This is an optimization exercise on Yosys and OpenROAD, whose aim is small area and a short achievable clock period, not a production implementation.
RTL that was checked went through simulation tests only; none was proved equivalent to the original.
The series may have gaps, and a smaller design here may also do less where the tests do not look.
Only the layout flow was run in runs 2 to 9; the RTL was not checked for function there.
Power figures rest on the tool's default switching activity, not on a simulated workload.

==> flow/config.mk <==
export PLATFORM = sky130hd
export DESIGN_NAME = MAC
export DESIGN_NICKNAME = MAC
export VERILOG_FILES = /design/flow/design.v
export SDC_FILE = /design/flow/constraint.sdc
export NUM_CORES = 4
export LEC_CHECK = 0
export CAP_MARGIN = 20
export CORE_MARGIN = 2
export CORE_UTILIZATION = 40
export SLEW_MARGIN = 20
==> flow/constraint.sdc <==
create_clock -name core_clock -period 5.5 [get_ports {clk}]
set_input_delay 1.1000 -clock core_clock [delete_from_list [all_inputs] [get_ports {clk}]]
set_output_delay 1.1000 -clock core_clock [all_outputs]
set_load 0.01 [all_outputs]
==> flow/design.v <==
module halfAdder ( a ,b ,sum ,carry );
output sum ;
output carry ;
input a ;
input b ;
assign  sum = a ^ b ;  
assign  carry = a & b;
endmodule
module fullAdder (input a ,b ,cin ,
output sum ,carry );
assign  sum = a ^ b ^ cin;  
assign  carry = (a&b) | (b&cin) | (cin&a);
endmodule
module adder4( a ,b ,cin, sum ,carry );
output [3:0] sum ;
output carry ;
input [3:0] a ;
input [3:0] b ;
input cin;
wire [2:0]s;
fullAdder u0 (a[0],b[0],1'b0,sum[0],s[0]);
fullAdder u1 (a[1],b[1],s[0],sum[1],s[1]);
fullAdder u2 (a[2],b[2],s[1],sum[2],s[2]);
fullAdder u3 (a[3],b[3],s[2],sum[3],carry);
endmodule
module alpha_adder16(a,b,cin,sum,carry );
output [15:0] sum ;
output carry ;
input [15:0] a ;
input [15:0] b ;
input cin;
wire [2:0]c;
adder4 a0 (a[3:0],b[3:0],0,sum[3:0],c[0]);
adder4 a1 (a[7:4],b[7:4],c[0],sum[7:4],c[1]);
adder4 a2 (a[11:8],b[11:8],c[1],sum[11:8],c[2]);
adder4 a3 (a[15:12],b[15:12],c[2],sum[15:12],carry);
endmodule
`timescale 1ns / 1ps
module reg_in(clk,in,out);
input clk;
input [7:0]in;
output reg [7:0]out;
always@(posedge clk)
begin
	out<=in;
end
endmodule
module PPG(X,Y,p00,p01,p02,p03,p04,p05,p06,p07,p10,p11,p12,p13,p14,p15,p16,p17,p20,p21,p22,p23,p24,p25,
          p26,p27,p30,p31,p32,p33,p34,p35,p36,p37,p40,p41,p42,p43,p44,p45,p46,p47,p50,p51,p52,p53,
          p54,p55,p56,p57,p60,p61,p62,p63,p64,p65,p66,p67,p70,p71,p72,p73,p74,p75,p76,p77);
      input [7:0] X;
      input [7:0] Y;
		output p00,p01,p02,p03,p04,p05,p06,p07,p10,p11,p12,p13,p14,p15,p16,p17,p20,p21,p22,p23,p24,p25,
           p26,p27,p30,p31,p32,p33,p34,p35,p36,p37,p40,p41,p42,p43,p44,p45,p46,p47,p50,p51,p52,p53,
           p54,p55,p56,p57,p60,p61,p62,p63,p64,p65,p66,p67,p70,p71,p72,p73,p74,p75,p76,p77;
	 assign     p10 = X[1] & Y[0];
    assign     p20 = X[2] & Y[0];
    assign     p30 = X[3] & Y[0];
    assign     p40 = X[4] & Y[0];
    assign     p50 = X[5] & Y[0];
    assign     p60 = X[6] & Y[0];
    assign     p70 = X[7] & Y[0];
    assign     p01 = X[0] & Y[1];
    assign     p11 = X[1] & Y[1];
    assign     p21 = X[2] & Y[1];
    assign     p31 = X[3] & Y[1];
    assign     p41 = X[4] & Y[1];
    assign     p51 = X[5] & Y[1];
    assign     p61 = X[6] & Y[1];
    assign     p71 = X[7] & Y[1];
    assign     p00 = X[0] & Y[0];
    assign     p02 = X[0] & Y[2];
    assign     p12 = X[1] & Y[2];
    assign     p22 = X[2] & Y[2];
    assign     p32 = X[3] & Y[2];
    assign     p42 = X[4] & Y[2];
    assign     p52 = X[5] & Y[2];
    assign     p62 = X[6] & Y[2];
    assign     p72 = X[7] & Y[2];
    assign     p03 = X[0] & Y[3];
    assign     p13 = X[1] & Y[3];
    assign     p23 = X[2] & Y[3];
    assign     p33 = X[3] & Y[3];
    assign     p43 = X[4] & Y[3];
    assign     p53 = X[5] & Y[3];
    assign     p63 = X[6] & Y[3];
    assign     p73 = X[7] & Y[3];
    assign     p04 = X[0] & Y[4];
    assign     p14 = X[1] & Y[4];
    assign     p24 = X[2] & Y[4];
    assign     p34 = X[3] & Y[4];
    assign     p44 = X[4] & Y[4];
    assign     p54 = X[5] & Y[4];
    assign     p64 = X[6] & Y[4];
    assign     p74 = X[7] & Y[4];
    assign     p05 = X[0] & Y[5];
    assign     p15 = X[1] & Y[5];
    assign     p25 = X[2] & Y[5];
    assign     p35 = X[3] & Y[5];
    assign     p45 = X[4] & Y[5];
    assign     p55 = X[5] & Y[5];
    assign     p65 = X[6] & Y[5];
    assign     p75 = X[7] & Y[5];
    assign     p06 = X[0] & Y[6];
    assign     p16 = X[1] & Y[6];
    assign     p26 = X[2] & Y[6];
    assign     p36 = X[3] & Y[6];
    assign     p46 = X[4] & Y[6];
    assign     p56 = X[5] & Y[6];
    assign     p66 = X[6] & Y[6];
    assign     p76 = X[7] & Y[6];
    assign     p07 = X[0] & Y[7];
    assign     p17 = X[1] & Y[7];
    assign     p27 = X[2] & Y[7];
    assign     p37 = X[3] & Y[7];
    assign     p47 = X[4] & Y[7];
    assign     p57 = X[5] & Y[7];
    assign     p67 = X[6] & Y[7];
    assign     p77 = X[7] & Y[7];
endmodule
module PPR(p00,p01,p02,p03,p04,p05,p06,p07,p10,p11,p12,p13,p14,p15,p16,p17,p20,p21,p22,p23,p24,p25,
          p26,p27,p30,p31,p32,p33,p34,p35,p36,p37,p40,p41,p42,p43,p44,p45,p46,p47,p50,p51,p52,p53,
          p54,p55,p56,p57,p60,p61,p62,p63,p64,p65,p66,p67,p70,p71,p72,p73,p74,p75,p76,p77,row1,row2);
input     p00,p01,p02,p03,p04,p05,p06,p07,p10,p11,p12,p13,p14,p15,p16,p17,p20,p21,p22,p23,p24,p25,
          p26,p27,p30,p31,p32,p33,p34,p35,p36,p37,p40,p41,p42,p43,p44,p45,p46,p47,p50,p51,p52,p53,
          p54,p55,p56,p57,p60,p61,p62,p63,p64,p65,p66,p67,p70,p71,p72,p73,p74,p75,p76,p77;
	 output [15:0] row1;
    output [15:0] row2;	 
     wire  [42:1] s;
     wire  [42:1] c;
 	  halfAdder  h1(p60,p51,s[1],c[1]);
     fullAdder  h2(p70,p61,p52,s[2],c[2]);
     halfAdder  h3(p43,p34,s[3],c[3]);
     fullAdder  h4(p62,p53,p44,s[4],c[4]);
     halfAdder  h5(p26,p35,s[5],c[5]);
     fullAdder  h6(p36,p45,p54,s[6],c[6]);
    halfAdder  h7(p31,p40,s[7],c[7]);
    halfAdder  h8(p14,p23,s[8],c[8]);
    fullAdder  h9(p32,p50,p41,s[9],c[9]);
    fullAdder  h10(p06,p15,p24,s[10],c[10]);
    fullAdder  h11(p33,p42,s[1],s[11],c[11]);
    fullAdder  h12(p07,p16,p25,s[12],c[12]);    
    fullAdder  h13(s[2],s[3],c[1],s[13],c[13]);
    fullAdder  h14(p71,p17,s[5],s[14],c[14]);
    fullAdder  h15(c[2],s[4],c[3],s[15],c[15]);
    fullAdder  h16(p63,p27,p72 ,s[16],c[16]);
    fullAdder  h17(s[6],c[4], c[5],s[17],c[17]);
    fullAdder  h18(p55,p64,p73,s[18],c[18]);
    fullAdder  h19(p37,p46,c[6],s[19],c[19]);
    fullAdder  h20(p56,p65,p74,s[20],c[20]);
    halfAdder  h21(p21,p30,s[21],c[21]);
    fullAdder  h22(p13,p22,s[7],s[22],c[22]);
    fullAdder  h23(s[8],s[9],c[7],s[23],c[23]);
    fullAdder  h24(s[11],c[8],c[9],s[24],c[24]);
    fullAdder  h25(s[13],c[10],c[11],s[25],c[25]);
    fullAdder  h26(s[15],c[12],c[13],s[26],c[26]);
    fullAdder  h27(s[17],c[14],c[15],s[27],c[27]);
    fullAdder  h28(s[19],c[16],c[17],s[28],c[28]);
    fullAdder  h29(c[18],c[19],p47,s[29],c[29]);
    fullAdder  h30(p66,p75,c[20],s[30],c[30]);
    halfAdder  h31(p11,p20,s[31],c[31]);
    fullAdder  h32(p03,p12,s[21],s[32],c[32]);
    fullAdder  h33(p04,c[21],s[22],s[33],c[33]);
    fullAdder  h34(p05,s[23],c[22],s[34],c[34]);
    fullAdder  h35(s[10],s[24],c[23],s[35],c[35]);
    fullAdder  h36(s[12],s[25],c[24],s[36],c[36]);
    fullAdder  h37(s[14],s[26],c[25],s[37],c[37]);
    fullAdder  h38(s[16],s[27],c[26],s[38],c[38]);
    fullAdder  h40(s[18],s[28],c[27],s[39],c[39]);
    fullAdder  h41(s[20],s[29],c[28],s[40],c[40]);
    fullAdder  h42(p57,s[30],c[29],s[41],c[41]);
    fullAdder  h43(p67,p76,c[30],s[42],c[42]);
    assign row1[0] = p00;
    assign row1[1] = p01;
    assign row1[2] = p02;
    assign row1[3] = s[32];
    assign row1[4] = s[33];
    assign row1[5] = s[34];
    assign row1[6] = s[35];
    assign row1[7] = s[36];
    assign row1[8] = s[37];
    assign row1[9] = s[38];
    assign row1[10]= s[39];
    assign row1[11]= s[40];
    assign row1[12]= s[41];
    assign row1[13]= s[42];
    assign row1[14]= p77;
    assign row1[15]= 0;
    assign row2[0] = 0;
    assign row2[1] = p10;
    assign row2[2] = s[31];
    assign row2[3] = c[31];
    assign row2[4] = c[32];
    assign row2[5] = c[33];
    assign row2[6] = c[34];
    assign row2[7] = c[35];
    assign row2[8] = c[36];
    assign row2[9] = c[37];
    assign row2[10]= c[38];
    assign row2[11]= c[39];
    assign row2[12]= c[40];
    assign row2[13]= c[41];
    assign row2[14]= c[42];
    assign row2[15]= 0;
endmodule
`timescale 1ns / 1ps
module MAC( clk,reset,X,Y,reg_Pro );
        input clk,reset;
		  input [7:0] X;
        input [7:0] Y;
  wire [7:0] reg_X;
  wire [7:0] reg_Y;
  wire [15:0] row1;
  wire [15:0] row2;
  wire [15:0] Pro;
  output reg  [15:0] reg_Pro;
  reg_in R1(clk,X,reg_X);
  reg_in R2(clk,Y,reg_Y);
  PPG PP1(reg_X,reg_Y,p00,p01,p02,p03,p04,p05,p06,p07,p10,p11,p12,p13,p14,p15,p16,p17,p20,p21,p22,p23,p24,p25,
          p26,p27,p30,p31,p32,p33,p34,p35,p36,p37,p40,p41,p42,p43,p44,p45,p46,p47,p50,p51,p52,p53,
          p54,p55,p56,p57,p60,p61,p62,p63,p64,p65,p66,p67,p70,p71,p72,p73,p74,p75,p76,p77);
  PPR PP2(p00,p01,p02,p03,p04,p05,p06,p07,p10,p11,p12,p13,p14,p15,p16,p17,p20,p21,p22,p23,p24,p25,
          p26,p27,p30,p31,p32,p33,p34,p35,p36,p37,p40,p41,p42,p43,p44,p45,p46,p47,p50,p51,p52,p53,
          p54,p55,p56,p57,p60,p61,p62,p63,p64,p65,p66,p67,p70,p71,p72,p73,p74,p75,p76,p77,row1,row2);
  alpha_adder16 a(row1,row2,1'b0,Pro,carry);
always@(posedge clk)
begin
if (reset)
	reg_Pro<=0;
else
	reg_Pro<=Pro+reg_Pro;
end
endmodule
==> flow/run.sh <==
#!/bin/bash
# synth_recipe.tcl (not shown) runs the flow's synth.tcl, then flattens the netlist and writes it again
# the make line also repeats each setting of config.mk as NAME=value (left out here)
make -C /OpenROAD-flow-scripts/flow DESIGN_CONFIG=/design/flow/config.mk WORK_HOME=/design/flow/orfs CLKGATE_MAP_FILE= SYNTH_SCRIPT=/design/flow/synth_recipe.tcl finish
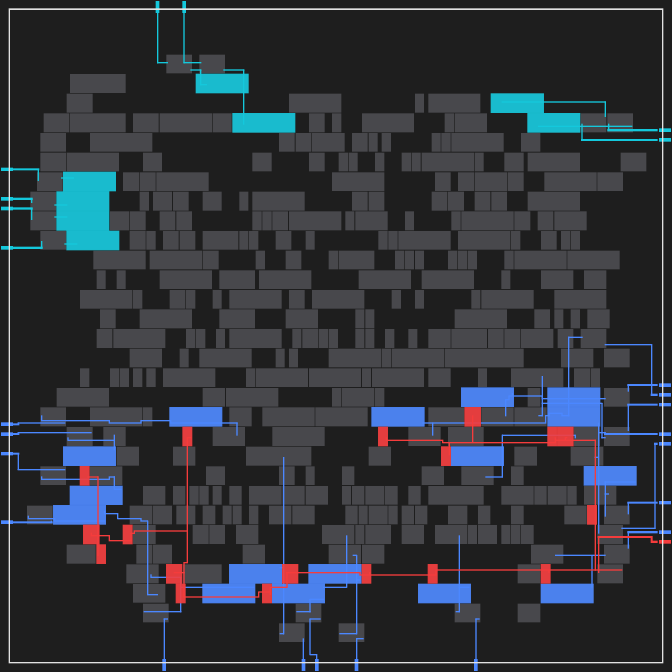
Fig. 1. I/O nets highlighted (run 1).
legend:
  blue:
    port: reg_Pro
    bits: 16
    direction: output
    end_cells: 16
    wire: 425 um
  cyan:
    port: Y
    bits: 8
    direction: input
    end_cells: 8
    wire: 105 um
  red:
    port: reset
    bits: 1
    direction: input
    end_cells: 18
    wire: 186 um
I/O pin count: 34
PortBufs: 33

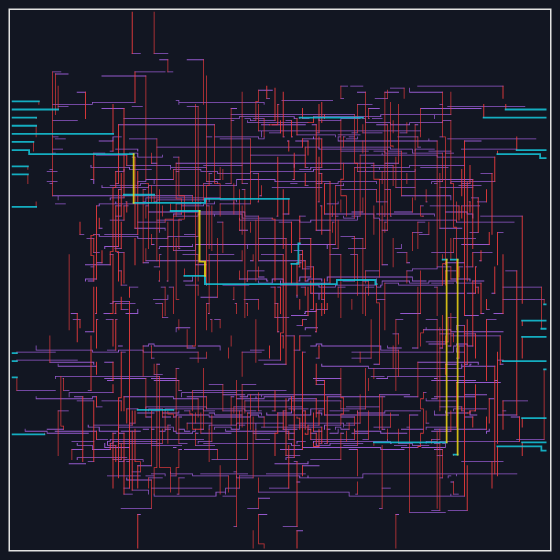
Fig. 2. Signal wires by layer (run 1).
legend:
  yellow:
    layer: met4
    wire_length: 83.2 um
  red:
    layer: met2
    wire_length: 2700 um
  purple:
    layer: met1
    wire_length: 2800 um
  cyan:
    layer: met3
    wire_length: 248 um
Vias: 2144
Routed WL: 5840 um
GRT Resource Usage Total: 15.5%

==> results.toml, run 1 <==
[clocking]
postCtsSetupBuffers = 0
clockBufferDepth = 2
clk_pin_slew_ps = 80
cts_sinks = 32
cts_hold_buf = 0
tritoncts = "built"
worstSkewPairLatency_ps = 290
cts_buffers = 5

[grt]
grt_pass1_wl_um = 10200
met1_usage_pct = 21.1
grt_most_used_layer = "met2"

[logic_synthesis]
syn_area_sq_mm = 0.00299
yosysMostFrequentCell = "inv_1"
synth_fp_nets = 401
ys_top_cells_by_count = "56 x inv_1, 43 x fa_1, 40 x and2_1"
yosys.area_share.simple_pct = 16.9
postSynth.asyncResetShare_pct = 0
synth_cells = 314
netlist.area_leader.share_pct = 28.8
synth_top_family_by_area = "adder cells"
post_synth_fa_ha_maj_area_fraction_pct = 39.7
yosys.cell_types.count = 32
synth-compound-area-share_pct = 8.25
synth-edff-count = 0

[layout]
final_cells = 460
final_area_sq_mm = 0.00365
nets = 447
synthToLayoutAreaGrowth_pct = 22.1

[run_status]
status = "no timing/DRC/antenna violations"

[detailed_routing]
dr.pass1.iters = 4
wl_per_cell_um = 12.7
ant_nets = 0

[power]
powerDensity_mw_per_mm2 = 502

[floorplan]
core_sq_mm = 0.00725
die_area_sq_mm = 0.00818
initial_core_util_pct = 41.2
die_w_um = 90.4

[critical_path]
setup.worst_path.end_class = "flip-flop"
cp_max_fo = 8
arrival_ps = 5420

[sta]
setup_viol = 0
slew_violations = 0
slew_headroom_pct = 55.5
period_needed_ps = 5240
hold_viol = 0
fmaxAchievable_mhz = 191
final.setup_skew_ps = 11.8

[place]
placed_area_sq_mm = 0.00350
globalplace.congestion = 0.790

[run]
cap_violations = 0
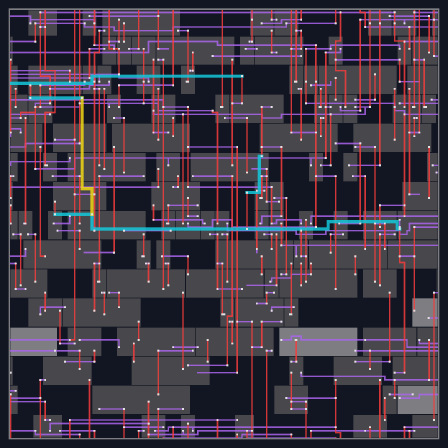
Fig. 3. A small window of the routed layout (run 1).
Window x 25 to 65, y 25 to 65 um. Cells in gray, sequential cells in the stronger gray; small squares are vias.
legend:
  red:
    layer: met2
  purple:
    layer: met1
  cyan:
    layer: met3
  yellow:
    layer: met4
most frequent: inv_1 (26), fa_1 (19), nand2_1 (18)
sequential cells in the window: 3
cells with their middle in the window: 103
netlist names of flops here include: reg_Pro (3)

run 1: layer usage:
layer  part of all wire (%)  vias up
li1                       -     1063
met1                     48     1030
met2                     46       43
met3                    4.2        8
met4                    1.4        0
met5                      0        -
run 1: through the flow:
stage,hold slack (ps),total power [mW],worst slack (ps)
after floorplan,629,1.26,430
after global placement,593,1.55,216
after detailed placement,593,1.56,55.9
after CTS,613,1.82,47.6
after global routing,676,2.02,4.66
final,605,1.83,263
run 1: critical path: stages, from the launching register on:
cell     delay (ps)
dfxtp_4         390
nand2_1          80
fa_1            540
inv_1            50
fa_1            480
fa_1            540
inv_1            50
fa_1            500
inv_1            40
ha_1            190
fa_1            370
fa_1            490
ha_4            330
and4_1          230
o211a_1         160
nand2_1          70
a21oi_2         190
a31oi_1         120
mux2_1          320
run 1: where the power goes:
part | switching [mW] | total, mW | internal (mW)
registers | 0.0378 | 0.328 | 0.290
logic | 0.652 | 1.25 | 0.598
clock network | 0.0927 | 0.253 | 0.160
total | 0.783 | 1.83 | 1.05
run 1: path summary, 6_finish.rpt:
kind | from | endpoint | slack [ps] | depth (start not counted)
setup / recovery | R2.out[2] | reg_Pro[14] | 260 | 18
hold reg to reg | reg_Pro[0] | reg_Pro[0] | 610 | 2
hold / removal | reg_Pro[0] | reg_Pro[0] | 610 | 2
setup reg to reg | R2.out[2] | reg_Pro[14] | 260 | 18
run 1: final cells by class:
cell class,instances,area [sq um]
clock inverter,1,30.0
multi-input combinational,224,2150
clock buffer,7,96.3
sequential,32,651
fill,700,3600
inverter,56,210
timing repair buffer,41,390
tap,99,124
run 1: kinds of logic after synthesis:
kind of cell | Yosys count
compound gates | 34
xor+xnor | 19
fa+ha+maj | 69
buf+inv | 58
flops | 32
mux | 2
simple gates | 100
run 1: state kept, by name, indices dropped and copies added, names as in the netlist:
signal,count
R2.out,8
R1.out,8
reg_Pro,16
run 1: layout by cell type, fill, tap and decap left out, types with 2 or more instances in the layout:
cell / instances
a211oi_1: 2
a21o_1: 4
a21oi_1: 9
a21oi_2: 3
and2_1: 40
and4_1: 2
buf_4: 8
clkbuf_8: 7
clkdlybuf4s50_1: 33
dfxtp_1: 28
dfxtp_2: 2
dfxtp_4: 2
fa_1: 43
ha_1: 25
inv_1: 56
nand2_1: 34
nand3_1: 2
nor2_1: 15
nor2b_1: 6
o21ai_1: 4
o21bai_1: 2
xnor2_1: 11
xor2_1: 8
Fig. 4: run 1, clock tree branches
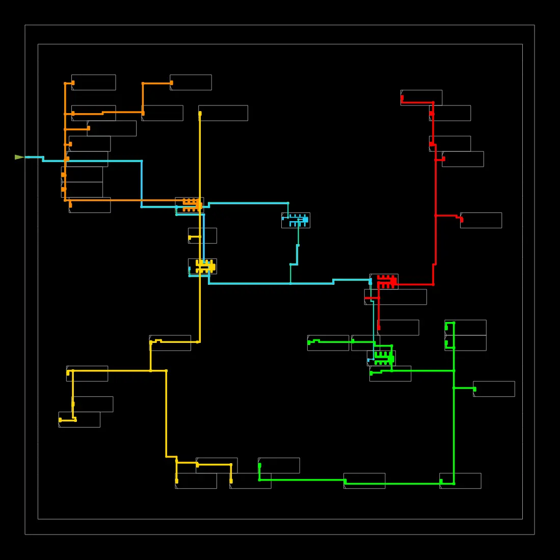

==> run 2, diff against run 1 <==
--- a/flow/design.v
+++ b/flow/design.v
@@ -205,17 +205,15 @@
 endmodule
 `timescale 1ns / 1ps
 module MAC( clk,reset,X,Y,reg_Pro );
-        input clk,reset;
-		  input [7:0] X;
-        input [7:0] Y;
-  wire [7:0] reg_X;
-  wire [7:0] reg_Y;
+  input clk,reset;
+  input [7:0] X;
+  input [7:0] Y;
+  output reg [15:0] reg_Pro;
   wire [15:0] row1;
   wire [15:0] row2;
   wire [15:0] Pro;
-  output reg  [15:0] reg_Pro;
-  reg_in R1(clk,X,reg_X);
-  reg_in R2(clk,Y,reg_Y);
+  wire [7:0] reg_X = X;
+  wire [7:0] reg_Y = Y;
   PPG PP1(reg_X,reg_Y,p00,p01,p02,p03,p04,p05,p06,p07,p10,p11,p12,p13,p14,p15,p16,p17,p20,p21,p22,p23,p24,p25,
           p26,p27,p30,p31,p32,p33,p34,p35,p36,p37,p40,p41,p42,p43,p44,p45,p46,p47,p50,p51,p52,p53,
           p54,p55,p56,p57,p60,p61,p62,p63,p64,p65,p66,p67,p70,p71,p72,p73,p74,p75,p76,p77);
@@ -223,11 +221,10 @@
           p26,p27,p30,p31,p32,p33,p34,p35,p36,p37,p40,p41,p42,p43,p44,p45,p46,p47,p50,p51,p52,p53,
           p54,p55,p56,p57,p60,p61,p62,p63,p64,p65,p66,p67,p70,p71,p72,p73,p74,p75,p76,p77,row1,row2);
   alpha_adder16 a(row1,row2,1'b0,Pro,carry);
-always@(posedge clk)
-begin
-if (reset)
-	reg_Pro<=0;
-else
-	reg_Pro<=Pro+reg_Pro;
-end
-endmodule
+  reg [15:0] reg_A;
+  always @(posedge clk) begin
+    reg_A <= Pro;
+    if (reset) reg_Pro <= 0;
+    else reg_Pro <= reg_Pro + reg_A;
+  end
+endmodule
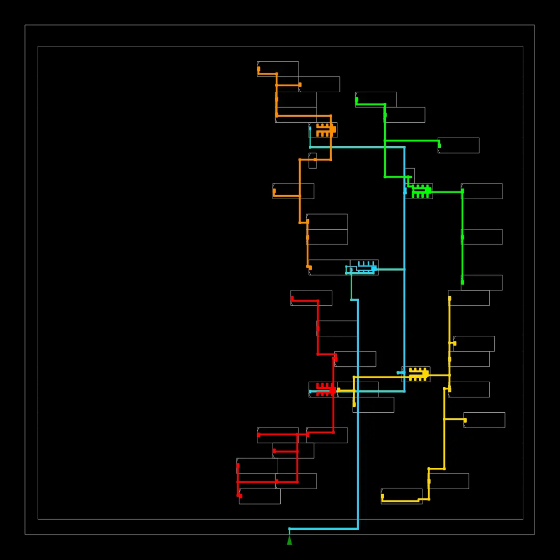
Fig. 5. Clock tree branches (run 2).
H-tree lvl count: 2
cts bufs inserted: 5
num sequential: 32

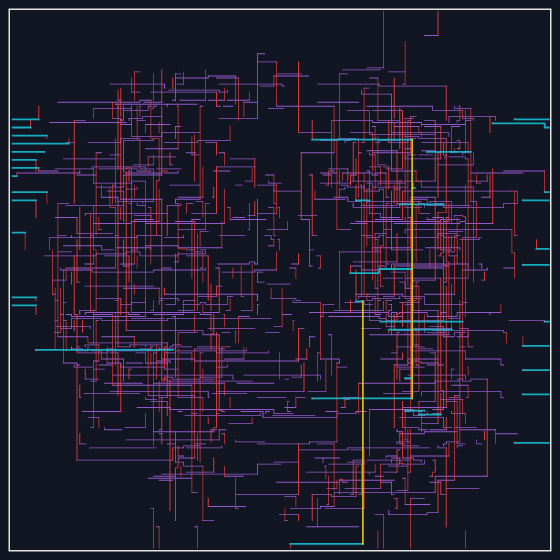
Fig. 6. Signal wires by layer (run 2).
legend:
  yellow:
    layer: met4
    wire_length: 84.3 um
  purple:
    layer: met1
    wire_length: 2850 um
  red:
    layer: met2
    wire_length: 2610 um
  cyan:
    layer: met3
    wire_length: 234 um
Routed WL: 5780 um
drt wl/cell: 12.6 um
GRT Resource Usage Total: 15.3%
Vias: 2178

==> run 2 against run 1 <==
Against the previous run:
- clock-buffer cell count is 1 lower
- combinational power shrank 26%
- clock power fell by 34%
- sequential share of layout area grew 0.11 points
- critical path depth shrank 5
- worst hold slack got worse by 47 ps
- fmax grew 8.4%
- core utilization fell by 1.3 points
- via count is 1.6% higher
- first-iteration DRC count decreased by 16%
- die area is 0.84% higher
- global-route usage decreased by 0.24 points
- critical path type is now in2reg
- critical endpoint is now reg_A[10]
- largest power group unchanged
- highest routed layer unchanged
==> results.toml, run 2 <==
[run_status]
status = "no timing/DRC/antenna violations"

[layout]
seq_area_sq_um = 641
synthToLayoutAreaGrowth_pct = 18.4
multi_input_area_sq_mm = 0.00217
fillCellCount = 738
nets = 446
largestRegisters = "reg_A (16), reg_Pro (16)"
final_area_sq_mm = 0.00357
final_cells = 458
layout_commonest_cell = "inv_1"
layout_common_cells = "48 x inv_1, 43 x fa_1, 38 x and2_1"

[logic_synthesis]
netlist.area_leader.share_pct = 28.5
yosysMostFrequentCell = "inv_1"
synth-edff-count = 0
synth-compound-area-share_pct = 9.83
synth_top_family_by_area = "adder cells"
syn_area_sq_mm = 0.00302
postSynth.asyncResetShare_pct = 0
synth_cells = 318
synth.area.top_cells = "fa_1 29%, dfxtp_1 21%, ha_1 11%, and2_1 7.9%, inv_1 6.0%"
ys_top_cells_by_count = "48 x inv_1, 43 x fa_1, 38 x and2_1"
yosys.area_share.simple_pct = 18.3
yosys.cell_types.count = 41
post_synth_fa_ha_maj_area_fraction_pct = 39.3
synth_fp_nets = 405

[clocking]
worstSkewPairLatency_ps = 280
cts_sinks = 32
clockBufferDepth = 2
clockRootBuffer = "clkbuf_8"
cts_hold_buf = 0
postCtsSetupBuffers = 0
tritoncts = "built"
clk_pin_slew_ps = 60

[floorplan]
die_w_um = 90.8
core_sq_mm = 0.00729
initial_core_util_pct = 41.4
row_count = 31
die_area_sq_mm = 0.00825
ios = 34

[critical_path]
cp_max_fo = 8
regToRegSetupSlack_ps = 3160
cp_common_cell = "fa_1"
r2r_end = "reg_Pro[12]"
crit_chain = "clkdlybuf4s50_1, and2_1, fa_1, inv_1, fa_1, fa_1, fa_1, inv_1, ha_1, inv_1, fa_1, inv_1, fa_1"
arrival_ps = 4990
reg2reg_from = "reg_Pro[0]"
setup.worst_path.end_class = "flip-flop"
crit_path_top_delay_cell = "fa_1"
reg2reg_depth = 8
cp-start-kind = "input port"
max_stage_delay_ps = 580

[run]
cap_violations = 0

[sta]
slew_headroom_pct = 49.1
final.setup_skew_ps = 2.90
slew_violations = 0
setup_viol = 0
hold_viol = 0
fmaxAchievable_mhz = 207
period_needed_ps = 4830
setup_ws_ps = 669
fin_hold_ws_ps = 558

[worst_hold_path]
min_to = "reg_Pro[0]"
holdPathStages = 2
hp-start = "reg_A[0]"

[power]
vdd_drop_max_mv = 0.141
powerDensity_mw_per_mm2 = 410

[place]
pre_cts_slack_ps = 320
io_buffers = 33
globalplace.congestion = 0.822
placed_area_sq_mm = 0.00349

[detailed_routing]
dr.pass1.iters = 5
ant_nets = 0

[grt]
grt_pass1_wl_um = 10300
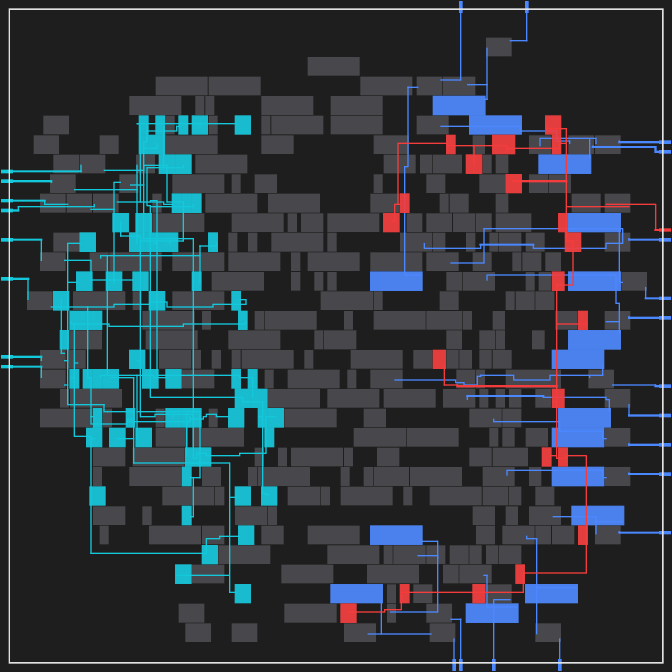
Fig. 7. I/O nets highlighted (run 2).
legend:
  red:
    port: reset
    bits: 1
    direction: input
    end_cells: 21
    wire: 204 um
  blue:
    port: reg_Pro
    bits: 16
    direction: output
    end_cells: 16
    wire: 437 um
  cyan:
    port: Y
    bits: 8
    direction: input
    end_cells: 64
    wire: 759 um

-- run 2: cell count changes after synthesis, moves of 3 or more --
cell	delta
o21ai_1	-3
o21a_1	+3
o21ai_0	+3
xnor2_1	-4
xor2_1	-3
nor3_1	+6
buf_2	+3
inv_1	-8
-- run 2: area by class of cell --
| type | count | area share [%] |
|---|---|---|
| multi-input cells | 233 | 60.8 |
| inverters | 48 | 5.05 |
| well taps | 99 | 3.47 |
| clock inverters | 1 | 0.140 |
| clock buffers | 6 | 2.03 |
| repair buffers | 39 | 10.5 |
| flip-flops and latches | 32 | 17.9 |
-- run 2: layer usage --
layer  vias to the layer above  global-route usage, %  share of wire (%)
met4                         0                   5.05                1.5
met1                      1026                   21.1                 49
li1                       1098                      -                  -
met2                        47                   24.9                 45
met3                         7                   1.92                4.0
met5                         -                      0                  0
-- run 2: kinds of logic (layout without fill, tap and decap cells) --
kind of cell / count (synthesis) / after routing
XOR/XNOR: 12 / 12
AND/OR/NAND/NOR: 108 / 108
buffers and inverters: 53 / 94
multiplexers: 3 / 3
AO/OA/AOI/OAI: 41 / 41
flip-flops: 32 / 32
adder cells (fa/ha/maj): 69 / 69
-- run 2: how the worst max path moves through the flow --
| stage | from | end | slack [ps] | depth (start not counted) |
|---|---|---|---|---|
| 2_1_floorplan | X[6] | reg_A[10] | 1070 | 12 |
| 3_3_place_gp | X[6] | reg_A[10] | 400 | 13 |
| 3_5_place_dp | X[6] | reg_A[10] | 320 | 13 |
| 4_1_cts | X[6] | reg_A[10] | 640 | 13 |
| 5_1_grt | Y[2] | reg_A[10] | 480 | 13 |
| 6_report | X[6] | reg_A[10] | 670 | 13 |
-- run 2: worst max-delay path, delay by kind of cell --
kind / cells / cell delay, ps
adders and majority gates: 7 / 2890
buffers and inverters: 5 / 770
and+or+nand+nor: 1 / 240
-- run 2: per-stage QoR --
step | utilization [%] | total power [mW]
3_5_place_dp | 47.9 | 1.30
2_1_floorplan | - | 1.05
6_report | 49.0 | 1.46
3_3_place_gp | 47.9 | 1.28
4_1_cts | 49.0 | 1.47
5_1_grt | 49.0 | 1.62
-- run 2: where the power goes --
part	internal (mW)	leakage (nW)	switching, mW
logic	0.428	1.36	0.499
clock network	0.0858	0.0410	0.0815
registers	0.327	0.268	0.0428
Fig. 8: run 2, selected gate families
Scale bar: 20 um.
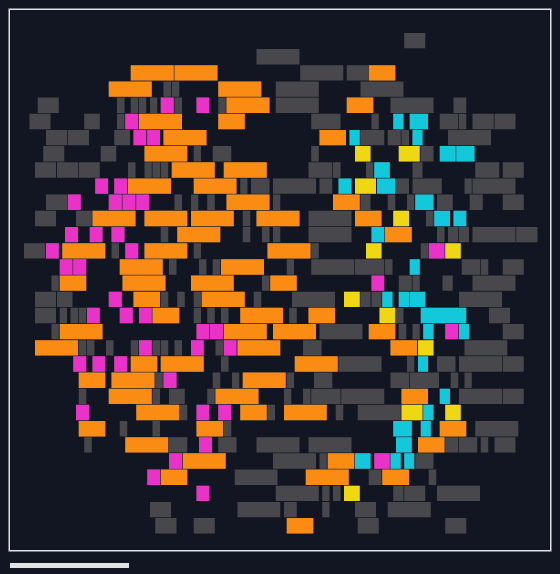

==> run 3, diff against run 2 <==
--- a/flow/design.v
+++ b/flow/design.v
@@ -212,6 +212,7 @@
   wire [15:0] row1;
   wire [15:0] row2;
   wire [15:0] Pro;
+  wire [15:0] t1, t2;
   wire [7:0] reg_X = X;
   wire [7:0] reg_Y = Y;
   PPG PP1(reg_X,reg_Y,p00,p01,p02,p03,p04,p05,p06,p07,p10,p11,p12,p13,p14,p15,p16,p17,p20,p21,p22,p23,p24,p25,
@@ -219,12 +220,15 @@
           p54,p55,p56,p57,p60,p61,p62,p63,p64,p65,p66,p67,p70,p71,p72,p73,p74,p75,p76,p77);
   PPR PP2(p00,p01,p02,p03,p04,p05,p06,p07,p10,p11,p12,p13,p14,p15,p16,p17,p20,p21,p22,p23,p24,p25,
           p26,p27,p30,p31,p32,p33,p34,p35,p36,p37,p40,p41,p42,p43,p44,p45,p46,p47,p50,p51,p52,p53,
-          p54,p55,p56,p57,p60,p61,p62,p63,p64,p65,p66,p67,p70,p71,p72,p73,p74,p75,p76,p77,row1,row2);
+          p54,p55,p56,p57,p60,p61,p62,p63,p64,p65,p66,p67,p70,p71,p72,p73,p74,p75,p76,p77,t1,t2);
+  reg [15:0] reg_r1, reg_r2;
+  assign row1 = reg_r1;
+  assign row2 = reg_r2;
   alpha_adder16 a(row1,row2,1'b0,Pro,carry);
-  reg [15:0] reg_A;
   always @(posedge clk) begin
-    reg_A <= Pro;
+    reg_r1 <= t1;
+    reg_r2 <= t2;
     if (reset) reg_Pro <= 0;
-    else reg_Pro <= reg_Pro + reg_A;
+    else reg_Pro <= reg_Pro + Pro;
   end
 endmodule
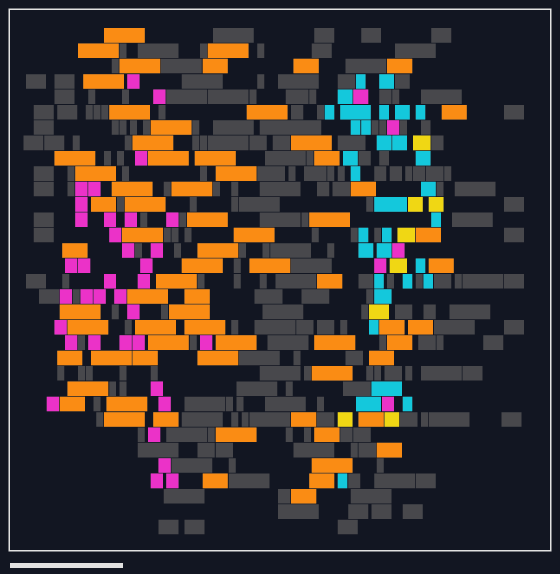
Fig. 9. Selected gate families (run 3).
Scale bar: 20 um.
legend:
  orange:
    family: adder and majority cells
    cells: 70
    most_used: fa_1
  cyan:
    family: inverting AOI/OAI gates
    cells: 32
    most_used: a21oi_1
  yellow:
    family: AND-OR and OR-AND gates
    cells: 8
  magenta:
    family: AND and OR gates
    cells: 41
    most_used: and2_1
multi-input combinational area share: 56.3%
post-route insts no fill: 485

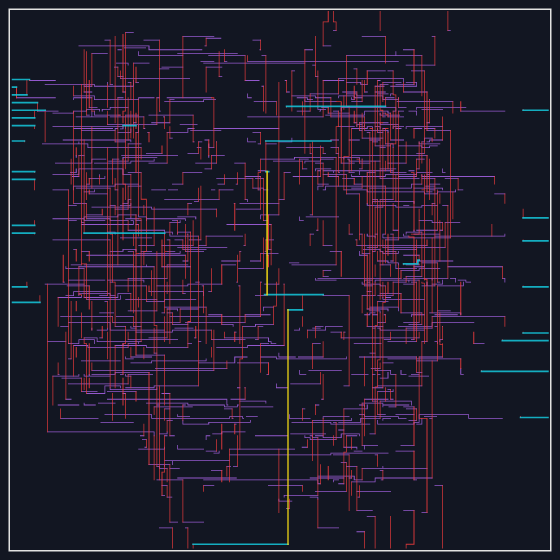
Fig. 10. Signal wires by layer (run 3).
legend:
  cyan:
    layer: met3
    wire_length: 174 um
  yellow:
    layer: met4
    wire_length: 63.2 um
  purple:
    layer: met1
    wire_length: 2930 um
  red:
    layer: met2
    wire_length: 2730 um
Vias: 2278
Routed WL: 5890 um
drt wl/cell: 12.1 um
GRT Resource Usage Total: 14.5%

==> run 3 against run 2 <==
Against the previous run:
- sequential power is 28% higher
- first-iteration DRC count is 21% lower
- largest cell class unchanged
- core utilization is 1.2 points lower
==> results.toml, run 3 <==
[critical_path]
crit_chain = "clkdlybuf4s50_1, and2_1, fa_1, fa_1, inv_1, fa_1, inv_1, fa_1"
max_stage_delay_ps = 560
arrival_ps = 4010
reg2reg_depth = 11
reg2reg_from = "a.a1.b[0]"
cp_common_cell = "fa_1"
cp_max_fo = 8
regToRegSetupSlack_ps = 2290

[place]
io_buffers = 33
globalplace.congestion = 0.837
pre_cts_slack_ps = 1330

[layout]
multi_input_area_sq_mm = 0.00220
fillCellCount = 796
largest_reg_flops = 16
synthToLayoutAreaGrowth_pct = 16.2
seq_area_sq_um = 901
largest_register = "reg_Pro"
layout_common_cells = "60 x inv_1, 45 x dfxtp_1, 43 x fa_1"
layout_commonest_cell = "inv_1"
largestRegisters = "reg_Pro (16), reg_r1 (15)"

[run_status]
status = "no timing/DRC/antenna violations"

[sta]
period_needed_ps = 3830
hold_viol = 0
setup_viol = 0
slew_violations = 0
fmaxAchievable_mhz = 261
setup_ws_ps = 1670

[floorplan]
initial_core_util_pct = 41.1
core_sq_mm = 0.00818
die_w_um = 95.6
ios = 34

[worst_hold_path]
hp-start = "reg_r1[0]"

[grt]
met2_usage_pct = 23.7
met1_usage_pct = 20.4

[logic_synthesis]
synth_cells = 342
synth.area.top_cells = "dfxtp_1 27%, fa_1 26%, ha_1 10%, and2_1 6.9%, inv_1 6.7%"
synth_fp_nets = 430
synth-edff-count = 0
postSynth.asyncResetShare_pct = 0
ys_top_cells_by_count = "60 x inv_1, 45 x dfxtp_1, 43 x fa_1"
syn_area_sq_mm = 0.00336

[clocking]
cts_max_level = 2
clockBufferDepth = 2

[power]
powerDensity_mw_per_mm2 = 487
vdd_drop_max_mv = 0.158

[detailed_routing]
ant_nets = 0
dr.pass1.iters = 4

[run]
cap_violations = 0
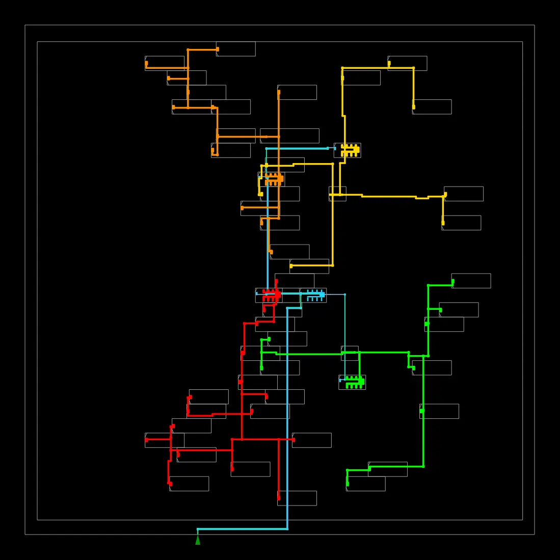
Fig. 11. Clock tree branches (run 3).
clk sinks: 45
num sequential: 45
Clock Tree Root: clkbuf_8

run 3: changes by cell type in the layout (fill, tap and decap cells not counted), moves of 4 or more:
cell and delta:
buf_4 -6, a21o_1 -4, nor3_1 -5, dfxtp_1 +13, o31ai_1 +5, inv_1 +12
run 3: worst max-delay path by stage:
| stage | to |
|---|---|
| 2_1_floorplan | reg_r1[7] |
| 3_3_place_gp | reg_r1[9] |
| 3_5_place_dp | reg_r1[9] |
| 4_1_cts | reg_r1[9] |
| 5_1_grt | reg_r1[9] |
| 6_report | reg_r1[9] |
run 3: logic make-up (layout without fill, tap and decap cells):
kind of cell / count (synthesis) / after routing / synth area share (%)
compound gates: 40 / 40 / 8.76
xor+xnor: 15 / 15 / 3.91
fa+ha+maj: 70 / 70 / 35.7
buf+inv: 63 / 101 / 7.72
flops: 45 / 45 / 26.8
mux: 2 / 2 / 0.671
simple gates: 107 / 107 / 16.4
run 3: area by class of cell:
| type | instances | area share, % |
|---|---|---|
| multi-input cells | 234 | 56.3 |
| clock buffers | 5 | 1.76 |
| clock inverters | 3 | 1.22 |
| flip-flops and latches | 45 | 23.1 |
| well taps | 105 | 3.37 |
| inverters | 60 | 5.77 |
| repair buffers | 33 | 8.47 |
run 3: where the power goes:
| part | switching [mW] | leakage, nW | internal, mW |
|---|---|---|---|
| combinational | 0.628 | 1.34 | 0.538 |
| clock | 0.121 | 0.0591 | 0.139 |
| sequential | 0.0425 | 0.376 | 0.430 |
run 3: stage by stage:
step                      power [mW]  std cells  instance area [sq um]  utilization (%)
after floorplan                 1.37        342                   3360                -
after global placement          1.63        477                   3780             46.3
after detailed placement        1.65        477                   3780             46.3
after CTS                       1.91        485                   3900             47.7
after global routing            2.09        485                   3900             47.7
final                           1.90        485                   3900             47.7
run 3: metal layers:
layer,share of wire [%],wire (um)
met1,50,2930
met3,3.0,174
met2,46,2730
met5,0,0
met4,1.1,63
run 3: critical path, delay by kind of cell:
kind,cells,cell delay (ps)
adders and majority gates,4,1990
buffers and inverters,3,660
and+or+nand+nor,1,250
Fig. 12: run 3, I/O nets highlighted
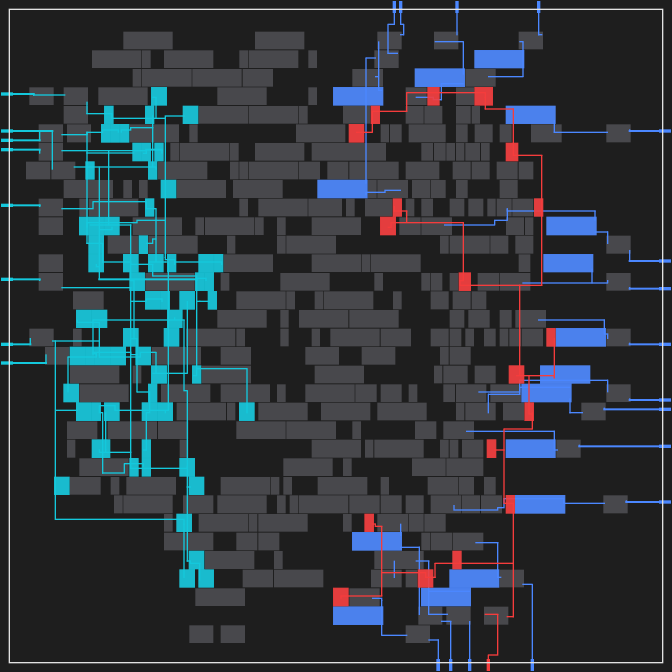

==> run 4, diff against run 3 <==
--- a/flow/config.mk
+++ b/flow/config.mk
@@ -8,4 +8,5 @@
 export CAP_MARGIN = 20
 export CORE_MARGIN = 2
 export CORE_UTILIZATION = 40
+export SETUP_SLACK_MARGIN = 2.0
 export SLEW_MARGIN = 20
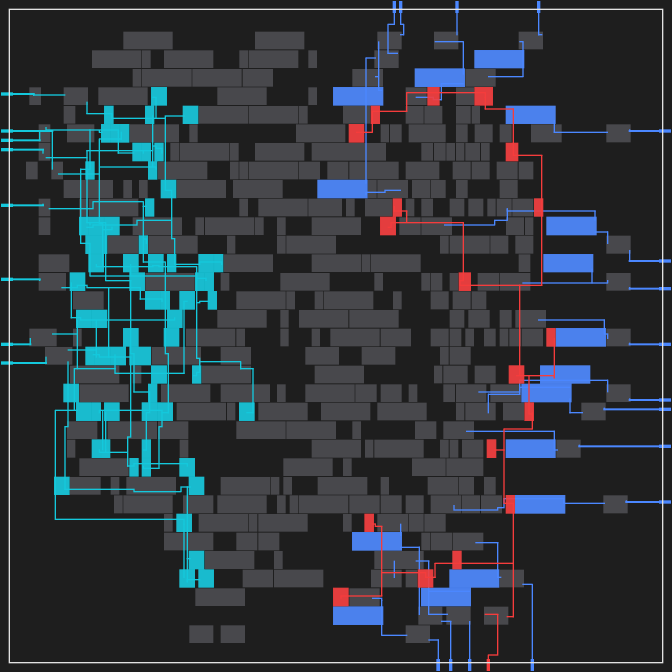
Fig. 13. I/O nets highlighted (run 4).
legend:
  red:
    port: reset
    bits: 1
    direction: input
    end_cells: 18
    wire: 218 um
  cyan:
    port: Y
    bits: 8
    direction: input
    end_cells: 64
    wire: 672 um
  blue:
    port: reg_Pro
    bits: 16
    direction: output
    end_cells: 16
    wire: 365 um

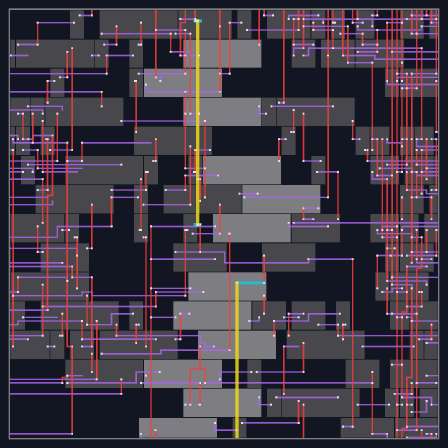
Fig. 14. A small window of the routed layout (run 4).
Window x 28 to 68, y 28 to 68 um. Cells in gray, sequential cells in the stronger gray; small squares are vias.
legend:
  yellow:
    layer: met4
  cyan:
    layer: met3
  red:
    layer: met2
  purple:
    layer: met1
netlist names of flops here include: reg_r1 (6), a.a1.b (3), a.a2.b (3)
sequential cells in the window: 12
most frequent: inv_1 (27), fa_1 (16), dfxtp_1 (12)
cells with their middle in the window: 96

==> run 4 against run 3 <==
Against the previous run:
- fmax is 12% higher
- routed wire length increased by 0.87%
- worst hold slack better by 0.59 ps
- power about the same
- sequential power hardly changed
- core utilization decreased by 0.34 points
==> results.toml, run 4 <==
[run_status]
status = "no timing/DRC/antenna violations"

[grt]
grt_pass1_wl_um = 10400
met1_usage_pct = 20.4
grtUsageMet3_pct = 1.66

[logic_synthesis]
synth-edff-count = 0
yosys.cell_types.count = 40
syn_area_sq_mm = 0.00336
ys_top_cells_by_count = "60 x inv_1, 45 x dfxtp_1, 43 x fa_1"
post_synth_fa_ha_maj_area_fraction_pct = 35.7
synth_cells = 342
synth-compound-area-share_pct = 8.76
postSynth.asyncResetShare_pct = 0
synth_top_family_by_area = "adder cells"
netlist.area_leader.share_pct = 26.8
synth_xor_xnor_area_share_pct = 3.91
yosysMostFrequentCell = "inv_1"

[place]
globalplace.congestion = 0.837
io_buffers = 33
placed_area_sq_mm = 0.00378
pre_cts_slack_ps = 1330

[critical_path]
critical_path.top_delay_family = "adder cells"
cp_common_cell = "fa_1"
crit_path_top_delay_cell = "fa_1"
cp.depth = 8
cp-start-kind = "input port"
reg2reg_depth = 11
cp_max_fo = 8

[clocking]
clockRootBuffer = "clkbuf_8"
postCtsSetupBuffers = 0
clk_pin_slew_ps = 90
worstSkewPairLatency_ps = 300
cts_hold_buf = 0
cts_sinks = 45
tritoncts = "built"

[floorplan]
die_area_sq_mm = 0.00914
initial_core_util_pct = 41.1
row_count = 33
die_w_um = 95.6

[layout]
largest_register = "reg_Pro"
multi_input_area_sq_mm = 0.00220
layout_commonest_cell = "inv_1"
largest_reg_flops = 16
nets = 467
fillCellCount = 801
layout_common_cells = "60 x inv_1, 45 x dfxtp_1, 43 x fa_1"
final_area_sq_mm = 0.00387
seq_area_sq_um = 901

[sta]
slew_headroom_pct = 51.9
setup_viol = 0
setup_ws_ps = 2070
final.setup_skew_ps = 7.87
slew_violations = 0

[detailed_routing]
dr.pass1.iters = 4
wl_per_cell_um = 12.3
wl_um = 5940
num_vias = 2286

[power]
vdd_drop_max_mv = 0.157

[run]
cap_violations = 0

[worst_hold_path]
holdPathStages = 2
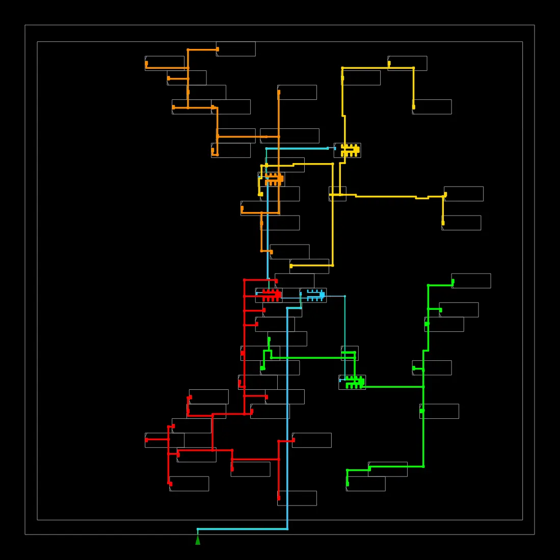
Fig. 15. Clock tree branches (run 4).

## run 4: cell counts after synthesis
Identical to the previous run, type by type.
## run 4: worst paths after layout
kind / startpoint / to / slack (ps)
setup reg to reg: a.a1.b[0] / reg_Pro[12] / 2290
setup / recovery: Y[2] / reg_r1[7] / 2070
hold reg to reg: reg_r1[0] / reg_Pro[0] / 570
hold / removal: reg_r1[0] / reg_Pro[0] / 570
## run 4: timing repair
item                                    4_1_cts  5_1_grt
hold endpoints to repair                      0        0
endpoints found under the setup margin       10        7
resized for setup                            30       17
pin swaps                                     0        2
## run 4: worst reg2reg max path: stages, from the launching register on
cell     delay, ps
dfxtp_1        320
ha_1           130
inv_1           50
fa_1           440
fa_1           440
xnor2_1        250
ha_1           300
a21oi_1        210
o21a_1         170
o31ai_1        110
o31ai_1        300
mux2_2         370
## run 4: power by group
| group | switching, mW | total [mW] | internal (mW) |
|---|---|---|---|
| registers | 0.0423 | 0.472 | 0.430 |
| clock network | 0.123 | 0.262 | 0.139 |
| logic | 0.629 | 1.16 | 0.535 |
| total | 0.794 | 1.90 | 1.10 |
## run 4: cell type report
type                            instances  area share (%)
Clock buffer                            5            1.78
Clock inverter                          3            1.23
Inverter                               60            5.81
Multi-Input combinational cell        234            56.8
Sequential cell                        45            23.3
Tap cell                              105            3.39
Timing Repair Buffer                   33            7.69
## run 4: kinds of logic (layout without fill, tap and decap cells)
family                     count (synthesis)  count (layout)
AOI/OAI and AO/OA                         40              40
xor gates and xnor gates                  15              15
DFF                                       45              45
buffers and inverters                     63             101
and+or+nand+nor                          107             107
adders and majority gates                 70              70
muxes                                      2               2
## run 4: routing by layer
metal / share of wire [%] / wire length (um)
met5: 0 / 0
met4: 1.0 / 60
met3: 2.6 / 153
met2: 46 / 2740
met1: 50 / 2990
## run 4: through the flow
stage / utilization [%] / hold slack [ps] / instances
after floorplan: - / 524 / 342
after global placement: 46.3 / 540 / 477
after detailed placement: 46.3 / 549 / 477
after CTS: 47.8 / 572 / 485
after global routing: 47.4 / 620 / 485
final: 47.4 / 567 / 485
Fig. 16: run 4, signal wires by layer
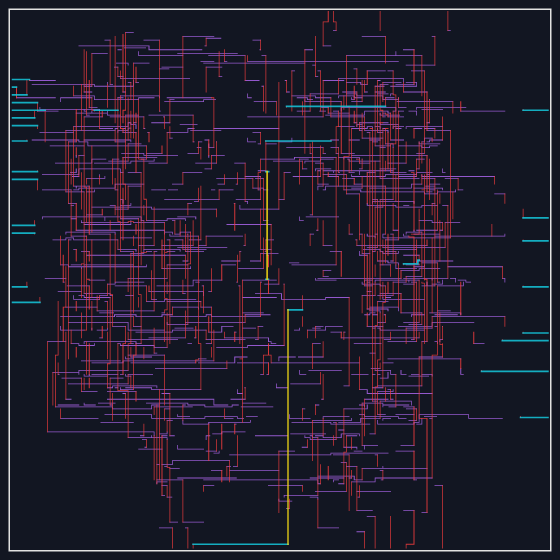

==> run 5, diff against run 4 <==
--- a/flow/config.mk
+++ b/flow/config.mk
@@ -5,8 +5,9 @@
 export SDC_FILE = /design/flow/constraint.sdc
 export NUM_CORES = 4
 export LEC_CHECK = 0
+export ABC_CLOCK_PERIOD_IN_PS = 3000
 export CAP_MARGIN = 20
 export CORE_MARGIN = 2
 export CORE_UTILIZATION = 40
-export SETUP_SLACK_MARGIN = 2.0
+export SETUP_SLACK_MARGIN = 2.5
 export SLEW_MARGIN = 20
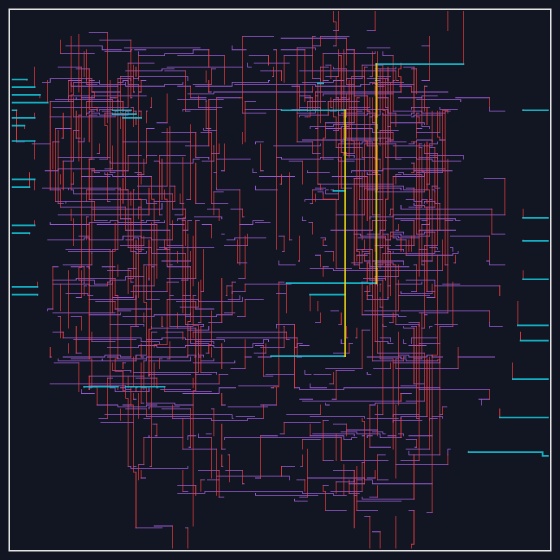
Fig. 17. Signal wires by layer (run 5).
legend:
  purple:
    layer: met1
    wire_length: 3100 um
  cyan:
    layer: met3
    wire_length: 196 um
  red:
    layer: met2
    wire_length: 3190 um
  yellow:
    layer: met4
    wire_length: 82.3 um
Vias: 2355
GRT Resource Usage Total: 16.0%
drt wl/cell: 13.1 um
Routed WL: 6570 um

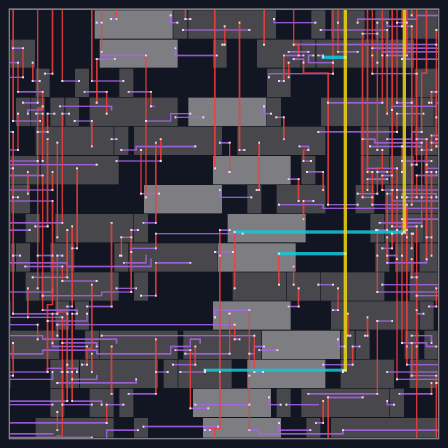
Fig. 18. A small window of the routed layout (run 5).
Window x 28 to 68, y 28 to 68 um. Cells in gray, sequential cells in the stronger gray; small squares are vias.
legend:
  purple:
    layer: met1
  yellow:
    layer: met4
  cyan:
    layer: met3
  red:
    layer: met2
netlist names of flops here include: reg_r1 (6), a.a1.b (3), a.a2.b (3)
most frequent: inv_1 (27), dfxtp_1 (12), nand2_1 (11)
cells with their middle in the window: 100
sequential cells in the window: 12

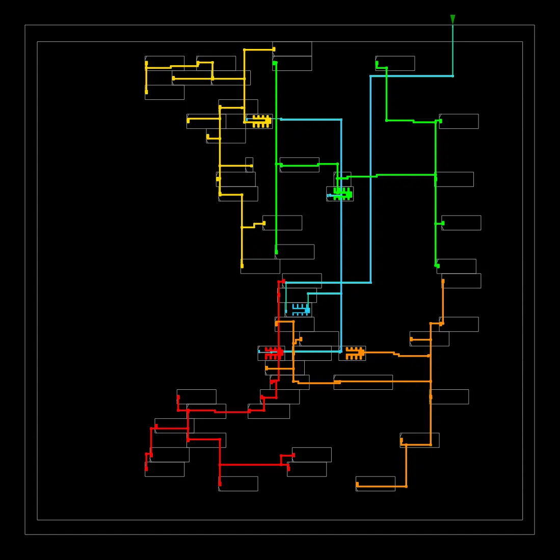
Fig. 19. Clock tree branches (run 5).

==> run 5 against run 4 <==
Against the previous run:
- still clean on timing, DRC and antenna
- clock-buffer cell count increased by 1
- fmax grew 8.8%
- clock skew shrank 0.71 ps
- register-to-register slack improved by 340 ps
- sequential cell count is the same
- die area is the same
- sequential power barely moved
- critical path type unchanged
- critical endpoint is now reg_r1[9]
- highest routed layer unchanged
==> results.toml, run 5 <==
[run_status]
status = "no timing/DRC/antenna violations"

[floorplan]
initial_core_util_pct = 41.1
core_sq_mm = 0.00818
die_area_sq_mm = 0.00914
die_w_um = 95.6
ios = 34

[sta]
slew_headroom_pct = 50.9
period_needed_ps = 3150
fin_hold_ws_ps = 571
final.setup_skew_ps = 7.16
slew_violations = 0
setup_viol = 0
fmaxAchievable_mhz = 317

[layout]
largest_reg_flops = 16
synthToLayoutAreaGrowth_pct = 25.4
largest_register = "reg_Pro"
largestRegisters = "reg_Pro (16), reg_r1 (15)"
layout_commonest_cell = "inv_1"

[logic_synthesis]
yosysMostFrequentCell = "inv_1"
syn_area_sq_mm = 0.00336
netlist.area_leader.share_pct = 26.8
postSynth.asyncResetShare_pct = 0
synth_fp_nets = 430
synth-edff-count = 0
ys_top_cells_by_count = "60 x inv_1, 45 x dfxtp_1, 43 x fa_1"
yosys.cell_types.count = 40
synth.area.top_cells = "dfxtp_1 27%, fa_1 26%, ha_1 10%, and2_1 6.9%, inv_1 6.7%"

[clocking]
cts_sinks = 45
tritoncts = "built"
worstSkewPairLatency_ps = 300
clockRootBuffer = "clkbuf_8"
clk_pin_slew_ps = 80
cts_buffers = 5
cts_max_level = 2
clockBufferDepth = 2

[place]
globalplace.congestion = 0.818
pre_cts_slack_ps = 1450
io_buffers = 33
placed_area_sq_mm = 0.00381

[critical_path]
cp_max_fo = 8
arrival_ps = 3400
setup.worst_path.end_class = "flip-flop"
cp-start-kind = "input port"

[detailed_routing]
ant_nets = 0
m1WireLength_um = 3100
topRoutingLayerUsed = "met4"
dr_wl_met3_um = 195

[power]
power_mw = 2.18
powerDensity_mw_per_mm2 = 517

[grt]
grt_pass1_wl_um = 11300

[run]
cap_violations = 0
==> run 5: per-stage QoR <==
stage               utilization [%]  instances
detailed placement             46.6        477
floorplan                         -        342
global placement               46.6        477
CTS                            50.1        495
finish                         51.5        501
global route                   51.5        501
==> run 5: cells by family after synthesis <==
logic type | after synthesis | synth area share (%)
AOI/OAI and AO/OA | 40 | 8.76
xor gates and xnor gates | 15 | 3.91
adders and majority gates | 70 | 35.7
buffers and inverters | 63 | 7.72
DFF | 45 | 26.8
muxes | 2 | 0.671
and+or+nand+nor | 107 | 16.4
==> run 5: power by group <==
group / switching, mW / total, mW / leakage [nW] / internal, mW
logic: 0.745 / 1.45 / 1.47 / 0.705
clock network: 0.117 / 0.253 / 0.0554 / 0.136
registers: 0.0448 / 0.475 / 0.376 / 0.430
total: 0.906 / 2.18 / 1.90 / 1.27
==> run 5: final cells by class <==
cell class / instances / area (sq um)
multi-input combinational: 234 / 2350
clock buffer: 6 / 72.6
clock inverter: 2 / 38.8
inverter: 60 / 225
timing repair buffer: 49 / 487
fill: 751 / 3970
tap: 105 / 131
sequential: 45 / 902
==> run 5: repair_timing <==
action / CTS / global route
setup endpoints to repair: 20 / 14
gates resized for setup: 102 / 24
hold buffers: 0 / 0
pin swaps: 15 / 19
buffers inserted: 10 / 6
hold endpoints to repair: 0 / 0
==> run 5: metal layers <==
metal / global-route usage [%] / vias up
li1: - / 1183
met1: 20.5 / 1124
met2: 27.7 / 42
met5: 0 / -
met4: 5.24 / 0
met3: 2.29 / 6
==> run 5: worst paths after layout <==
check	from	endpoint	slack (ps)	cells past startpoint
min reg2reg	reg_r1[0]	reg_Pro[0]	570	2
max	Y[6]	reg_r1[9]	2350	8
min	reg_r1[0]	reg_Pro[0]	570	2
max reg2reg	a.a1.b[0]	reg_Pro[12]	2630	11
==> run 5: critical path, stage by stage <==
cell and delay [ps]:
buf_4 150, and2_4 160, fa_2 410, fa_1 480, inv_1 50, fa_1 490, inv_1 50, fa_2 500
Fig. 20: run 5, selected gate families
Scale bar: 20 um.
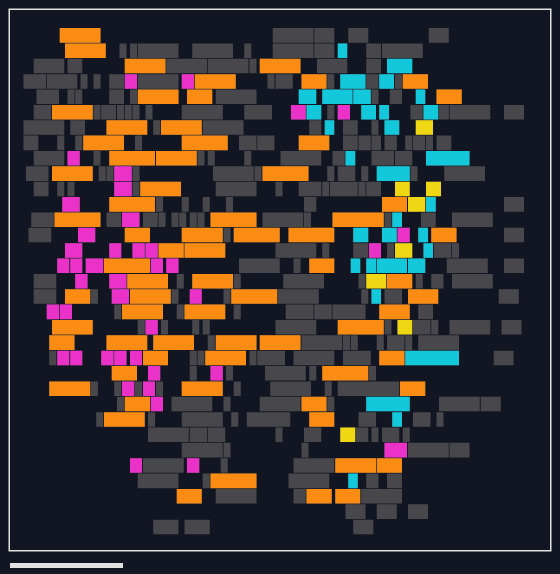

==> run 6, diff against run 5 <==
==> flow/flow/run.sh (new file) <==
#!/bin/bash
# Standard ORFS layout, but synthesis keeps full adders as plain gates
# (no mapping to the library's fa/ha cells), so abc can map them for speed.
set -euo pipefail
bash standard.sh ADDER_MAP_FILE= finish > flow_make.log 2>&1
==> flow/standard.sh (new file) <==
#!/bin/bash
# synth_recipe.tcl (not shown) runs the flow's synth.tcl, then flattens the netlist and writes it again
# the make line also repeats each setting of config.mk as NAME=value (left out here)
make -C /OpenROAD-flow-scripts/flow DESIGN_CONFIG=/design/flow/config.mk WORK_HOME=/design/flow/orfs CLKGATE_MAP_FILE= SYNTH_SCRIPT=/design/flow/synth_recipe.tcl "${@:-finish}"
==> flow/config.mk (replaced) <==
export PLATFORM = sky130hd
export DESIGN_NAME = MAC
export DESIGN_NICKNAME = MAC
export VERILOG_FILES = /design/flow/design.v
export SDC_FILE = /design/flow/constraint.sdc
export NUM_CORES = 4
export LEC_CHECK = 0
export CAP_MARGIN = 20
export CORE_MARGIN = 2
export CORE_UTILIZATION = 40
export SETUP_SLACK_MARGIN = 2.0
export SLEW_MARGIN = 20
removed: flow/run.sh
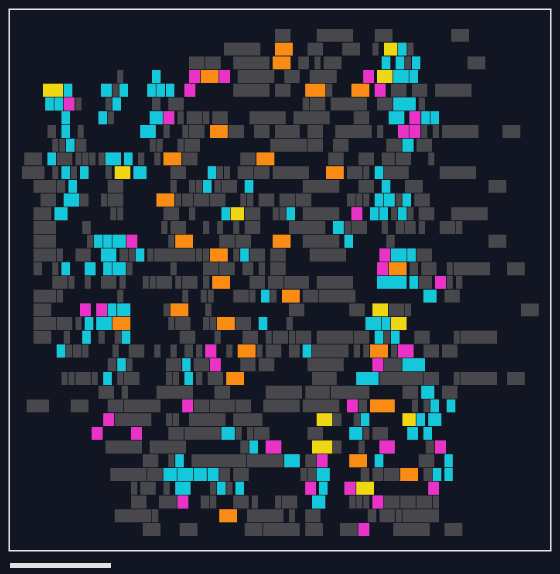
Fig. 21. Selected gate families (run 6).
Scale bar: 20 um.
legend:
  magenta:
    family: AND and OR gates
    cells: 36
    most_used: and2_1
  yellow:
    family: AND-OR and OR-AND gates
    cells: 11
  orange:
    family: adder and majority cells
    cells: 26
    most_used: maj3_1
  cyan:
    family: inverting AOI/OAI gates
    cells: 113
    most_used: o21ai_0
    where: all over the die
commonest non-fill, non-tap cell in the layout: nand2_1
multi-input combinational area share: 66.6%

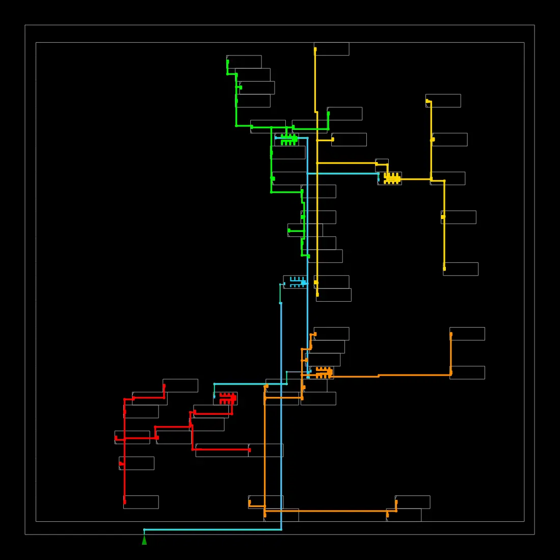
Fig. 22. Clock tree branches (run 6).

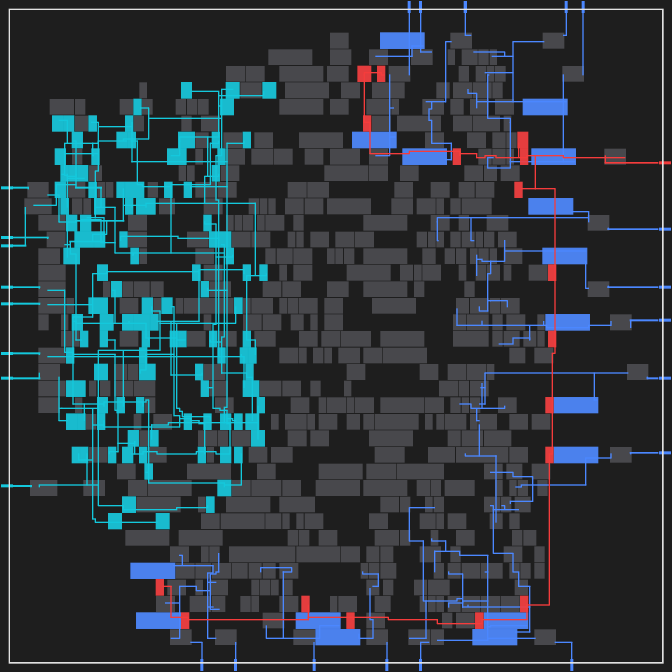
Fig. 23. I/O nets highlighted (run 6).
legend:
  red:
    port: reset
    bits: 1
    direction: input
    end_cells: 17
    wire: 231 um
  blue:
    port: reg_Pro
    bits: 16
    direction: output
    end_cells: 16
    wire: 735 um
  cyan:
    port: Y
    bits: 8
    direction: input
    end_cells: 108
    wire: 1150 um

==> run 6 against run 5 <==
Against the previous run:
- still clean
- clock skew rose by 6.0 ps
- cell count rose by 44%
- sequential share of layout area decreased by 2.4 points
- non-clock buffer count fell by 16
- die area grew 25%
- worst setup slack lost 120 ps
- clock power is 3% higher
- via count grew 59%
- clock-buffer cell count unchanged
- register-to-register slack lost 210 ps
- cell area rose by 13%
- combinational power is 13% lower
- largest cell class unchanged
==> results.toml, run 6 <==
[clocking]
clockRootBuffer = "clkbuf_8"
tritoncts = "built"
worstSkewPairLatency_ps = 300
clockBufferDepth = 2
cts_max_level = 2
cts_buffers = 5
clk_pin_slew_ps = 80
postCtsSetupBuffers = 0
cts_sinks = 45

[sta]
hold_viol = 0
slew_violations = 0
final.setup_skew_ps = 13.2
setup_viol = 0
worst_slew_pin_slew_ps = 684
fmaxAchievable_mhz = 306
setup_ws_ps = 2230
slew_headroom_pct = 54.3
period_needed_ps = 3270
tns_ps = 0
grt_setup_unrepaired = "no"

[grt]
grt_overflow = 0
grt.total_usage_pct = 15.9
grt_pass1_wl_um = 15200
antenna_found_initial = 0

[logic_synthesis]
synth-compound-area-share_pct = 18.6
syn_area_sq_mm = 0.00425
yosysSeqAreaShare_pct = 21.2
synth_xor_xnor_area_share_pct = 25.3
synth_fp_nets = 597
synth_top_family_by_area = "XOR/XNOR gates"
synth.area.mux_share_pct = 0.825
yosys.cell_types.count = 62
synth_cells = 579
netlist.area_leader.share_pct = 21.2
ys_top_cells_by_count = "92 x nand2_1, 75 x xnor2_1, 50 x nor2_1"
postSynth.asyncResetShare_pct = 0
post_synth_fa_ha_maj_area_fraction_pct = 6.25
yosysWarnings = 67
synth.area.top_cells = "dfxtp_1 21%, xnor2_1 15%, xor2_1 8.9%, nand2_1 8.1%, maj3_1 5.7%"
yosysMostFrequentCell = "nand2_1"
synth-edff-count = 0
yosys.area_share.simple_pct = 23.3

[place]
pre_cts_slack_ps = 1570
place_inst = 713
dp_hpwl_um = 6620
io_buffers = 33
globalplace.congestion = 0.817
placed_area_sq_mm = 0.00460

[layout]
n_antenna_cell = 0
largest_reg_flops = 16
synthToLayoutAreaGrowth_pct = 11.5
largestRegisters = "reg_Pro (16), reg_r1 (15)"
nets = 602
final_cells = 721
layout_common_cells = "92 x nand2_1, 75 x xnor2_1, 50 x nor2_1"
utilization_pct = 45.9
largest_register = "reg_Pro"
final_area_sq_mm = 0.00474

[power]
p_switching_uw = 888
pwr-share-seq_pct = 26.9
power_frac_comb_pct = 60.6
vdd_drop_max_mv = 0.158
power_frac_clock_pct = 12.5
p_int_mw = 1.19
switching_share_pct = 42.7
powerDensity_mw_per_mm2 = 439

[critical_path]
cp_max_fo = 16
crit_required_ps = 5680
cp-start-kind = "input port"
arrival_ps = 3450
setup.worst_path.end_class = "flip-flop"

[floorplan]
core_sq_mm = 0.0103
die_area_sq_mm = 0.0115
row_count = 37
ios = 34
die_w_um = 107
initial_core_util_pct = 41.1
fp.dieH_um = 107

[detailed_routing]
num_vias = 3748
wl_um = 8830
drtIter0Drc = 92
ant_nets = 0
dr.pass1.iters = 4
drc = 0
wl_per_cell_um = 12.2

[run_status]
status = "no timing/DRC/antenna violations"

[run]
cap_violations = 0
==> run 6: routing by layer <==
metal / routed length, um / share of wire, % / track usage, %
met1: 4510 / 51 / 21.8
met2: 3970 / 45 / 26.1
met3: 244 / 2.8 / 1.95
met4: 97 / 1.1 / 4.82
met5: 0 / 0 / 0
==> run 6: worst max-delay path, stage by stage <==
cell             delay [ps]
clkdlybuf4s50_1         880
a21oi_1                 130
nor2_1                  160
xnor3_1                 450
nor2_1                  140
nand2b_1                130
xnor2_1                  90
maj3_1                  360
==> run 6: worst paths after layout <==
check / start / endpoint / slack, ps / cells past startpoint
worst max-delay path: X[7] / a.a2.b[1] / 2230 / 8
worst min-delay path: reg_Pro[0] / reg_Pro[0] / 600 / 2
worst max register to register: a.a1.b[1] / reg_Pro[15] / 2420 / 10
worst min register to register: reg_Pro[0] / reg_Pro[0] / 600 / 2
==> run 6: cell type report <==
| type | count | area, sq um |
|---|---|---|
| sequential | 45 | 901 |
| clock inverter | 2 | 37.5 |
| clock buffer | 6 | 82.6 |
| fill | 1042 | 5590 |
| timing repair buffer | 33 | 344 |
| tap | 136 | 170 |
| multi-input combinational | 486 | 3150 |
| inverter | 13 | 48.8 |
==> run 6: cells by family (layout without fill, tap and decap cells) <==
| kind of cell | count (synthesis) | after routing |
|---|---|---|
| adders and majority gates | 26 | 26 |
| AOI/OAI and AO/OA | 124 | 124 |
| buffers and inverters | 48 | 54 |
| muxes | 3 | 3 |
| DFF | 45 | 45 |
| xor gates and xnor gates | 120 | 120 |
| and+or+nand+nor | 213 | 213 |
==> run 6: what timing repair did <==
action / 4_1_cts / 5_1_grt
resized for setup: 2 / 10
hold buffers: 0 / 0
hold endpoints to repair: 0 / 0
endpoints found under the setup margin: 4 / 8
==> run 6: stage by stage <==
step                hold WS [ps]  power (mW)
floorplan                    554        1.58
global placement             587        1.81
detailed placement           595        1.83
CTS                          608        2.10
global route                 692        2.29
finish                       601        2.08
==> run 6: power groups by stage <==
stage	Combinational [mW]	Clock (mW)	Sequential, mW
after floorplan	1.05	0	0.527
after global routing	1.42	0.286	0.582
after CTS	1.27	0.274	0.560
after global placement	1.24	0	0.564
final	1.26	0.260	0.560
after detailed placement	1.26	0	0.569
Fig. 24: run 6, signal wires by layer
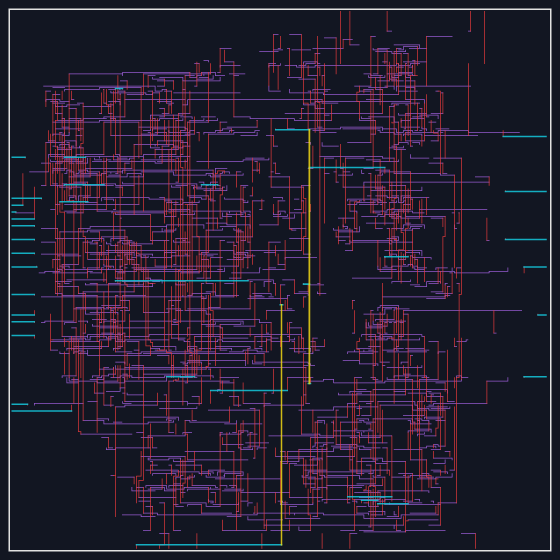

==> run 7: a larger rewrite; changed files in full <==
removed: flow/flow/run.sh
removed: flow/standard.sh
==> flow/design.v <==
module halfAdder ( a ,b ,sum ,carry );
output sum ;
output carry ;
input a ;
input b ;
assign  sum = a ^ b ;  
assign  carry = a & b;
endmodule
module fullAdder (input a ,b ,cin ,
output sum ,carry );
assign  sum = a ^ b ^ cin;  
assign  carry = (a&b) | (b&cin) | (cin&a);
endmodule
module adder4( a ,b ,cin, sum ,carry );
output [3:0] sum ;
output carry ;
input [3:0] a ;
input [3:0] b ;
input cin;
wire [2:0]s;
fullAdder u0 (a[0],b[0],1'b0,sum[0],s[0]);
fullAdder u1 (a[1],b[1],s[0],sum[1],s[1]);
fullAdder u2 (a[2],b[2],s[1],sum[2],s[2]);
fullAdder u3 (a[3],b[3],s[2],sum[3],carry);
endmodule
module alpha_adder16(a,b,cin,sum,carry );
output [15:0] sum ;
output carry ;
input [15:0] a ;
input [15:0] b ;
input cin;
wire [2:0]c;
adder4 a0 (a[3:0],b[3:0],0,sum[3:0],c[0]);
adder4 a1 (a[7:4],b[7:4],c[0],sum[7:4],c[1]);
adder4 a2 (a[11:8],b[11:8],c[1],sum[11:8],c[2]);
adder4 a3 (a[15:12],b[15:12],c[2],sum[15:12],carry);
endmodule
`timescale 1ns / 1ps
module reg_in(clk,in,out);
input clk;
input [7:0]in;
output reg [7:0]out;
always@(posedge clk)
begin
	out<=in;
end
endmodule
module PPG(X,Y,p00,p01,p02,p03,p04,p05,p06,p07,p10,p11,p12,p13,p14,p15,p16,p17,p20,p21,p22,p23,p24,p25,
          p26,p27,p30,p31,p32,p33,p34,p35,p36,p37,p40,p41,p42,p43,p44,p45,p46,p47,p50,p51,p52,p53,
          p54,p55,p56,p57,p60,p61,p62,p63,p64,p65,p66,p67,p70,p71,p72,p73,p74,p75,p76,p77);
      input [7:0] X;
      input [7:0] Y;
		output p00,p01,p02,p03,p04,p05,p06,p07,p10,p11,p12,p13,p14,p15,p16,p17,p20,p21,p22,p23,p24,p25,
           p26,p27,p30,p31,p32,p33,p34,p35,p36,p37,p40,p41,p42,p43,p44,p45,p46,p47,p50,p51,p52,p53,
           p54,p55,p56,p57,p60,p61,p62,p63,p64,p65,p66,p67,p70,p71,p72,p73,p74,p75,p76,p77;
	 assign     p10 = X[1] & Y[0];
    assign     p20 = X[2] & Y[0];
    assign     p30 = X[3] & Y[0];
    assign     p40 = X[4] & Y[0];
    assign     p50 = X[5] & Y[0];
    assign     p60 = X[6] & Y[0];
    assign     p70 = X[7] & Y[0];
    assign     p01 = X[0] & Y[1];
    assign     p11 = X[1] & Y[1];
    assign     p21 = X[2] & Y[1];
    assign     p31 = X[3] & Y[1];
    assign     p41 = X[4] & Y[1];
    assign     p51 = X[5] & Y[1];
    assign     p61 = X[6] & Y[1];
    assign     p71 = X[7] & Y[1];
    assign     p00 = X[0] & Y[0];
    assign     p02 = X[0] & Y[2];
    assign     p12 = X[1] & Y[2];
    assign     p22 = X[2] & Y[2];
    assign     p32 = X[3] & Y[2];
    assign     p42 = X[4] & Y[2];
    assign     p52 = X[5] & Y[2];
    assign     p62 = X[6] & Y[2];
    assign     p72 = X[7] & Y[2];
    assign     p03 = X[0] & Y[3];
    assign     p13 = X[1] & Y[3];
    assign     p23 = X[2] & Y[3];
    assign     p33 = X[3] & Y[3];
    assign     p43 = X[4] & Y[3];
    assign     p53 = X[5] & Y[3];
    assign     p63 = X[6] & Y[3];
    assign     p73 = X[7] & Y[3];
    assign     p04 = X[0] & Y[4];
    assign     p14 = X[1] & Y[4];
    assign     p24 = X[2] & Y[4];
    assign     p34 = X[3] & Y[4];
    assign     p44 = X[4] & Y[4];
    assign     p54 = X[5] & Y[4];
    assign     p64 = X[6] & Y[4];
    assign     p74 = X[7] & Y[4];
    assign     p05 = X[0] & Y[5];
    assign     p15 = X[1] & Y[5];
    assign     p25 = X[2] & Y[5];
    assign     p35 = X[3] & Y[5];
    assign     p45 = X[4] & Y[5];
    assign     p55 = X[5] & Y[5];
    assign     p65 = X[6] & Y[5];
    assign     p75 = X[7] & Y[5];
    assign     p06 = X[0] & Y[6];
    assign     p16 = X[1] & Y[6];
    assign     p26 = X[2] & Y[6];
    assign     p36 = X[3] & Y[6];
    assign     p46 = X[4] & Y[6];
    assign     p56 = X[5] & Y[6];
    assign     p66 = X[6] & Y[6];
    assign     p76 = X[7] & Y[6];
    assign     p07 = X[0] & Y[7];
    assign     p17 = X[1] & Y[7];
    assign     p27 = X[2] & Y[7];
    assign     p37 = X[3] & Y[7];
    assign     p47 = X[4] & Y[7];
    assign     p57 = X[5] & Y[7];
    assign     p67 = X[6] & Y[7];
    assign     p77 = X[7] & Y[7];
endmodule
module PPR(p00,p01,p02,p03,p04,p05,p06,p07,p10,p11,p12,p13,p14,p15,p16,p17,p20,p21,p22,p23,p24,p25,
          p26,p27,p30,p31,p32,p33,p34,p35,p36,p37,p40,p41,p42,p43,p44,p45,p46,p47,p50,p51,p52,p53,
          p54,p55,p56,p57,p60,p61,p62,p63,p64,p65,p66,p67,p70,p71,p72,p73,p74,p75,p76,p77,row1,row2);
input     p00,p01,p02,p03,p04,p05,p06,p07,p10,p11,p12,p13,p14,p15,p16,p17,p20,p21,p22,p23,p24,p25,
          p26,p27,p30,p31,p32,p33,p34,p35,p36,p37,p40,p41,p42,p43,p44,p45,p46,p47,p50,p51,p52,p53,
          p54,p55,p56,p57,p60,p61,p62,p63,p64,p65,p66,p67,p70,p71,p72,p73,p74,p75,p76,p77;
	 output [15:0] row1;
    output [15:0] row2;	 
     wire  [42:1] s;
     wire  [42:1] c;
 	  halfAdder  h1(p60,p51,s[1],c[1]);
     fullAdder  h2(p70,p61,p52,s[2],c[2]);
     halfAdder  h3(p43,p34,s[3],c[3]);
     fullAdder  h4(p62,p53,p44,s[4],c[4]);
     halfAdder  h5(p26,p35,s[5],c[5]);
     fullAdder  h6(p36,p45,p54,s[6],c[6]);
    halfAdder  h7(p31,p40,s[7],c[7]);
    halfAdder  h8(p14,p23,s[8],c[8]);
    fullAdder  h9(p32,p50,p41,s[9],c[9]);
    fullAdder  h10(p06,p15,p24,s[10],c[10]);
    fullAdder  h11(p33,p42,s[1],s[11],c[11]);
    fullAdder  h12(p07,p16,p25,s[12],c[12]);    
    fullAdder  h13(s[2],s[3],c[1],s[13],c[13]);
    fullAdder  h14(p71,p17,s[5],s[14],c[14]);
    fullAdder  h15(c[2],s[4],c[3],s[15],c[15]);
    fullAdder  h16(p63,p27,p72 ,s[16],c[16]);
    fullAdder  h17(s[6],c[4], c[5],s[17],c[17]);
    fullAdder  h18(p55,p64,p73,s[18],c[18]);
    fullAdder  h19(p37,p46,c[6],s[19],c[19]);
    fullAdder  h20(p56,p65,p74,s[20],c[20]);
    halfAdder  h21(p21,p30,s[21],c[21]);
    fullAdder  h22(p13,p22,s[7],s[22],c[22]);
    fullAdder  h23(s[8],s[9],c[7],s[23],c[23]);
    fullAdder  h24(s[11],c[8],c[9],s[24],c[24]);
    fullAdder  h25(s[13],c[10],c[11],s[25],c[25]);
    fullAdder  h26(s[15],c[12],c[13],s[26],c[26]);
    fullAdder  h27(s[17],c[14],c[15],s[27],c[27]);
    fullAdder  h28(s[19],c[16],c[17],s[28],c[28]);
    fullAdder  h29(c[18],c[19],p47,s[29],c[29]);
    fullAdder  h30(p66,p75,c[20],s[30],c[30]);
    halfAdder  h31(p11,p20,s[31],c[31]);
    fullAdder  h32(p03,p12,s[21],s[32],c[32]);
    fullAdder  h33(p04,c[21],s[22],s[33],c[33]);
    fullAdder  h34(p05,s[23],c[22],s[34],c[34]);
    fullAdder  h35(s[10],s[24],c[23],s[35],c[35]);
    fullAdder  h36(s[12],s[25],c[24],s[36],c[36]);
    fullAdder  h37(s[14],s[26],c[25],s[37],c[37]);
    fullAdder  h38(s[16],s[27],c[26],s[38],c[38]);
    fullAdder  h40(s[18],s[28],c[27],s[39],c[39]);
    fullAdder  h41(s[20],s[29],c[28],s[40],c[40]);
    fullAdder  h42(p57,s[30],c[29],s[41],c[41]);
    fullAdder  h43(p67,p76,c[30],s[42],c[42]);
    assign row1[0] = p00;
    assign row1[1] = p01;
    assign row1[2] = p02;
    assign row1[3] = s[32];
    assign row1[4] = s[33];
    assign row1[5] = s[34];
    assign row1[6] = s[35];
    assign row1[7] = s[36];
    assign row1[8] = s[37];
    assign row1[9] = s[38];
    assign row1[10]= s[39];
    assign row1[11]= s[40];
    assign row1[12]= s[41];
    assign row1[13]= s[42];
    assign row1[14]= p77;
    assign row1[15]= 0;
    assign row2[0] = 0;
    assign row2[1] = p10;
    assign row2[2] = s[31];
    assign row2[3] = c[31];
    assign row2[4] = c[32];
    assign row2[5] = c[33];
    assign row2[6] = c[34];
    assign row2[7] = c[35];
    assign row2[8] = c[36];
    assign row2[9] = c[37];
    assign row2[10]= c[38];
    assign row2[11]= c[39];
    assign row2[12]= c[40];
    assign row2[13]= c[41];
    assign row2[14]= c[42];
    assign row2[15]= 0;
endmodule
`timescale 1ns / 1ps
module MAC(clk, reset, X, Y, reg_Pro);
  input clk, reset;
  input [7:0] X;
  input [7:0] Y;
  output reg [15:0] reg_Pro;
  wire p00_d = X[0] & Y[0];
  wire p01_d = X[0] & Y[1];
  wire p02_d = X[0] & Y[2];
  wire p03_d = X[0] & Y[3];
  wire p04_d = X[0] & Y[4];
  wire p05_d = X[0] & Y[5];
  wire p06_d = X[0] & Y[6];
  wire p07_d = X[0] & Y[7];
  wire p10_d = X[1] & Y[0];
  wire p11_d = X[1] & Y[1];
  wire p12_d = X[1] & Y[2];
  wire p13_d = X[1] & Y[3];
  wire p14_d = X[1] & Y[4];
  wire p15_d = X[1] & Y[5];
  wire p16_d = X[1] & Y[6];
  wire p17_d = X[1] & Y[7];
  wire p20_d = X[2] & Y[0];
  wire p21_d = X[2] & Y[1];
  wire p22_d = X[2] & Y[2];
  wire p23_d = X[2] & Y[3];
  wire p24_d = X[2] & Y[4];
  wire p25_d = X[2] & Y[5];
  wire p26_d = X[2] & Y[6];
  wire p27_d = X[2] & Y[7];
  wire p30_d = X[3] & Y[0];
  wire p31_d = X[3] & Y[1];
  wire p32_d = X[3] & Y[2];
  wire p33_d = X[3] & Y[3];
  wire p34_d = X[3] & Y[4];
  wire p35_d = X[3] & Y[5];
  wire p36_d = X[3] & Y[6];
  wire p37_d = X[3] & Y[7];
  wire p40_d = X[4] & Y[0];
  wire p41_d = X[4] & Y[1];
  wire p42_d = X[4] & Y[2];
  wire p43_d = X[4] & Y[3];
  wire p44_d = X[4] & Y[4];
  wire p45_d = X[4] & Y[5];
  wire p46_d = X[4] & Y[6];
  wire p47_d = X[4] & Y[7];
  wire p50_d = X[5] & Y[0];
  wire p51_d = X[5] & Y[1];
  wire p52_d = X[5] & Y[2];
  wire p53_d = X[5] & Y[3];
  wire p54_d = X[5] & Y[4];
  wire p55_d = X[5] & Y[5];
  wire p56_d = X[5] & Y[6];
  wire p57_d = X[5] & Y[7];
  wire p60_d = X[6] & Y[0];
  wire p61_d = X[6] & Y[1];
  wire p62_d = X[6] & Y[2];
  wire p63_d = X[6] & Y[3];
  wire p64_d = X[6] & Y[4];
  wire p65_d = X[6] & Y[5];
  wire p66_d = X[6] & Y[6];
  wire p67_d = X[6] & Y[7];
  wire p70_d = X[7] & Y[0];
  wire p71_d = X[7] & Y[1];
  wire p72_d = X[7] & Y[2];
  wire p73_d = X[7] & Y[3];
  wire p74_d = X[7] & Y[4];
  wire p75_d = X[7] & Y[5];
  wire p76_d = X[7] & Y[6];
  wire p77_d = X[7] & Y[7];
  wire s1_d = p60_d ^ p51_d;
  wire c1_d = p60_d & p51_d;
  wire s2_d = p70_d ^ p61_d ^ p52_d;
  wire c2_d = (p70_d & p61_d) | (p61_d & p52_d) | (p52_d & p70_d);
  wire s3_d = p43_d ^ p34_d;
  wire c3_d = p43_d & p34_d;
  wire s4_d = p62_d ^ p53_d ^ p44_d;
  wire c4_d = (p62_d & p53_d) | (p53_d & p44_d) | (p44_d & p62_d);
  wire s5_d = p26_d ^ p35_d;
  wire c5_d = p26_d & p35_d;
  wire s6_d = p36_d ^ p45_d ^ p54_d;
  wire c6_d = (p36_d & p45_d) | (p45_d & p54_d) | (p54_d & p36_d);
  wire s7_d = p31_d ^ p40_d;
  wire c7_d = p31_d & p40_d;
  wire s8_d = p14_d ^ p23_d;
  wire c8_d = p14_d & p23_d;
  wire s9_d = p32_d ^ p50_d ^ p41_d;
  wire c9_d = (p32_d & p50_d) | (p50_d & p41_d) | (p41_d & p32_d);
  wire s10_d = p06_d ^ p15_d ^ p24_d;
  wire c10_d = (p06_d & p15_d) | (p15_d & p24_d) | (p24_d & p06_d);
  wire s11_d = p33_d ^ p42_d ^ s1_d;
  wire c11_d = (p33_d & p42_d) | (p42_d & s1_d) | (s1_d & p33_d);
  wire s12_d = p07_d ^ p16_d ^ p25_d;
  wire c12_d = (p07_d & p16_d) | (p16_d & p25_d) | (p25_d & p07_d);
  wire s13_d = s2_d ^ s3_d ^ c1_d;
  wire c13_d = (s2_d & s3_d) | (s3_d & c1_d) | (c1_d & s2_d);
  wire s14_d = p71_d ^ p17_d ^ s5_d;
  wire c14_d = (p71_d & p17_d) | (p17_d & s5_d) | (s5_d & p71_d);
  wire s15_d = c2_d ^ s4_d ^ c3_d;
  wire c15_d = (c2_d & s4_d) | (s4_d & c3_d) | (c3_d & c2_d);
  wire s16_d = p63_d ^ p27_d ^ p72_d;
  wire c16_d = (p63_d & p27_d) | (p27_d & p72_d) | (p72_d & p63_d);
  wire s17_d = s6_d ^ c4_d ^ c5_d;
  wire c17_d = (s6_d & c4_d) | (c4_d & c5_d) | (c5_d & s6_d);
  wire s18_d = p55_d ^ p64_d ^ p73_d;
  wire c18_d = (p55_d & p64_d) | (p64_d & p73_d) | (p73_d & p55_d);
  wire s19_d = p37_d ^ p46_d ^ c6_d;
  wire c19_d = (p37_d & p46_d) | (p46_d & c6_d) | (c6_d & p37_d);
  wire s20_d = p56_d ^ p65_d ^ p74_d;
  wire c20_d = (p56_d & p65_d) | (p65_d & p74_d) | (p74_d & p56_d);
  wire s21_d = p21_d ^ p30_d;
  wire c21_d = p21_d & p30_d;
  wire s22_d = p13_d ^ p22_d ^ s7_d;
  wire c22_d = (p13_d & p22_d) | (p22_d & s7_d) | (s7_d & p13_d);
  wire s23_d = s8_d ^ s9_d ^ c7_d;
  wire c23_d = (s8_d & s9_d) | (s9_d & c7_d) | (c7_d & s8_d);
  wire s24_d = s11_d ^ c8_d ^ c9_d;
  wire c24_d = (s11_d & c8_d) | (c8_d & c9_d) | (c9_d & s11_d);
  wire s25_d = s13_d ^ c10_d ^ c11_d;
  wire c25_d = (s13_d & c10_d) | (c10_d & c11_d) | (c11_d & s13_d);
  wire s26_d = s15_d ^ c12_d ^ c13_d;
  wire c26_d = (s15_d & c12_d) | (c12_d & c13_d) | (c13_d & s15_d);
  wire s27_d = s17_d ^ c14_d ^ c15_d;
  wire c27_d = (s17_d & c14_d) | (c14_d & c15_d) | (c15_d & s17_d);
  wire s28_d = s19_d ^ c16_d ^ c17_d;
  wire c28_d = (s19_d & c16_d) | (c16_d & c17_d) | (c17_d & s19_d);
  wire s29_d = c18_d ^ c19_d ^ p47_d;
  wire c29_d = (c18_d & c19_d) | (c19_d & p47_d) | (p47_d & c18_d);
  wire s30_d = p66_d ^ p75_d ^ c20_d;
  wire c30_d = (p66_d & p75_d) | (p75_d & c20_d) | (c20_d & p66_d);
  wire s31_d = p11_d ^ p20_d;
  wire c31_d = p11_d & p20_d;
  wire s32_d = p03_d ^ p12_d ^ s21_d;
  wire c32_d = (p03_d & p12_d) | (p12_d & s21_d) | (s21_d & p03_d);
  wire s33_d = p04_d ^ c21_d ^ s22_d;
  wire c33_d = (p04_d & c21_d) | (c21_d & s22_d) | (s22_d & p04_d);
  wire s34_d = p05_d ^ s23_d ^ c22_d;
  wire c34_d = (p05_d & s23_d) | (s23_d & c22_d) | (c22_d & p05_d);
  wire s42_d = p67_d ^ p76_d ^ c30_d;
  wire c42_d = (p67_d & p76_d) | (p76_d & c30_d) | (c30_d & p67_d);
  wire [3:0] a0_d = {s32_d,p02_d,p01_d,p00_d} + {c31_d,s31_d,p10_d,1'b0};
  reg c32_q, s33_q, c33_q, s34_q, c23_q, c34_q, s10_q, s24_q, c24_q, s12_q, s25_q, c25_q, s14_q, s26_q, c26_q, s16_q, s27_q, c27_q, s18_q, s28_q, c28_q, s20_q, s29_q, c29_q, p57_q, s30_q, s42_q, c42_q, p77_q;
  reg [3:0] a0_q;
  always @(posedge clk) begin
    c32_q <= c32_d;
    s33_q <= s33_d;
    c33_q <= c33_d;
    s34_q <= s34_d;
    c23_q <= c23_d;
    c34_q <= c34_d;
    s10_q <= s10_d;
    s24_q <= s24_d;
    c24_q <= c24_d;
    s12_q <= s12_d;
    s25_q <= s25_d;
    c25_q <= c25_d;
    s14_q <= s14_d;
    s26_q <= s26_d;
    c26_q <= c26_d;
    s16_q <= s16_d;
    s27_q <= s27_d;
    c27_q <= c27_d;
    s18_q <= s18_d;
    s28_q <= s28_d;
    c28_q <= c28_d;
    s20_q <= s20_d;
    s29_q <= s29_d;
    c29_q <= c29_d;
    p57_q <= p57_d;
    s30_q <= s30_d;
    s42_q <= s42_d;
    c42_q <= c42_d;
    p77_q <= p77_d;
    a0_q <= a0_d;
  end
  wire c32 = c32_q;
  wire s33 = s33_q;
  wire c33 = c33_q;
  wire s34 = s34_q;
  wire c23 = c23_q;
  wire c34 = c34_q;
  wire s10 = s10_q;
  wire s24 = s24_q;
  wire c24 = c24_q;
  wire s12 = s12_q;
  wire s25 = s25_q;
  wire c25 = c25_q;
  wire s14 = s14_q;
  wire s26 = s26_q;
  wire c26 = c26_q;
  wire s16 = s16_q;
  wire s27 = s27_q;
  wire c27 = c27_q;
  wire s18 = s18_q;
  wire s28 = s28_q;
  wire c28 = c28_q;
  wire s20 = s20_q;
  wire s29 = s29_q;
  wire c29 = c29_q;
  wire p57 = p57_q;
  wire s30 = s30_q;
  wire s42 = s42_q;
  wire c42 = c42_q;
  wire p77 = p77_q;
  wire s35 = s10 ^ s24 ^ c23;
  wire c35 = (s10 & s24) | (s24 & c23) | (c23 & s10);
  wire s36 = s12 ^ s25 ^ c24;
  wire c36 = (s12 & s25) | (s25 & c24) | (c24 & s12);
  wire s37 = s14 ^ s26 ^ c25;
  wire c37 = (s14 & s26) | (s26 & c25) | (c25 & s14);
  wire s38 = s16 ^ s27 ^ c26;
  wire c38 = (s16 & s27) | (s27 & c26) | (c26 & s16);
  wire s39 = s18 ^ s28 ^ c27;
  wire c39 = (s18 & s28) | (s28 & c27) | (c27 & s18);
  wire s40 = s20 ^ s29 ^ c28;
  wire c40 = (s20 & s29) | (s29 & c28) | (c28 & s20);
  wire s41 = p57 ^ s30 ^ c29;
  wire c41 = (p57 & s30) | (s30 & c29) | (c29 & p57);
  wire [15:4] row1 = {1'b0,p77,s42,s41,s40,s39,s38,s37,s36,s35,s34,s33};
  wire [15:4] row2 = {1'b0,c42,c41,c40,c39,c38,c37,c36,c35,c34,c33,c32};
  wire [3:0] a3 = row1[15:12] + row2[15:12];
  wire [3:0] a2 = row1[11:8] + row2[11:8];
  wire [3:0] a1 = row1[7:4] + row2[7:4];
  wire [3:0] a0 = a0_q;
  wire [15:0] approx = {a3, a2, a1, a0};
  always @(posedge clk) begin
    if (reset) reg_Pro <= 16'd0;
    else reg_Pro <= reg_Pro + approx;
  end
endmodule
==> flow/run.sh <==
#!/bin/bash
# synth_recipe.tcl (not shown) runs the flow's synth.tcl, then flattens the netlist and writes it again
# the make line also repeats each setting of config.mk as NAME=value (left out here)
make -C /OpenROAD-flow-scripts/flow DESIGN_CONFIG=/design/flow/config.mk WORK_HOME=/design/flow/orfs CLKGATE_MAP_FILE= SYNTH_SCRIPT=/design/flow/synth_recipe.tcl finish
==> flow/config.mk <==
export PLATFORM = sky130hd
export DESIGN_NAME = MAC
export DESIGN_NICKNAME = MAC
export VERILOG_FILES = /design/flow/design.v
export SDC_FILE = /design/flow/constraint.sdc
export NUM_CORES = 4
export LEC_CHECK = 0
export CAP_MARGIN = 20
export CORE_MARGIN = 2
export CORE_UTILIZATION = 40
export SETUP_SLACK_MARGIN = 2.5
export SLEW_MARGIN = 20
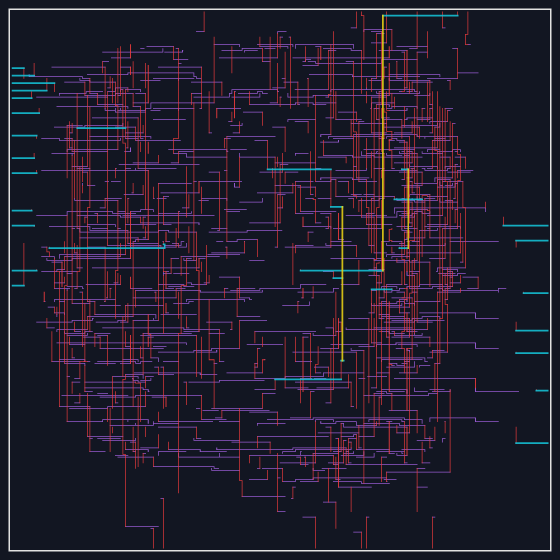
Fig. 25. Signal wires by layer (run 7).
legend:
  purple:
    layer: met1
    wire_length: 3280 um
  cyan:
    layer: met3
    wire_length: 190 um
  red:
    layer: met2
    wire_length: 2940 um
  yellow:
    layer: met4
    wire_length: 88.4 um
Routed WL: 6500 um
GRT Resource Usage Total: 14.5%
drt wl/cell: 12.8 um
Vias: 2407

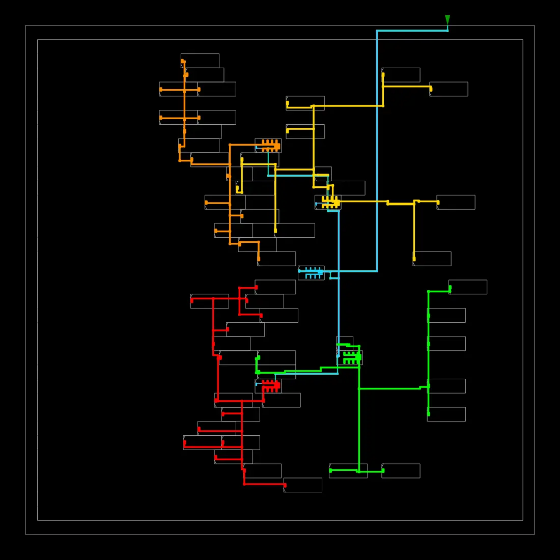
Fig. 26. Clock tree branches (run 7).
num sequential: 49
clk sinks: 49

==> run 7 against run 6 <==
Against the previous run:
- critical path depth rose by 3
- sequential power decreased by 11%
- largest power group unchanged
- global-route usage is 1.4 points lower
- clock power shrank 12%
- combinational power increased by 22%
- critical endpoint is now reg_Pro[15]
- sequential cell count increased by 4
- clock-buffer cell count unchanged
- worst hold slack worse by 28 ps
- first-iteration DRC count decreased by 64%
- register-to-register slack better by 90 ps
- routed wire length fell by 26%
- largest cell class unchanged
- still clean on timing, DRC and antenna
- core utilization rose by 3.4 points
==> results.toml, run 7 <==
[power]
pwr-share-seq_pct = 21.9
p_int_mw = 1.32
switching_share_pct = 41.9
powerDensity_mw_per_mm2 = 533
p_switching_uw = 950
vdd_drop_max_mv = 0.198
power_frac_clock_pct = 10.1
p_leak_nw = 1.98
power_mw = 2.27
power_frac_comb_pct = 68.0

[layout]
largest_register = "reg_Pro"
largestRegisters = "reg_Pro (16), a0_q (4)"
layout_common_cells = "53 x and2_1, 49 x inv_1, 45 x dfxtp_1"
nets = 490
layout_commonest_cell = "and2_1"
synthToLayoutAreaGrowth_pct = 20.6
fillCellCount = 820
drive_gt1_share_pct = 17.2
utilization_pct = 49.3
n_antenna_cell = 0
largest_reg_flops = 16

[floorplan]
initial_core_util_pct = 40.9
core_sq_mm = 0.00864
ios = 34
fp.dieH_um = 97.9
die_w_um = 97.9
die_area_sq_mm = 0.00959
row_count = 34

[logic_synthesis]
synth.area.top_cells = "dfxtp_1 28%, fa_1 23%, ha_1 11%, and2_1 9.8%, inv_1 5.4%"
ys_seq_elements = 49
yosysMostFrequentCell = "and2_1"
synth-edff-count = 0
syn_area_sq_mm = 0.00353
netlist.area_leader.share_pct = 27.8
yosysSeqAreaShare_pct = 27.8
yosys.cell_types.count = 39
synthFlopType = "dfxtp_1"
synth_cells = 353
ys_top_cells_by_count = "55 x and2_1, 51 x inv_1, 49 x dfxtp_1"
yosysWarnings = 1
synth_fp_nets = 443
syn_avg_cell_area_sq_um = 10.0
postSynth.asyncResetShare_pct = 0
netlist.top_cell.by_area = "dfxtp_1"

[place]
io_buffers = 33
dp_hpwl_um = 5170
globalplace.congestion = 0.856
place_inst = 491
pre_cts_slack_ps = 1830

[sta]
setup_viol = 0
grt_setup_unrepaired = "yes"
period_needed_ps = 2990
hold_viol = 0
fmaxAchievable_mhz = 334
setup_ws_ps = 2510
tns_ps = 0
worst_slew_pin_slew_ps = 870
slew_headroom_pct = 41.8
fin_crit_sh_pct = 54.4
slew_violations = 0
final.setup_skew_ps = 9.03

[clocking]
tritoncts = "built"
clockBufferDepth = 2
clockRootBuffer = "clkbuf_8"
cts_buffers = 5
cts_hold_buf = 0
clk_pin_slew_ps = 100
worstSkewPairLatency_ps = 300
cts_max_level = 2

[critical_path]
crit_type = "reg2reg"
crit_chain = "fa_1, ha_2, inv_1, fa_2, xnor2_2, ha_1, a21o_1, a31oi_1, a21bo_2, a41oi_2, mux2_4"
max_stage_delay_ps = 540
critical_path.top_delay_family = "adder cells"
arrival_ps = 3200
crit_path_top_delay_cell = "fa_1"
crit_required_ps = 5700
cp-start-kind = "flip-flop"
cp.buffers_inverters = 1
setup.worst_path.end_class = "flip-flop"
cp_max_fo = 2

[detailed_routing]
dr.pass1.iters = 4
viasPerCell = 4.73
ant_nets = 0
drtIter0Drc = 33
drc = 0

[worst_hold_path]
hp-class = "reg2reg"

[grt]
grt_pass1_vias = 2502
grt_max_degree = 23
antenna_found_initial = 0
grt_overflow = 0
grt_pass1_wl_um = 11500

[run_status]
status = "no timing/DRC/antenna violations"

[run]
cap_violations = 0
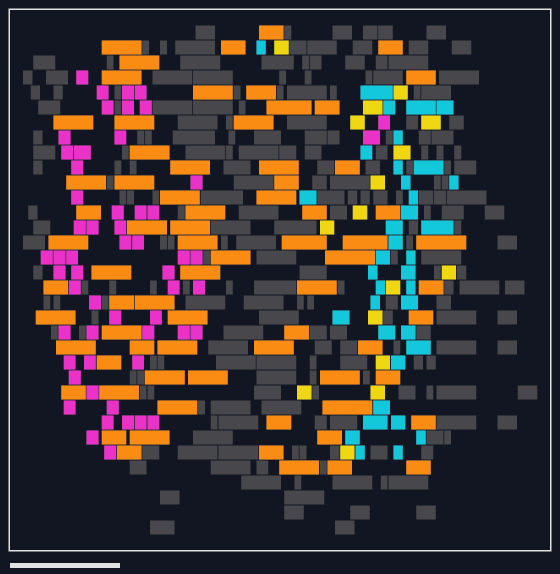
Fig. 27. Selected gate families (run 7).
Scale bar: 20 um.
legend:
  cyan:
    family: inverting AOI/OAI gates
    cells: 37
    most_used: a21oi_1
  orange:
    family: adder and majority cells
    cells: 72
    most_used: fa_1
  magenta:
    family: AND and OR gates
    cells: 56
    most_used: and2_1
  yellow:
    family: AND-OR and OR-AND gates
    cells: 16
    most_used: a21o_1
multi-input combinational area share: 57.8%
post-route insts no fill: 509

run 7: cell types whose count changed after synthesis, sizes merged, moves of 32 or more:
cell,change
xor2,-40
nor2,-36
and2,+38
fa,+40
o21ai,-34
inv,+38
xnor2,-66
ha,+32
nand2,-76
run 7: worst min-delay path: cells and delay by family (launching register included):
family	cells	cell delay (ps)
simple gates	1	110
flops	1	330
fa+ha+maj	1	110
run 7: power groups by stage:
stage	registers (mW)	clock network, mW	logic (mW)
6_report	0.498	0.229	1.54
5_1_grt	0.510	0.248	1.72
4_1_cts	0.499	0.238	1.43
3_5_place_dp	0.505	0	1.26
3_3_place_gp	0.504	0	1.24
2_1_floorplan	0.515	0	0.945
run 7: metrics by stage:
step	hold WS, ps	area (sq um)
detailed placement	560	3980
global placement	540	3980
finish	572	4260
floorplan	524	3530
global route	616	4260
CTS	584	4210
run 7: layout make-up:
| cell class | instances | area (sq um) | area share (%) |
|---|---|---|---|
| clock inverters | 2 | 17.5 | 0.412 |
| clock buffers | 6 | 82.6 | 1.94 |
| multi-input cells | 250 | 2460 | 57.8 |
| inverters | 51 | 191 | 4.50 |
| repair buffers | 43 | 382 | 8.97 |
| flip-flops and latches | 49 | 986 | 23.2 |
| well taps | 108 | 135 | 3.17 |
run 7: path summary, 6_finish.rpt:
path / startpoint / to / slack [ps] / cells after the start
max: c29_q / reg_Pro[15] / 2510 / 11
min: a0_q[0] / reg_Pro[0] / 570 / 2
max reg2reg: c29_q / reg_Pro[15] / 2510 / 11
min reg2reg: a0_q[0] / reg_Pro[0] / 570 / 2
run 7: kinds of logic after synthesis:
logic type      after synthesis  synth area share (%)
compound gates               53                  10.6
xor+xnor                     13                  3.23
fa+ha+maj                    72                  34.0
buf+inv                      54                  5.78
flops                        49                  27.8
mux                           6                  2.02
simple gates                106                  16.6
run 7: timing repair:
item,CTS,global route
pin swaps,8,14
endpoints found under the setup margin,14,12
resized for setup,47,30
buffers inserted,8,2
run 7: layer usage:
metal	routed length, um	part of all wire [%]	GRT usage, %
met5	0	0	0
met4	88	1.4	4.59
met3	189	2.9	2.15
met2	2940	45	24.4
met1	3280	50	19.4
Fig. 28: run 7, a small window of the routed layout
Window x 29 to 69, y 29 to 69 um. Cells in gray, sequential cells in the stronger gray; small squares are vias.
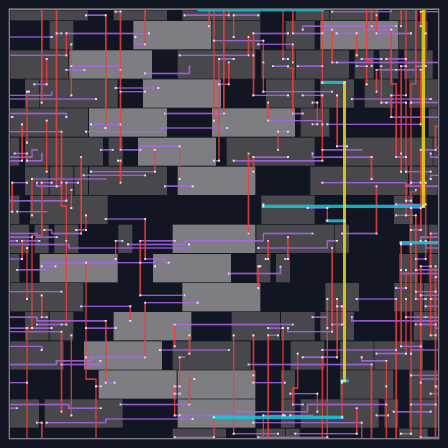

==> run 8, diff against run 7 <==
--- a/flow/design.v
+++ b/flow/design.v
@@ -423,13 +423,21 @@
   wire c41 = (p57 & s30) | (s30 & c29) | (c29 & p57);
   wire [15:4] row1 = {1'b0,p77,s42,s41,s40,s39,s38,s37,s36,s35,s34,s33};
   wire [15:4] row2 = {1'b0,c42,c41,c40,c39,c38,c37,c36,c35,c34,c33,c32};
-  wire [3:0] a3 = row1[15:12] + row2[15:12];
-  wire [3:0] a2 = row1[11:8] + row2[11:8];
-  wire [3:0] a1 = row1[7:4] + row2[7:4];
-  wire [3:0] a0 = a0_q;
-  wire [15:0] approx = {a3, a2, a1, a0};
+  wire [15:4] cs_s = reg_Pro[15:4] ^ row1[15:4] ^ row2[15:4];
+  wire [15:4] cs_c = (reg_Pro[15:4] & row1[15:4]) | (row1[15:4] & row2[15:4]) | (row2[15:4] & reg_Pro[15:4]);
+  wire [4:0] n0 = {1'b0, reg_Pro[3:0]} + {1'b0, a0_q};
+  wire d1 = ({1'b0, row1[7:4]} + {1'b0, row2[7:4]}) > 5'd15;
+  wire ci1 = n0[4];
+  wire [4:0] n1 = {1'b0, cs_s[7:4]} + {1'b0, cs_c[6:4], 1'b0} + {4'd0, ci1};
+  wire d2 = ({1'b0, row1[11:8]} + {1'b0, row2[11:8]}) > 5'd15;
+  wire ci2 = (cs_c[7] & ~d1) | ((cs_c[7] | ~d1) & n1[4]);
+  wire [4:0] n2 = {1'b0, cs_s[11:8]} + {1'b0, cs_c[10:8], 1'b0} + {4'd0, ci2};
+  wire d3 = ({1'b0, row1[15:12]} + {1'b0, row2[15:12]}) > 5'd15;
+  wire ci3 = (cs_c[11] & ~d2) | ((cs_c[11] | ~d2) & n2[4]);
+  wire [4:0] n3 = {1'b0, cs_s[15:12]} + {1'b0, cs_c[14:12], 1'b0} + {4'd0, ci3};
+  wire [15:0] nxt = {n3[3:0], n2[3:0], n1[3:0], n0[3:0]};
   always @(posedge clk) begin
     if (reset) reg_Pro <= 16'd0;
-    else reg_Pro <= reg_Pro + approx;
+    else reg_Pro <= nxt;
   end
 endmodule
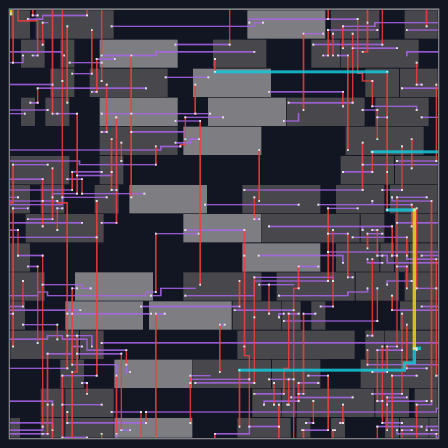
Fig. 29. A small window of the routed layout (run 8).
Window x 28 to 68, y 28 to 68 um. Cells in gray, sequential cells in the stronger gray; small squares are vias.
legend:
  red:
    layer: met2
  cyan:
    layer: met3
  yellow:
    layer: met4
  purple:
    layer: met1
most frequent: fa_1 (16), and2_1 (13), dfxtp_1 (13)
sequential cells in the window: 14
cells with their middle in the window: 82

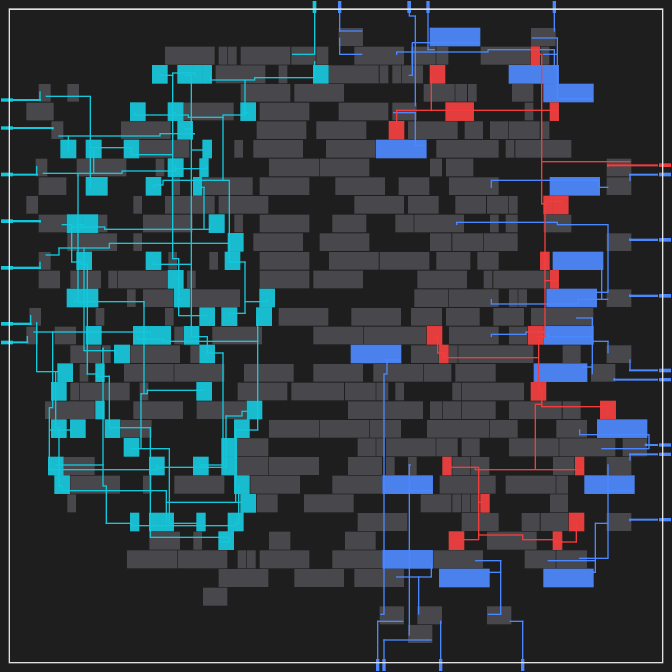
Fig. 30. I/O nets highlighted (run 8).
legend:
  red:
    port: reset
    bits: 1
    direction: input
    end_cells: 20
    wire: 204 um
  blue:
    port: reg_Pro
    bits: 16
    direction: output
    end_cells: 16
    wire: 436 um
  cyan:
    port: Y
    bits: 8
    direction: input
    end_cells: 64
    wire: 812 um

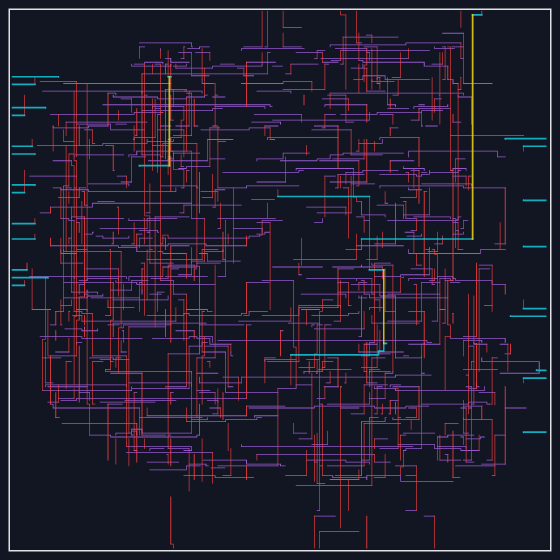
Fig. 31. Signal wires by layer (run 8).
legend:
  yellow:
    layer: met4
    wire_length: 68.0 um
  cyan:
    layer: met3
    wire_length: 154 um
  red:
    layer: met2
    wire_length: 2630 um
  purple:
    layer: met1
    wire_length: 3060 um
Routed WL: 5900 um
Vias: 1984

==> run 8 against run 7 <==
Against the previous run:
- core utilization is 0.16 points higher
- sequential share of layout area up 1.3 points
- synthesized cell count shrank 16%
- register-to-register slack got worse by 950 ps
- clock power is 33% higher
- critical path depth grew 7
- worst setup slack got worse by 950 ps
- via count down 18%
==> results.toml, run 8 <==
[run_status]
status = "no timing/DRC/antenna violations"

[grt]
grt_overflow = 0
grt_pass1_vias = 2230
grt_most_used_layer = "met2"
grt.total_usage_pct = 15.0

[logic_synthesis]
yosysWarnings = 1
netlist.top_cell.by_area = "fa_1"
yosysMostFrequentCell = "and2_1"
syn_avg_cell_area_sq_um = 11.1
synth.area.top_cells = "fa_1 32%, dfxtp_1 30%, ha_1 11%, and2_1 10%, inv_1 5.2%"
ys_top_cells_by_count = "54 x and2_1, 53 x fa_1, 49 x dfxtp_1"
synthFlopType = "dfxtp_1"
synth-edff-count = 0

[sta]
fin_crit_sh_pct = 71.8
setup_viol = 0
final.setup_skew_ps = 5.14
hold_viol = 0
fmaxAchievable_mhz = 253
worst_slew_pin_slew_ps = 728
slew_violations = 0
tns_ps = 0

[power]
p_switching_uw = 708
p_int_mw = 1.24
powerDensity_mw_per_mm2 = 484
switching_share_pct = 36.3

[clocking]
clockBufferDepth = 2
clockRootBuffer = "clkbuf_8"
cts_buffers = 5
clk_pin_slew_ps = 90
worstSkewPairLatency_ps = 300
cts_hold_buf = 0
tritoncts = "built"
cts_max_level = 2

[layout]
multi_input_area_sq_mm = 0.00227
layout_common_cells = "52 x and2_1, 49 x fa_1, 46 x dfxtp_1"
n_antenna_cell = 0
final_cells = 447
largestRegisters = "reg_Pro (16), a0_q (4)"
drive_gt1_share_pct = 15.8

[floorplan]
initial_core_util_pct = 40.8
die_w_um = 95.0
fp.dieH_um = 95.0

[place]
place_inst = 434
globalplace.congestion = 0.763
io_buffers = 33

[detailed_routing]
drc = 0
drtIter0Drc = 38

[critical_path]
cp_max_fo = 2
max_stage_delay_ps = 550
setup.worst_path.end_class = "flip-flop"
crit_chain = "fa_1, inv_1, fa_1, inv_2, ha_4, nand2b_4, a21oi_4, maj3_2, ha_4, inv_2, fa_2, nand2b_4, a21oi_2, maj3_2, ha_4, inv_2, fa_2, nor2_1"
-- run 8: cell count changes after synthesis, moves of 6 or more --
cell and change:
xnor2_1 -6, nand2_1 -6, fa_1 +13, o21ai_0 -6, nor3_1 -8
-- run 8: final timing paths --
check	start	end	slack [ps]
worst min-delay path	a0_q[0]	reg_Pro[0]	600
worst max-delay path	c23_q	reg_Pro[13]	1550
worst max register to register	c23_q	reg_Pro[13]	1550
worst min register to register	a0_q[0]	reg_Pro[0]	600
-- run 8: cells by family (layout without fill, tap and decap cells) --
kind of cell    after synthesis  count (layout)  share of synthesized area, %
mux                           3               3                          1.02
simple gates                 89              89                          15.0
fa+ha+maj                    84              84                          43.5
compound gates               18              18                          3.51
xor+xnor                      7               7                          1.85
flops                        49              49                          29.6
buf+inv                      48              92                          5.51
-- run 8: per-layer routing --
layer  up-vias  wire, um
met4         0        68
met2        31      2630
met1       963      3060
met5         -         0
met3         6       154
li1        984         -
-- run 8: final cells by class --
class	count	area share [%]
Tap cell	105	3.27
Multi-Input combinational cell	201	56.5
Sequential cell	49	24.5
Inverter	46	4.29
Timing Repair Buffer	38	8.06
Clock buffer	5	1.71
Clock inverter	3	1.71
-- run 8: critical path, delay by kind of cell (launching register included) --
family                     cells  cell delay, ps
DFF                            1             330
and+or+nand+nor                3             250
adders and majority gates      9            2870
AOI/OAI and AO/OA              2             230
buffers and inverters          4             160
-- run 8: stage by stage --
| stage | area (sq um) | hold slack, ps | total power [mW] | util (%) | setup WS, ps |
|---|---|---|---|---|---|
| detailed placement | 3830 | 590 | 1.56 | 47.1 | 1490 |
| CTS | 4050 | 592 | 1.95 | 49.7 | 1560 |
| floorplan | 3380 | 570 | 1.29 | - | 1650 |
| finish | 4020 | 597 | 1.95 | 49.5 | 1550 |
| global placement | 3830 | 580 | 1.53 | 47.1 | 1540 |
| global route | 4020 | 643 | 2.16 | 49.5 | 1340 |
-- run 8: power groups by stage --
stage          combinational [mW]  clock [mW]  sequential (mW)
5_1_grt                      1.31       0.328            0.525
4_1_cts                      1.12       0.314            0.514
3_5_place_dp                 1.04           0            0.521
3_3_place_gp                 1.01           0            0.519
2_1_floorplan               0.757           0            0.528
6_report                     1.13       0.304            0.511
-- run 8: repair_timing --
| item | CTS | global route |
|---|---|---|
| pin swaps | 10 | 3 |
| setup buffers | 4 | 1 |
| resized for setup | 48 | 21 |
| endpoints found under the setup margin | 21 | 11 |
Fig. 32: run 8, selected gate families
Scale bar: 20 um.
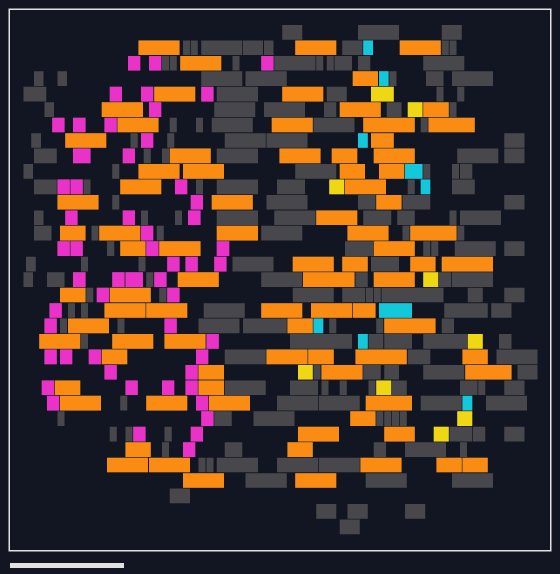

==> run 9, diff against run 8 <==
--- a/flow/design.v
+++ b/flow/design.v
@@ -341,38 +341,45 @@
   wire c33_d = (p04_d & c21_d) | (c21_d & s22_d) | (s22_d & p04_d);
   wire s34_d = p05_d ^ s23_d ^ c22_d;
   wire c34_d = (p05_d & s23_d) | (s23_d & c22_d) | (c22_d & p05_d);
+  wire s35_d = s10_d ^ s24_d ^ c23_d;
+  wire c35_d = (s10_d & s24_d) | (s24_d & c23_d) | (c23_d & s10_d);
+  wire s36_d = s12_d ^ s25_d ^ c24_d;
+  wire c36_d = (s12_d & s25_d) | (s25_d & c24_d) | (c24_d & s12_d);
+  wire s37_d = s14_d ^ s26_d ^ c25_d;
+  wire c37_d = (s14_d & s26_d) | (s26_d & c25_d) | (c25_d & s14_d);
+  wire s38_d = s16_d ^ s27_d ^ c26_d;
+  wire c38_d = (s16_d & s27_d) | (s27_d & c26_d) | (c26_d & s16_d);
+  wire s39_d = s18_d ^ s28_d ^ c27_d;
+  wire c39_d = (s18_d & s28_d) | (s28_d & c27_d) | (c27_d & s18_d);
+  wire s40_d = s20_d ^ s29_d ^ c28_d;
+  wire c40_d = (s20_d & s29_d) | (s29_d & c28_d) | (c28_d & s20_d);
+  wire s41_d = p57_d ^ s30_d ^ c29_d;
+  wire c41_d = (p57_d & s30_d) | (s30_d & c29_d) | (c29_d & p57_d);
   wire s42_d = p67_d ^ p76_d ^ c30_d;
   wire c42_d = (p67_d & p76_d) | (p76_d & c30_d) | (c30_d & p67_d);
   wire [3:0] a0_d = {s32_d,p02_d,p01_d,p00_d} + {c31_d,s31_d,p10_d,1'b0};
-  reg c32_q, s33_q, c33_q, s34_q, c23_q, c34_q, s10_q, s24_q, c24_q, s12_q, s25_q, c25_q, s14_q, s26_q, c26_q, s16_q, s27_q, c27_q, s18_q, s28_q, c28_q, s20_q, s29_q, c29_q, p57_q, s30_q, s42_q, c42_q, p77_q;
+  reg c32_q, s33_q, c33_q, s34_q, c34_q, s35_q, c35_q, s36_q, c36_q, s37_q, c37_q, s38_q, c38_q, s39_q, c39_q, s40_q, c40_q, s41_q, c41_q, s42_q, c42_q, p77_q;
   reg [3:0] a0_q;
   always @(posedge clk) begin
     c32_q <= c32_d;
     s33_q <= s33_d;
     c33_q <= c33_d;
     s34_q <= s34_d;
-    c23_q <= c23_d;
     c34_q <= c34_d;
-    s10_q <= s10_d;
-    s24_q <= s24_d;
-    c24_q <= c24_d;
-    s12_q <= s12_d;
-    s25_q <= s25_d;
-    c25_q <= c25_d;
-    s14_q <= s14_d;
-    s26_q <= s26_d;
-    c26_q <= c26_d;
-    s16_q <= s16_d;
-    s27_q <= s27_d;
-    c27_q <= c27_d;
-    s18_q <= s18_d;
-    s28_q <= s28_d;
-    c28_q <= c28_d;
-    s20_q <= s20_d;
-    s29_q <= s29_d;
-    c29_q <= c29_d;
-    p57_q <= p57_d;
-    s30_q <= s30_d;
+    s35_q <= s35_d;
+    c35_q <= c35_d;
+    s36_q <= s36_d;
+    c36_q <= c36_d;
+    s37_q <= s37_d;
+    c37_q <= c37_d;
+    s38_q <= s38_d;
+    c38_q <= c38_d;
+    s39_q <= s39_d;
+    c39_q <= c39_d;
+    s40_q <= s40_d;
+    c40_q <= c40_d;
+    s41_q <= s41_d;
+    c41_q <= c41_d;
     s42_q <= s42_d;
     c42_q <= c42_d;
     p77_q <= p77_d;
@@ -382,45 +389,24 @@
   wire s33 = s33_q;
   wire c33 = c33_q;
   wire s34 = s34_q;
-  wire c23 = c23_q;
   wire c34 = c34_q;
-  wire s10 = s10_q;
-  wire s24 = s24_q;
-  wire c24 = c24_q;
-  wire s12 = s12_q;
-  wire s25 = s25_q;
-  wire c25 = c25_q;
-  wire s14 = s14_q;
-  wire s26 = s26_q;
-  wire c26 = c26_q;
-  wire s16 = s16_q;
-  wire s27 = s27_q;
-  wire c27 = c27_q;
-  wire s18 = s18_q;
-  wire s28 = s28_q;
-  wire c28 = c28_q;
-  wire s20 = s20_q;
-  wire s29 = s29_q;
-  wire c29 = c29_q;
-  wire p57 = p57_q;
-  wire s30 = s30_q;
+  wire s35 = s35_q;
+  wire c35 = c35_q;
+  wire s36 = s36_q;
+  wire c36 = c36_q;
+  wire s37 = s37_q;
+  wire c37 = c37_q;
+  wire s38 = s38_q;
+  wire c38 = c38_q;
+  wire s39 = s39_q;
+  wire c39 = c39_q;
+  wire s40 = s40_q;
+  wire c40 = c40_q;
+  wire s41 = s41_q;
+  wire c41 = c41_q;
   wire s42 = s42_q;
   wire c42 = c42_q;
   wire p77 = p77_q;
-  wire s35 = s10 ^ s24 ^ c23;
-  wire c35 = (s10 & s24) | (s24 & c23) | (c23 & s10);
-  wire s36 = s12 ^ s25 ^ c24;
-  wire c36 = (s12 & s25) | (s25 & c24) | (c24 & s12);
-  wire s37 = s14 ^ s26 ^ c25;
-  wire c37 = (s14 & s26) | (s26 & c25) | (c25 & s14);
-  wire s38 = s16 ^ s27 ^ c26;
-  wire c38 = (s16 & s27) | (s27 & c26) | (c26 & s16);
-  wire s39 = s18 ^ s28 ^ c27;
-  wire c39 = (s18 & s28) | (s28 & c27) | (c27 & s18);
-  wire s40 = s20 ^ s29 ^ c28;
-  wire c40 = (s20 & s29) | (s29 & c28) | (c28 & s20);
-  wire s41 = p57 ^ s30 ^ c29;
-  wire c41 = (p57 & s30) | (s30 & c29) | (c29 & p57);
   wire [15:4] row1 = {1'b0,p77,s42,s41,s40,s39,s38,s37,s36,s35,s34,s33};
   wire [15:4] row2 = {1'b0,c42,c41,c40,c39,c38,c37,c36,c35,c34,c33,c32};
   wire [15:4] cs_s = reg_Pro[15:4] ^ row1[15:4] ^ row2[15:4];
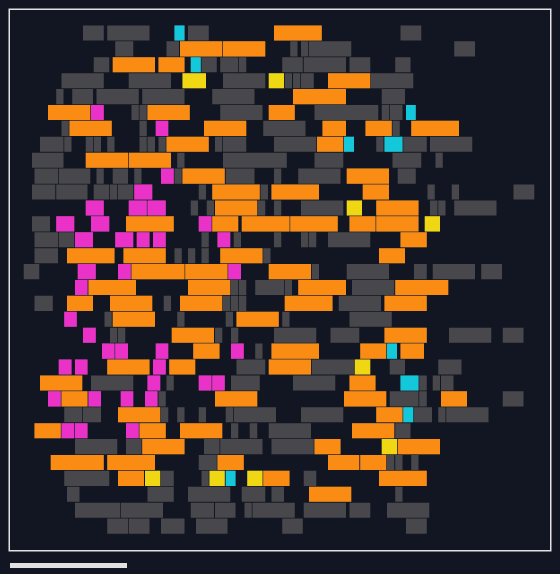
Fig. 33. Selected gate families (run 9).
Scale bar: 20 um.
legend:
  yellow:
    family: AND-OR and OR-AND gates
    cells: 9
    most_used: a21o_1
  orange:
    family: adder and majority cells
    cells: 84
    most_used: fa_1
  cyan:
    family: inverting AOI/OAI gates
    cells: 9
    most_used: a21oi_1
  magenta:
    family: AND and OR gates
    cells: 38
    most_used: and2_1
    where: middle left
post-route insts no fill: 440
multi-input combinational area share: 56.6%
commonest non-fill, non-tap cell in the layout: dfxtp_1

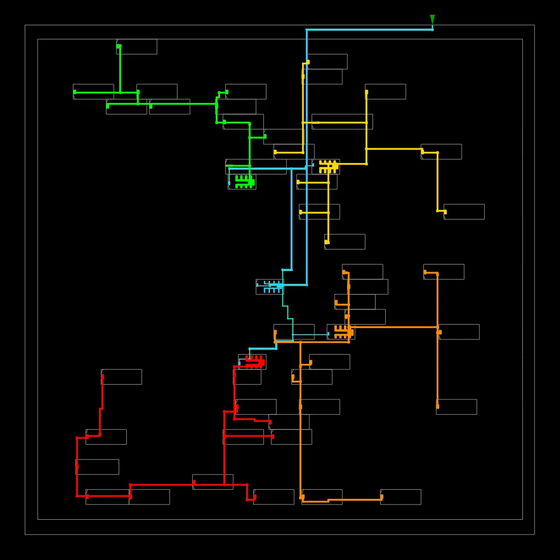
Fig. 34. Clock tree branches (run 9).
num sequential: 42
clk sinks: 42

==> run 9 against run 8 <==
Against the previous run:
- still clean
- fmax grew 1.6%
- global-route usage is essentially flat
- combinational power shrank 11%
- non-clock buffer count grew 7
- cell count shrank 1.6%
- synthesized cell count shrank 3.7%
- synthesized area shrank 5.9%
- core utilization grew 2.5 points
- via count grew 1.2%
- routed wire length shrank 5.6%
- largest cell class unchanged
==> results.toml, run 9 <==
[sta]
fin_hold_ws_ps = 597

[layout]
seq_area_sq_um = 843
n_all_buffers = 45
clock_buffers = 6
largest_reg_flops = 16

[logic_synthesis]
synth_fp_nets = 387
yosysMostFrequentCell = "fa_1"
post_synth_fa_ha_maj_area_fraction_pct = 46.3

[run]
cap_violations = 0

[floorplan]
initial_core_util_pct = 40.8
die_w_um = 92.3

[run_status]
status = "no timing/DRC/antenna violations"

[power]
power_frac_clock_pct = 16.7

[clocking]
postCtsSetupBuffers = 10
clockBufferDepth = 2

[grt]
grt_overflow = 0

[critical_path]
cp_max_fo = 2
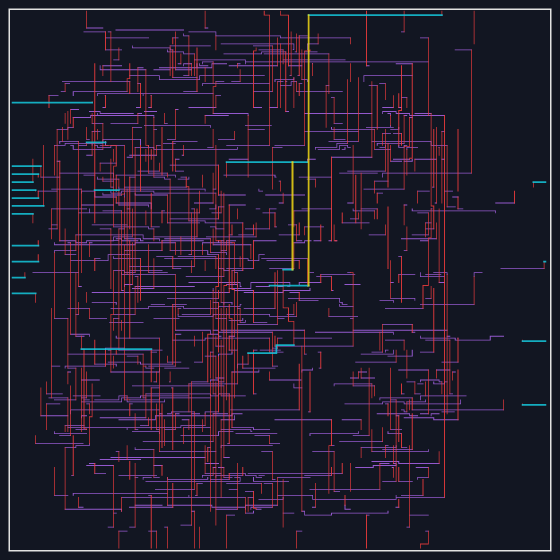
Fig. 35. Signal wires by layer (run 9).
legend:
  yellow:
    layer: met4
    wire_length: 64.6 um
  purple:
    layer: met1
    wire_length: 2750 um
  red:
    layer: met2
    wire_length: 2610 um
  cyan:
    layer: met3
    wire_length: 141 um
drt wl/cell: 12.7 um
Routed WL: 5570 um
GRT Resource Usage Total: 15.1%
Vias: 2008

## run 9: changes by cell type after synthesis
cell	previous run	this run
and2_1	54	38
dfxtp_1	49	42
inv_1	46	42
nand2_1	10	26
## run 9: path summary, 6_finish.rpt
kind | end | slack (ps) | start
worst min-delay path | reg_Pro[0] | 600 | a0_q[0]
worst max-delay path | reg_Pro[15] | 1620 | reg_Pro[0]
worst max register to register | reg_Pro[15] | 1620 | reg_Pro[0]
worst min register to register | reg_Pro[0] | 600 | a0_q[0]
## run 9: worst max-delay path: stages (launching register included)
cell	delay (ps)
dfxtp_2	340
ha_4	160
fa_2	350
a21o_1	170
a21o_1	190
ha_2	180
inv_2	50
fa_2	190
nand2b_4	120
a21oi_2	50
maj3_2	330
ha_4	170
inv_2	50
fa_2	190
nand2b_4	120
a21oi_2	50
maj3_2	330
ha_4	170
a21o_1	160
a2111o_1	360
o21ai_1	80
## run 9: metal layers
layer  routed length, um  vias to the layer above
li1                    -                      973
met1                2750                     1002
met2                2610                       29
met3                 141                        4
met4                  64                        0
met5                   0                        -

==> screenshots <==
A small window of the routed layout.
(a)
Window x 25 to 65, y 25 to 65 um. Cells in gray, sequential cells in the stronger gray; small squares are vias.
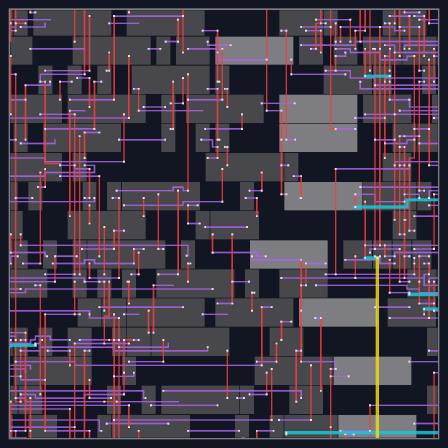
(b)
Window x 26 to 66, y 26 to 66 um. Cells in gray, sequential cells in the stronger gray; small squares are vias.
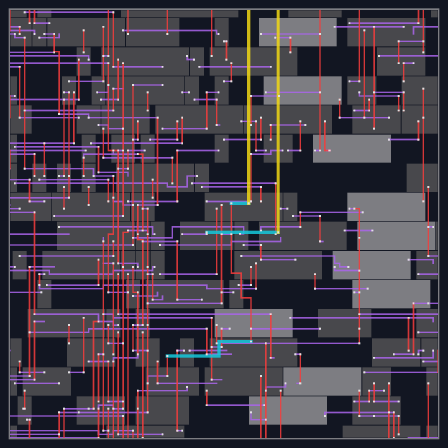
(c)
Window x 28 to 68, y 28 to 68 um. Cells in gray, sequential cells in the stronger gray; small squares are vias.
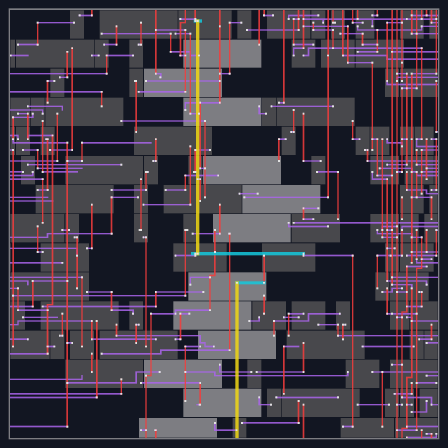
(d)
Window x 34 to 74, y 34 to 74 um. Cells in gray, sequential cells in the stronger gray; small squares are vias.
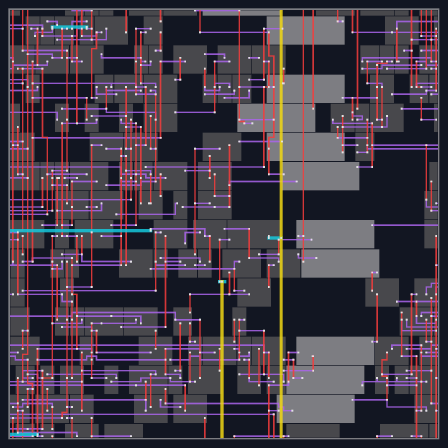
| from | picture |
|---|---|
| run 6 | (d) |
| run 9 | (b) |
| run 2 | (a) |
| run 3 | (c) |

Key to (a):
legend:
  yellow:
    layer: met4
  red:
    layer: met2
  cyan:
    layer: met3
  purple:
    layer: met1
sequential cells in the window: 8
cells with their middle in the window: 102
netlist names of flops here include: reg_A (7), reg_Pro (1)
most frequent: inv_1 (26), fa_1 (21), nand2_1 (13)


==> gallery <==
I/O nets highlighted.
Plate I
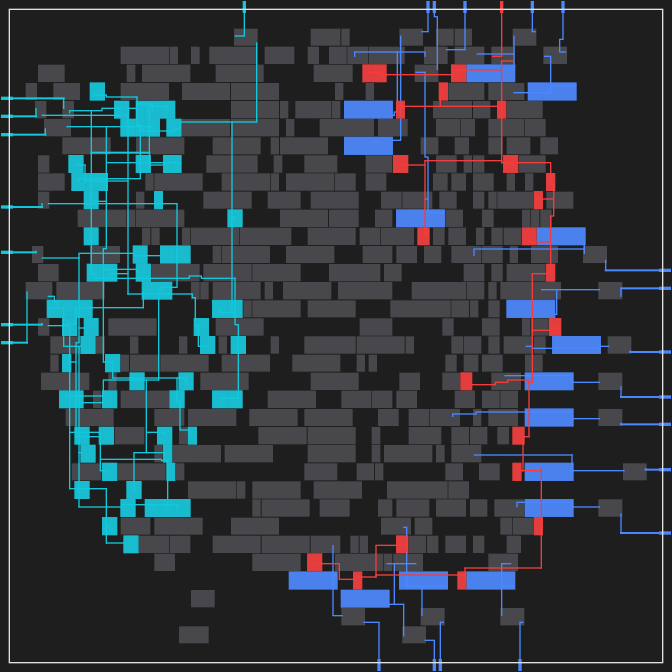
Plate II
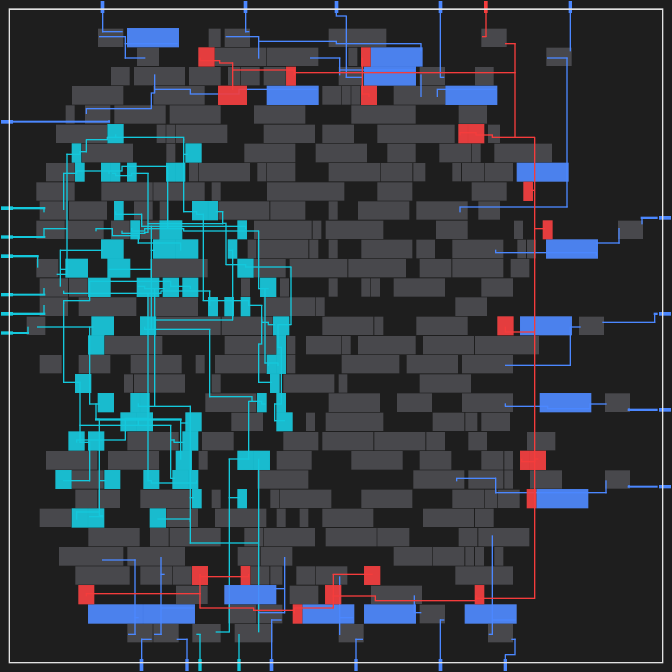
Plate III
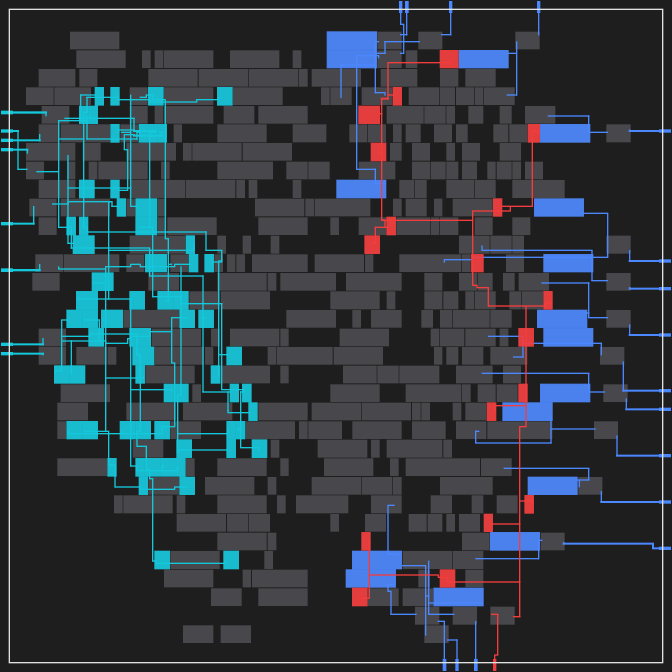
run 9: Plate II
run 5: Plate III
run 7: Plate I

Key to Plate III:
legend:
  blue:
    port: reg_Pro
    bits: 16
    direction: output
    end_cells: 16
    wire: 405 um
  red:
    port: reset
    bits: 1
    direction: input
    end_cells: 18
    wire: 205 um
  cyan:
    port: Y
    bits: 8
    direction: input
    end_cells: 64
    wire: 748 um

## afterwards: timing with drivers on the ports
Ports are ideal in the flow. The routed layouts listed here were re-timed in OpenROAD. Step 1 assumes that a clkbuf_16 drives the clock port and a buf_2 every other input. Step 2 times the ports against the registers' clock, not the clock port: input delays grow and output delays shrink by t, the midpoint of the rising clock arrivals with the driver on. Three values: ideal, step 1, step 2; two values: the first two.
run | t (ns) | setup slack, ns | worst setup path after step 2
run 1 | 0.311 | 0.263 / 0.263 / 0.263 | register to register
run 2 | 0.308 | 0.669 / 0.673 / 0.364 | input to register
run 3 | 0.319 | 1.667 / 1.668 / 1.349 | input to register
run 4 | 0.320 | 2.070 / 2.075 / 1.755 | input to register
run 5 | 0.330 | 2.348 / 2.343 / 2.013 | input to register
run 6 | 0.326 | 2.231 / 2.236 / 1.910 | input to register
run 7 | 0.330 | 2.506 / 2.506 / 2.220 | input to register
run 8 | 0.322 | 1.552 / 1.553 / 1.553 | register to register
run 9 | 0.315 | 1.615 / 1.615 / 1.615 | register to register
After both steps every run listed still meets setup and hold. For run 5, which loses most, drivers alone change the setup slack by -0.005 ns; drivers and shift together by -0.335 ns.
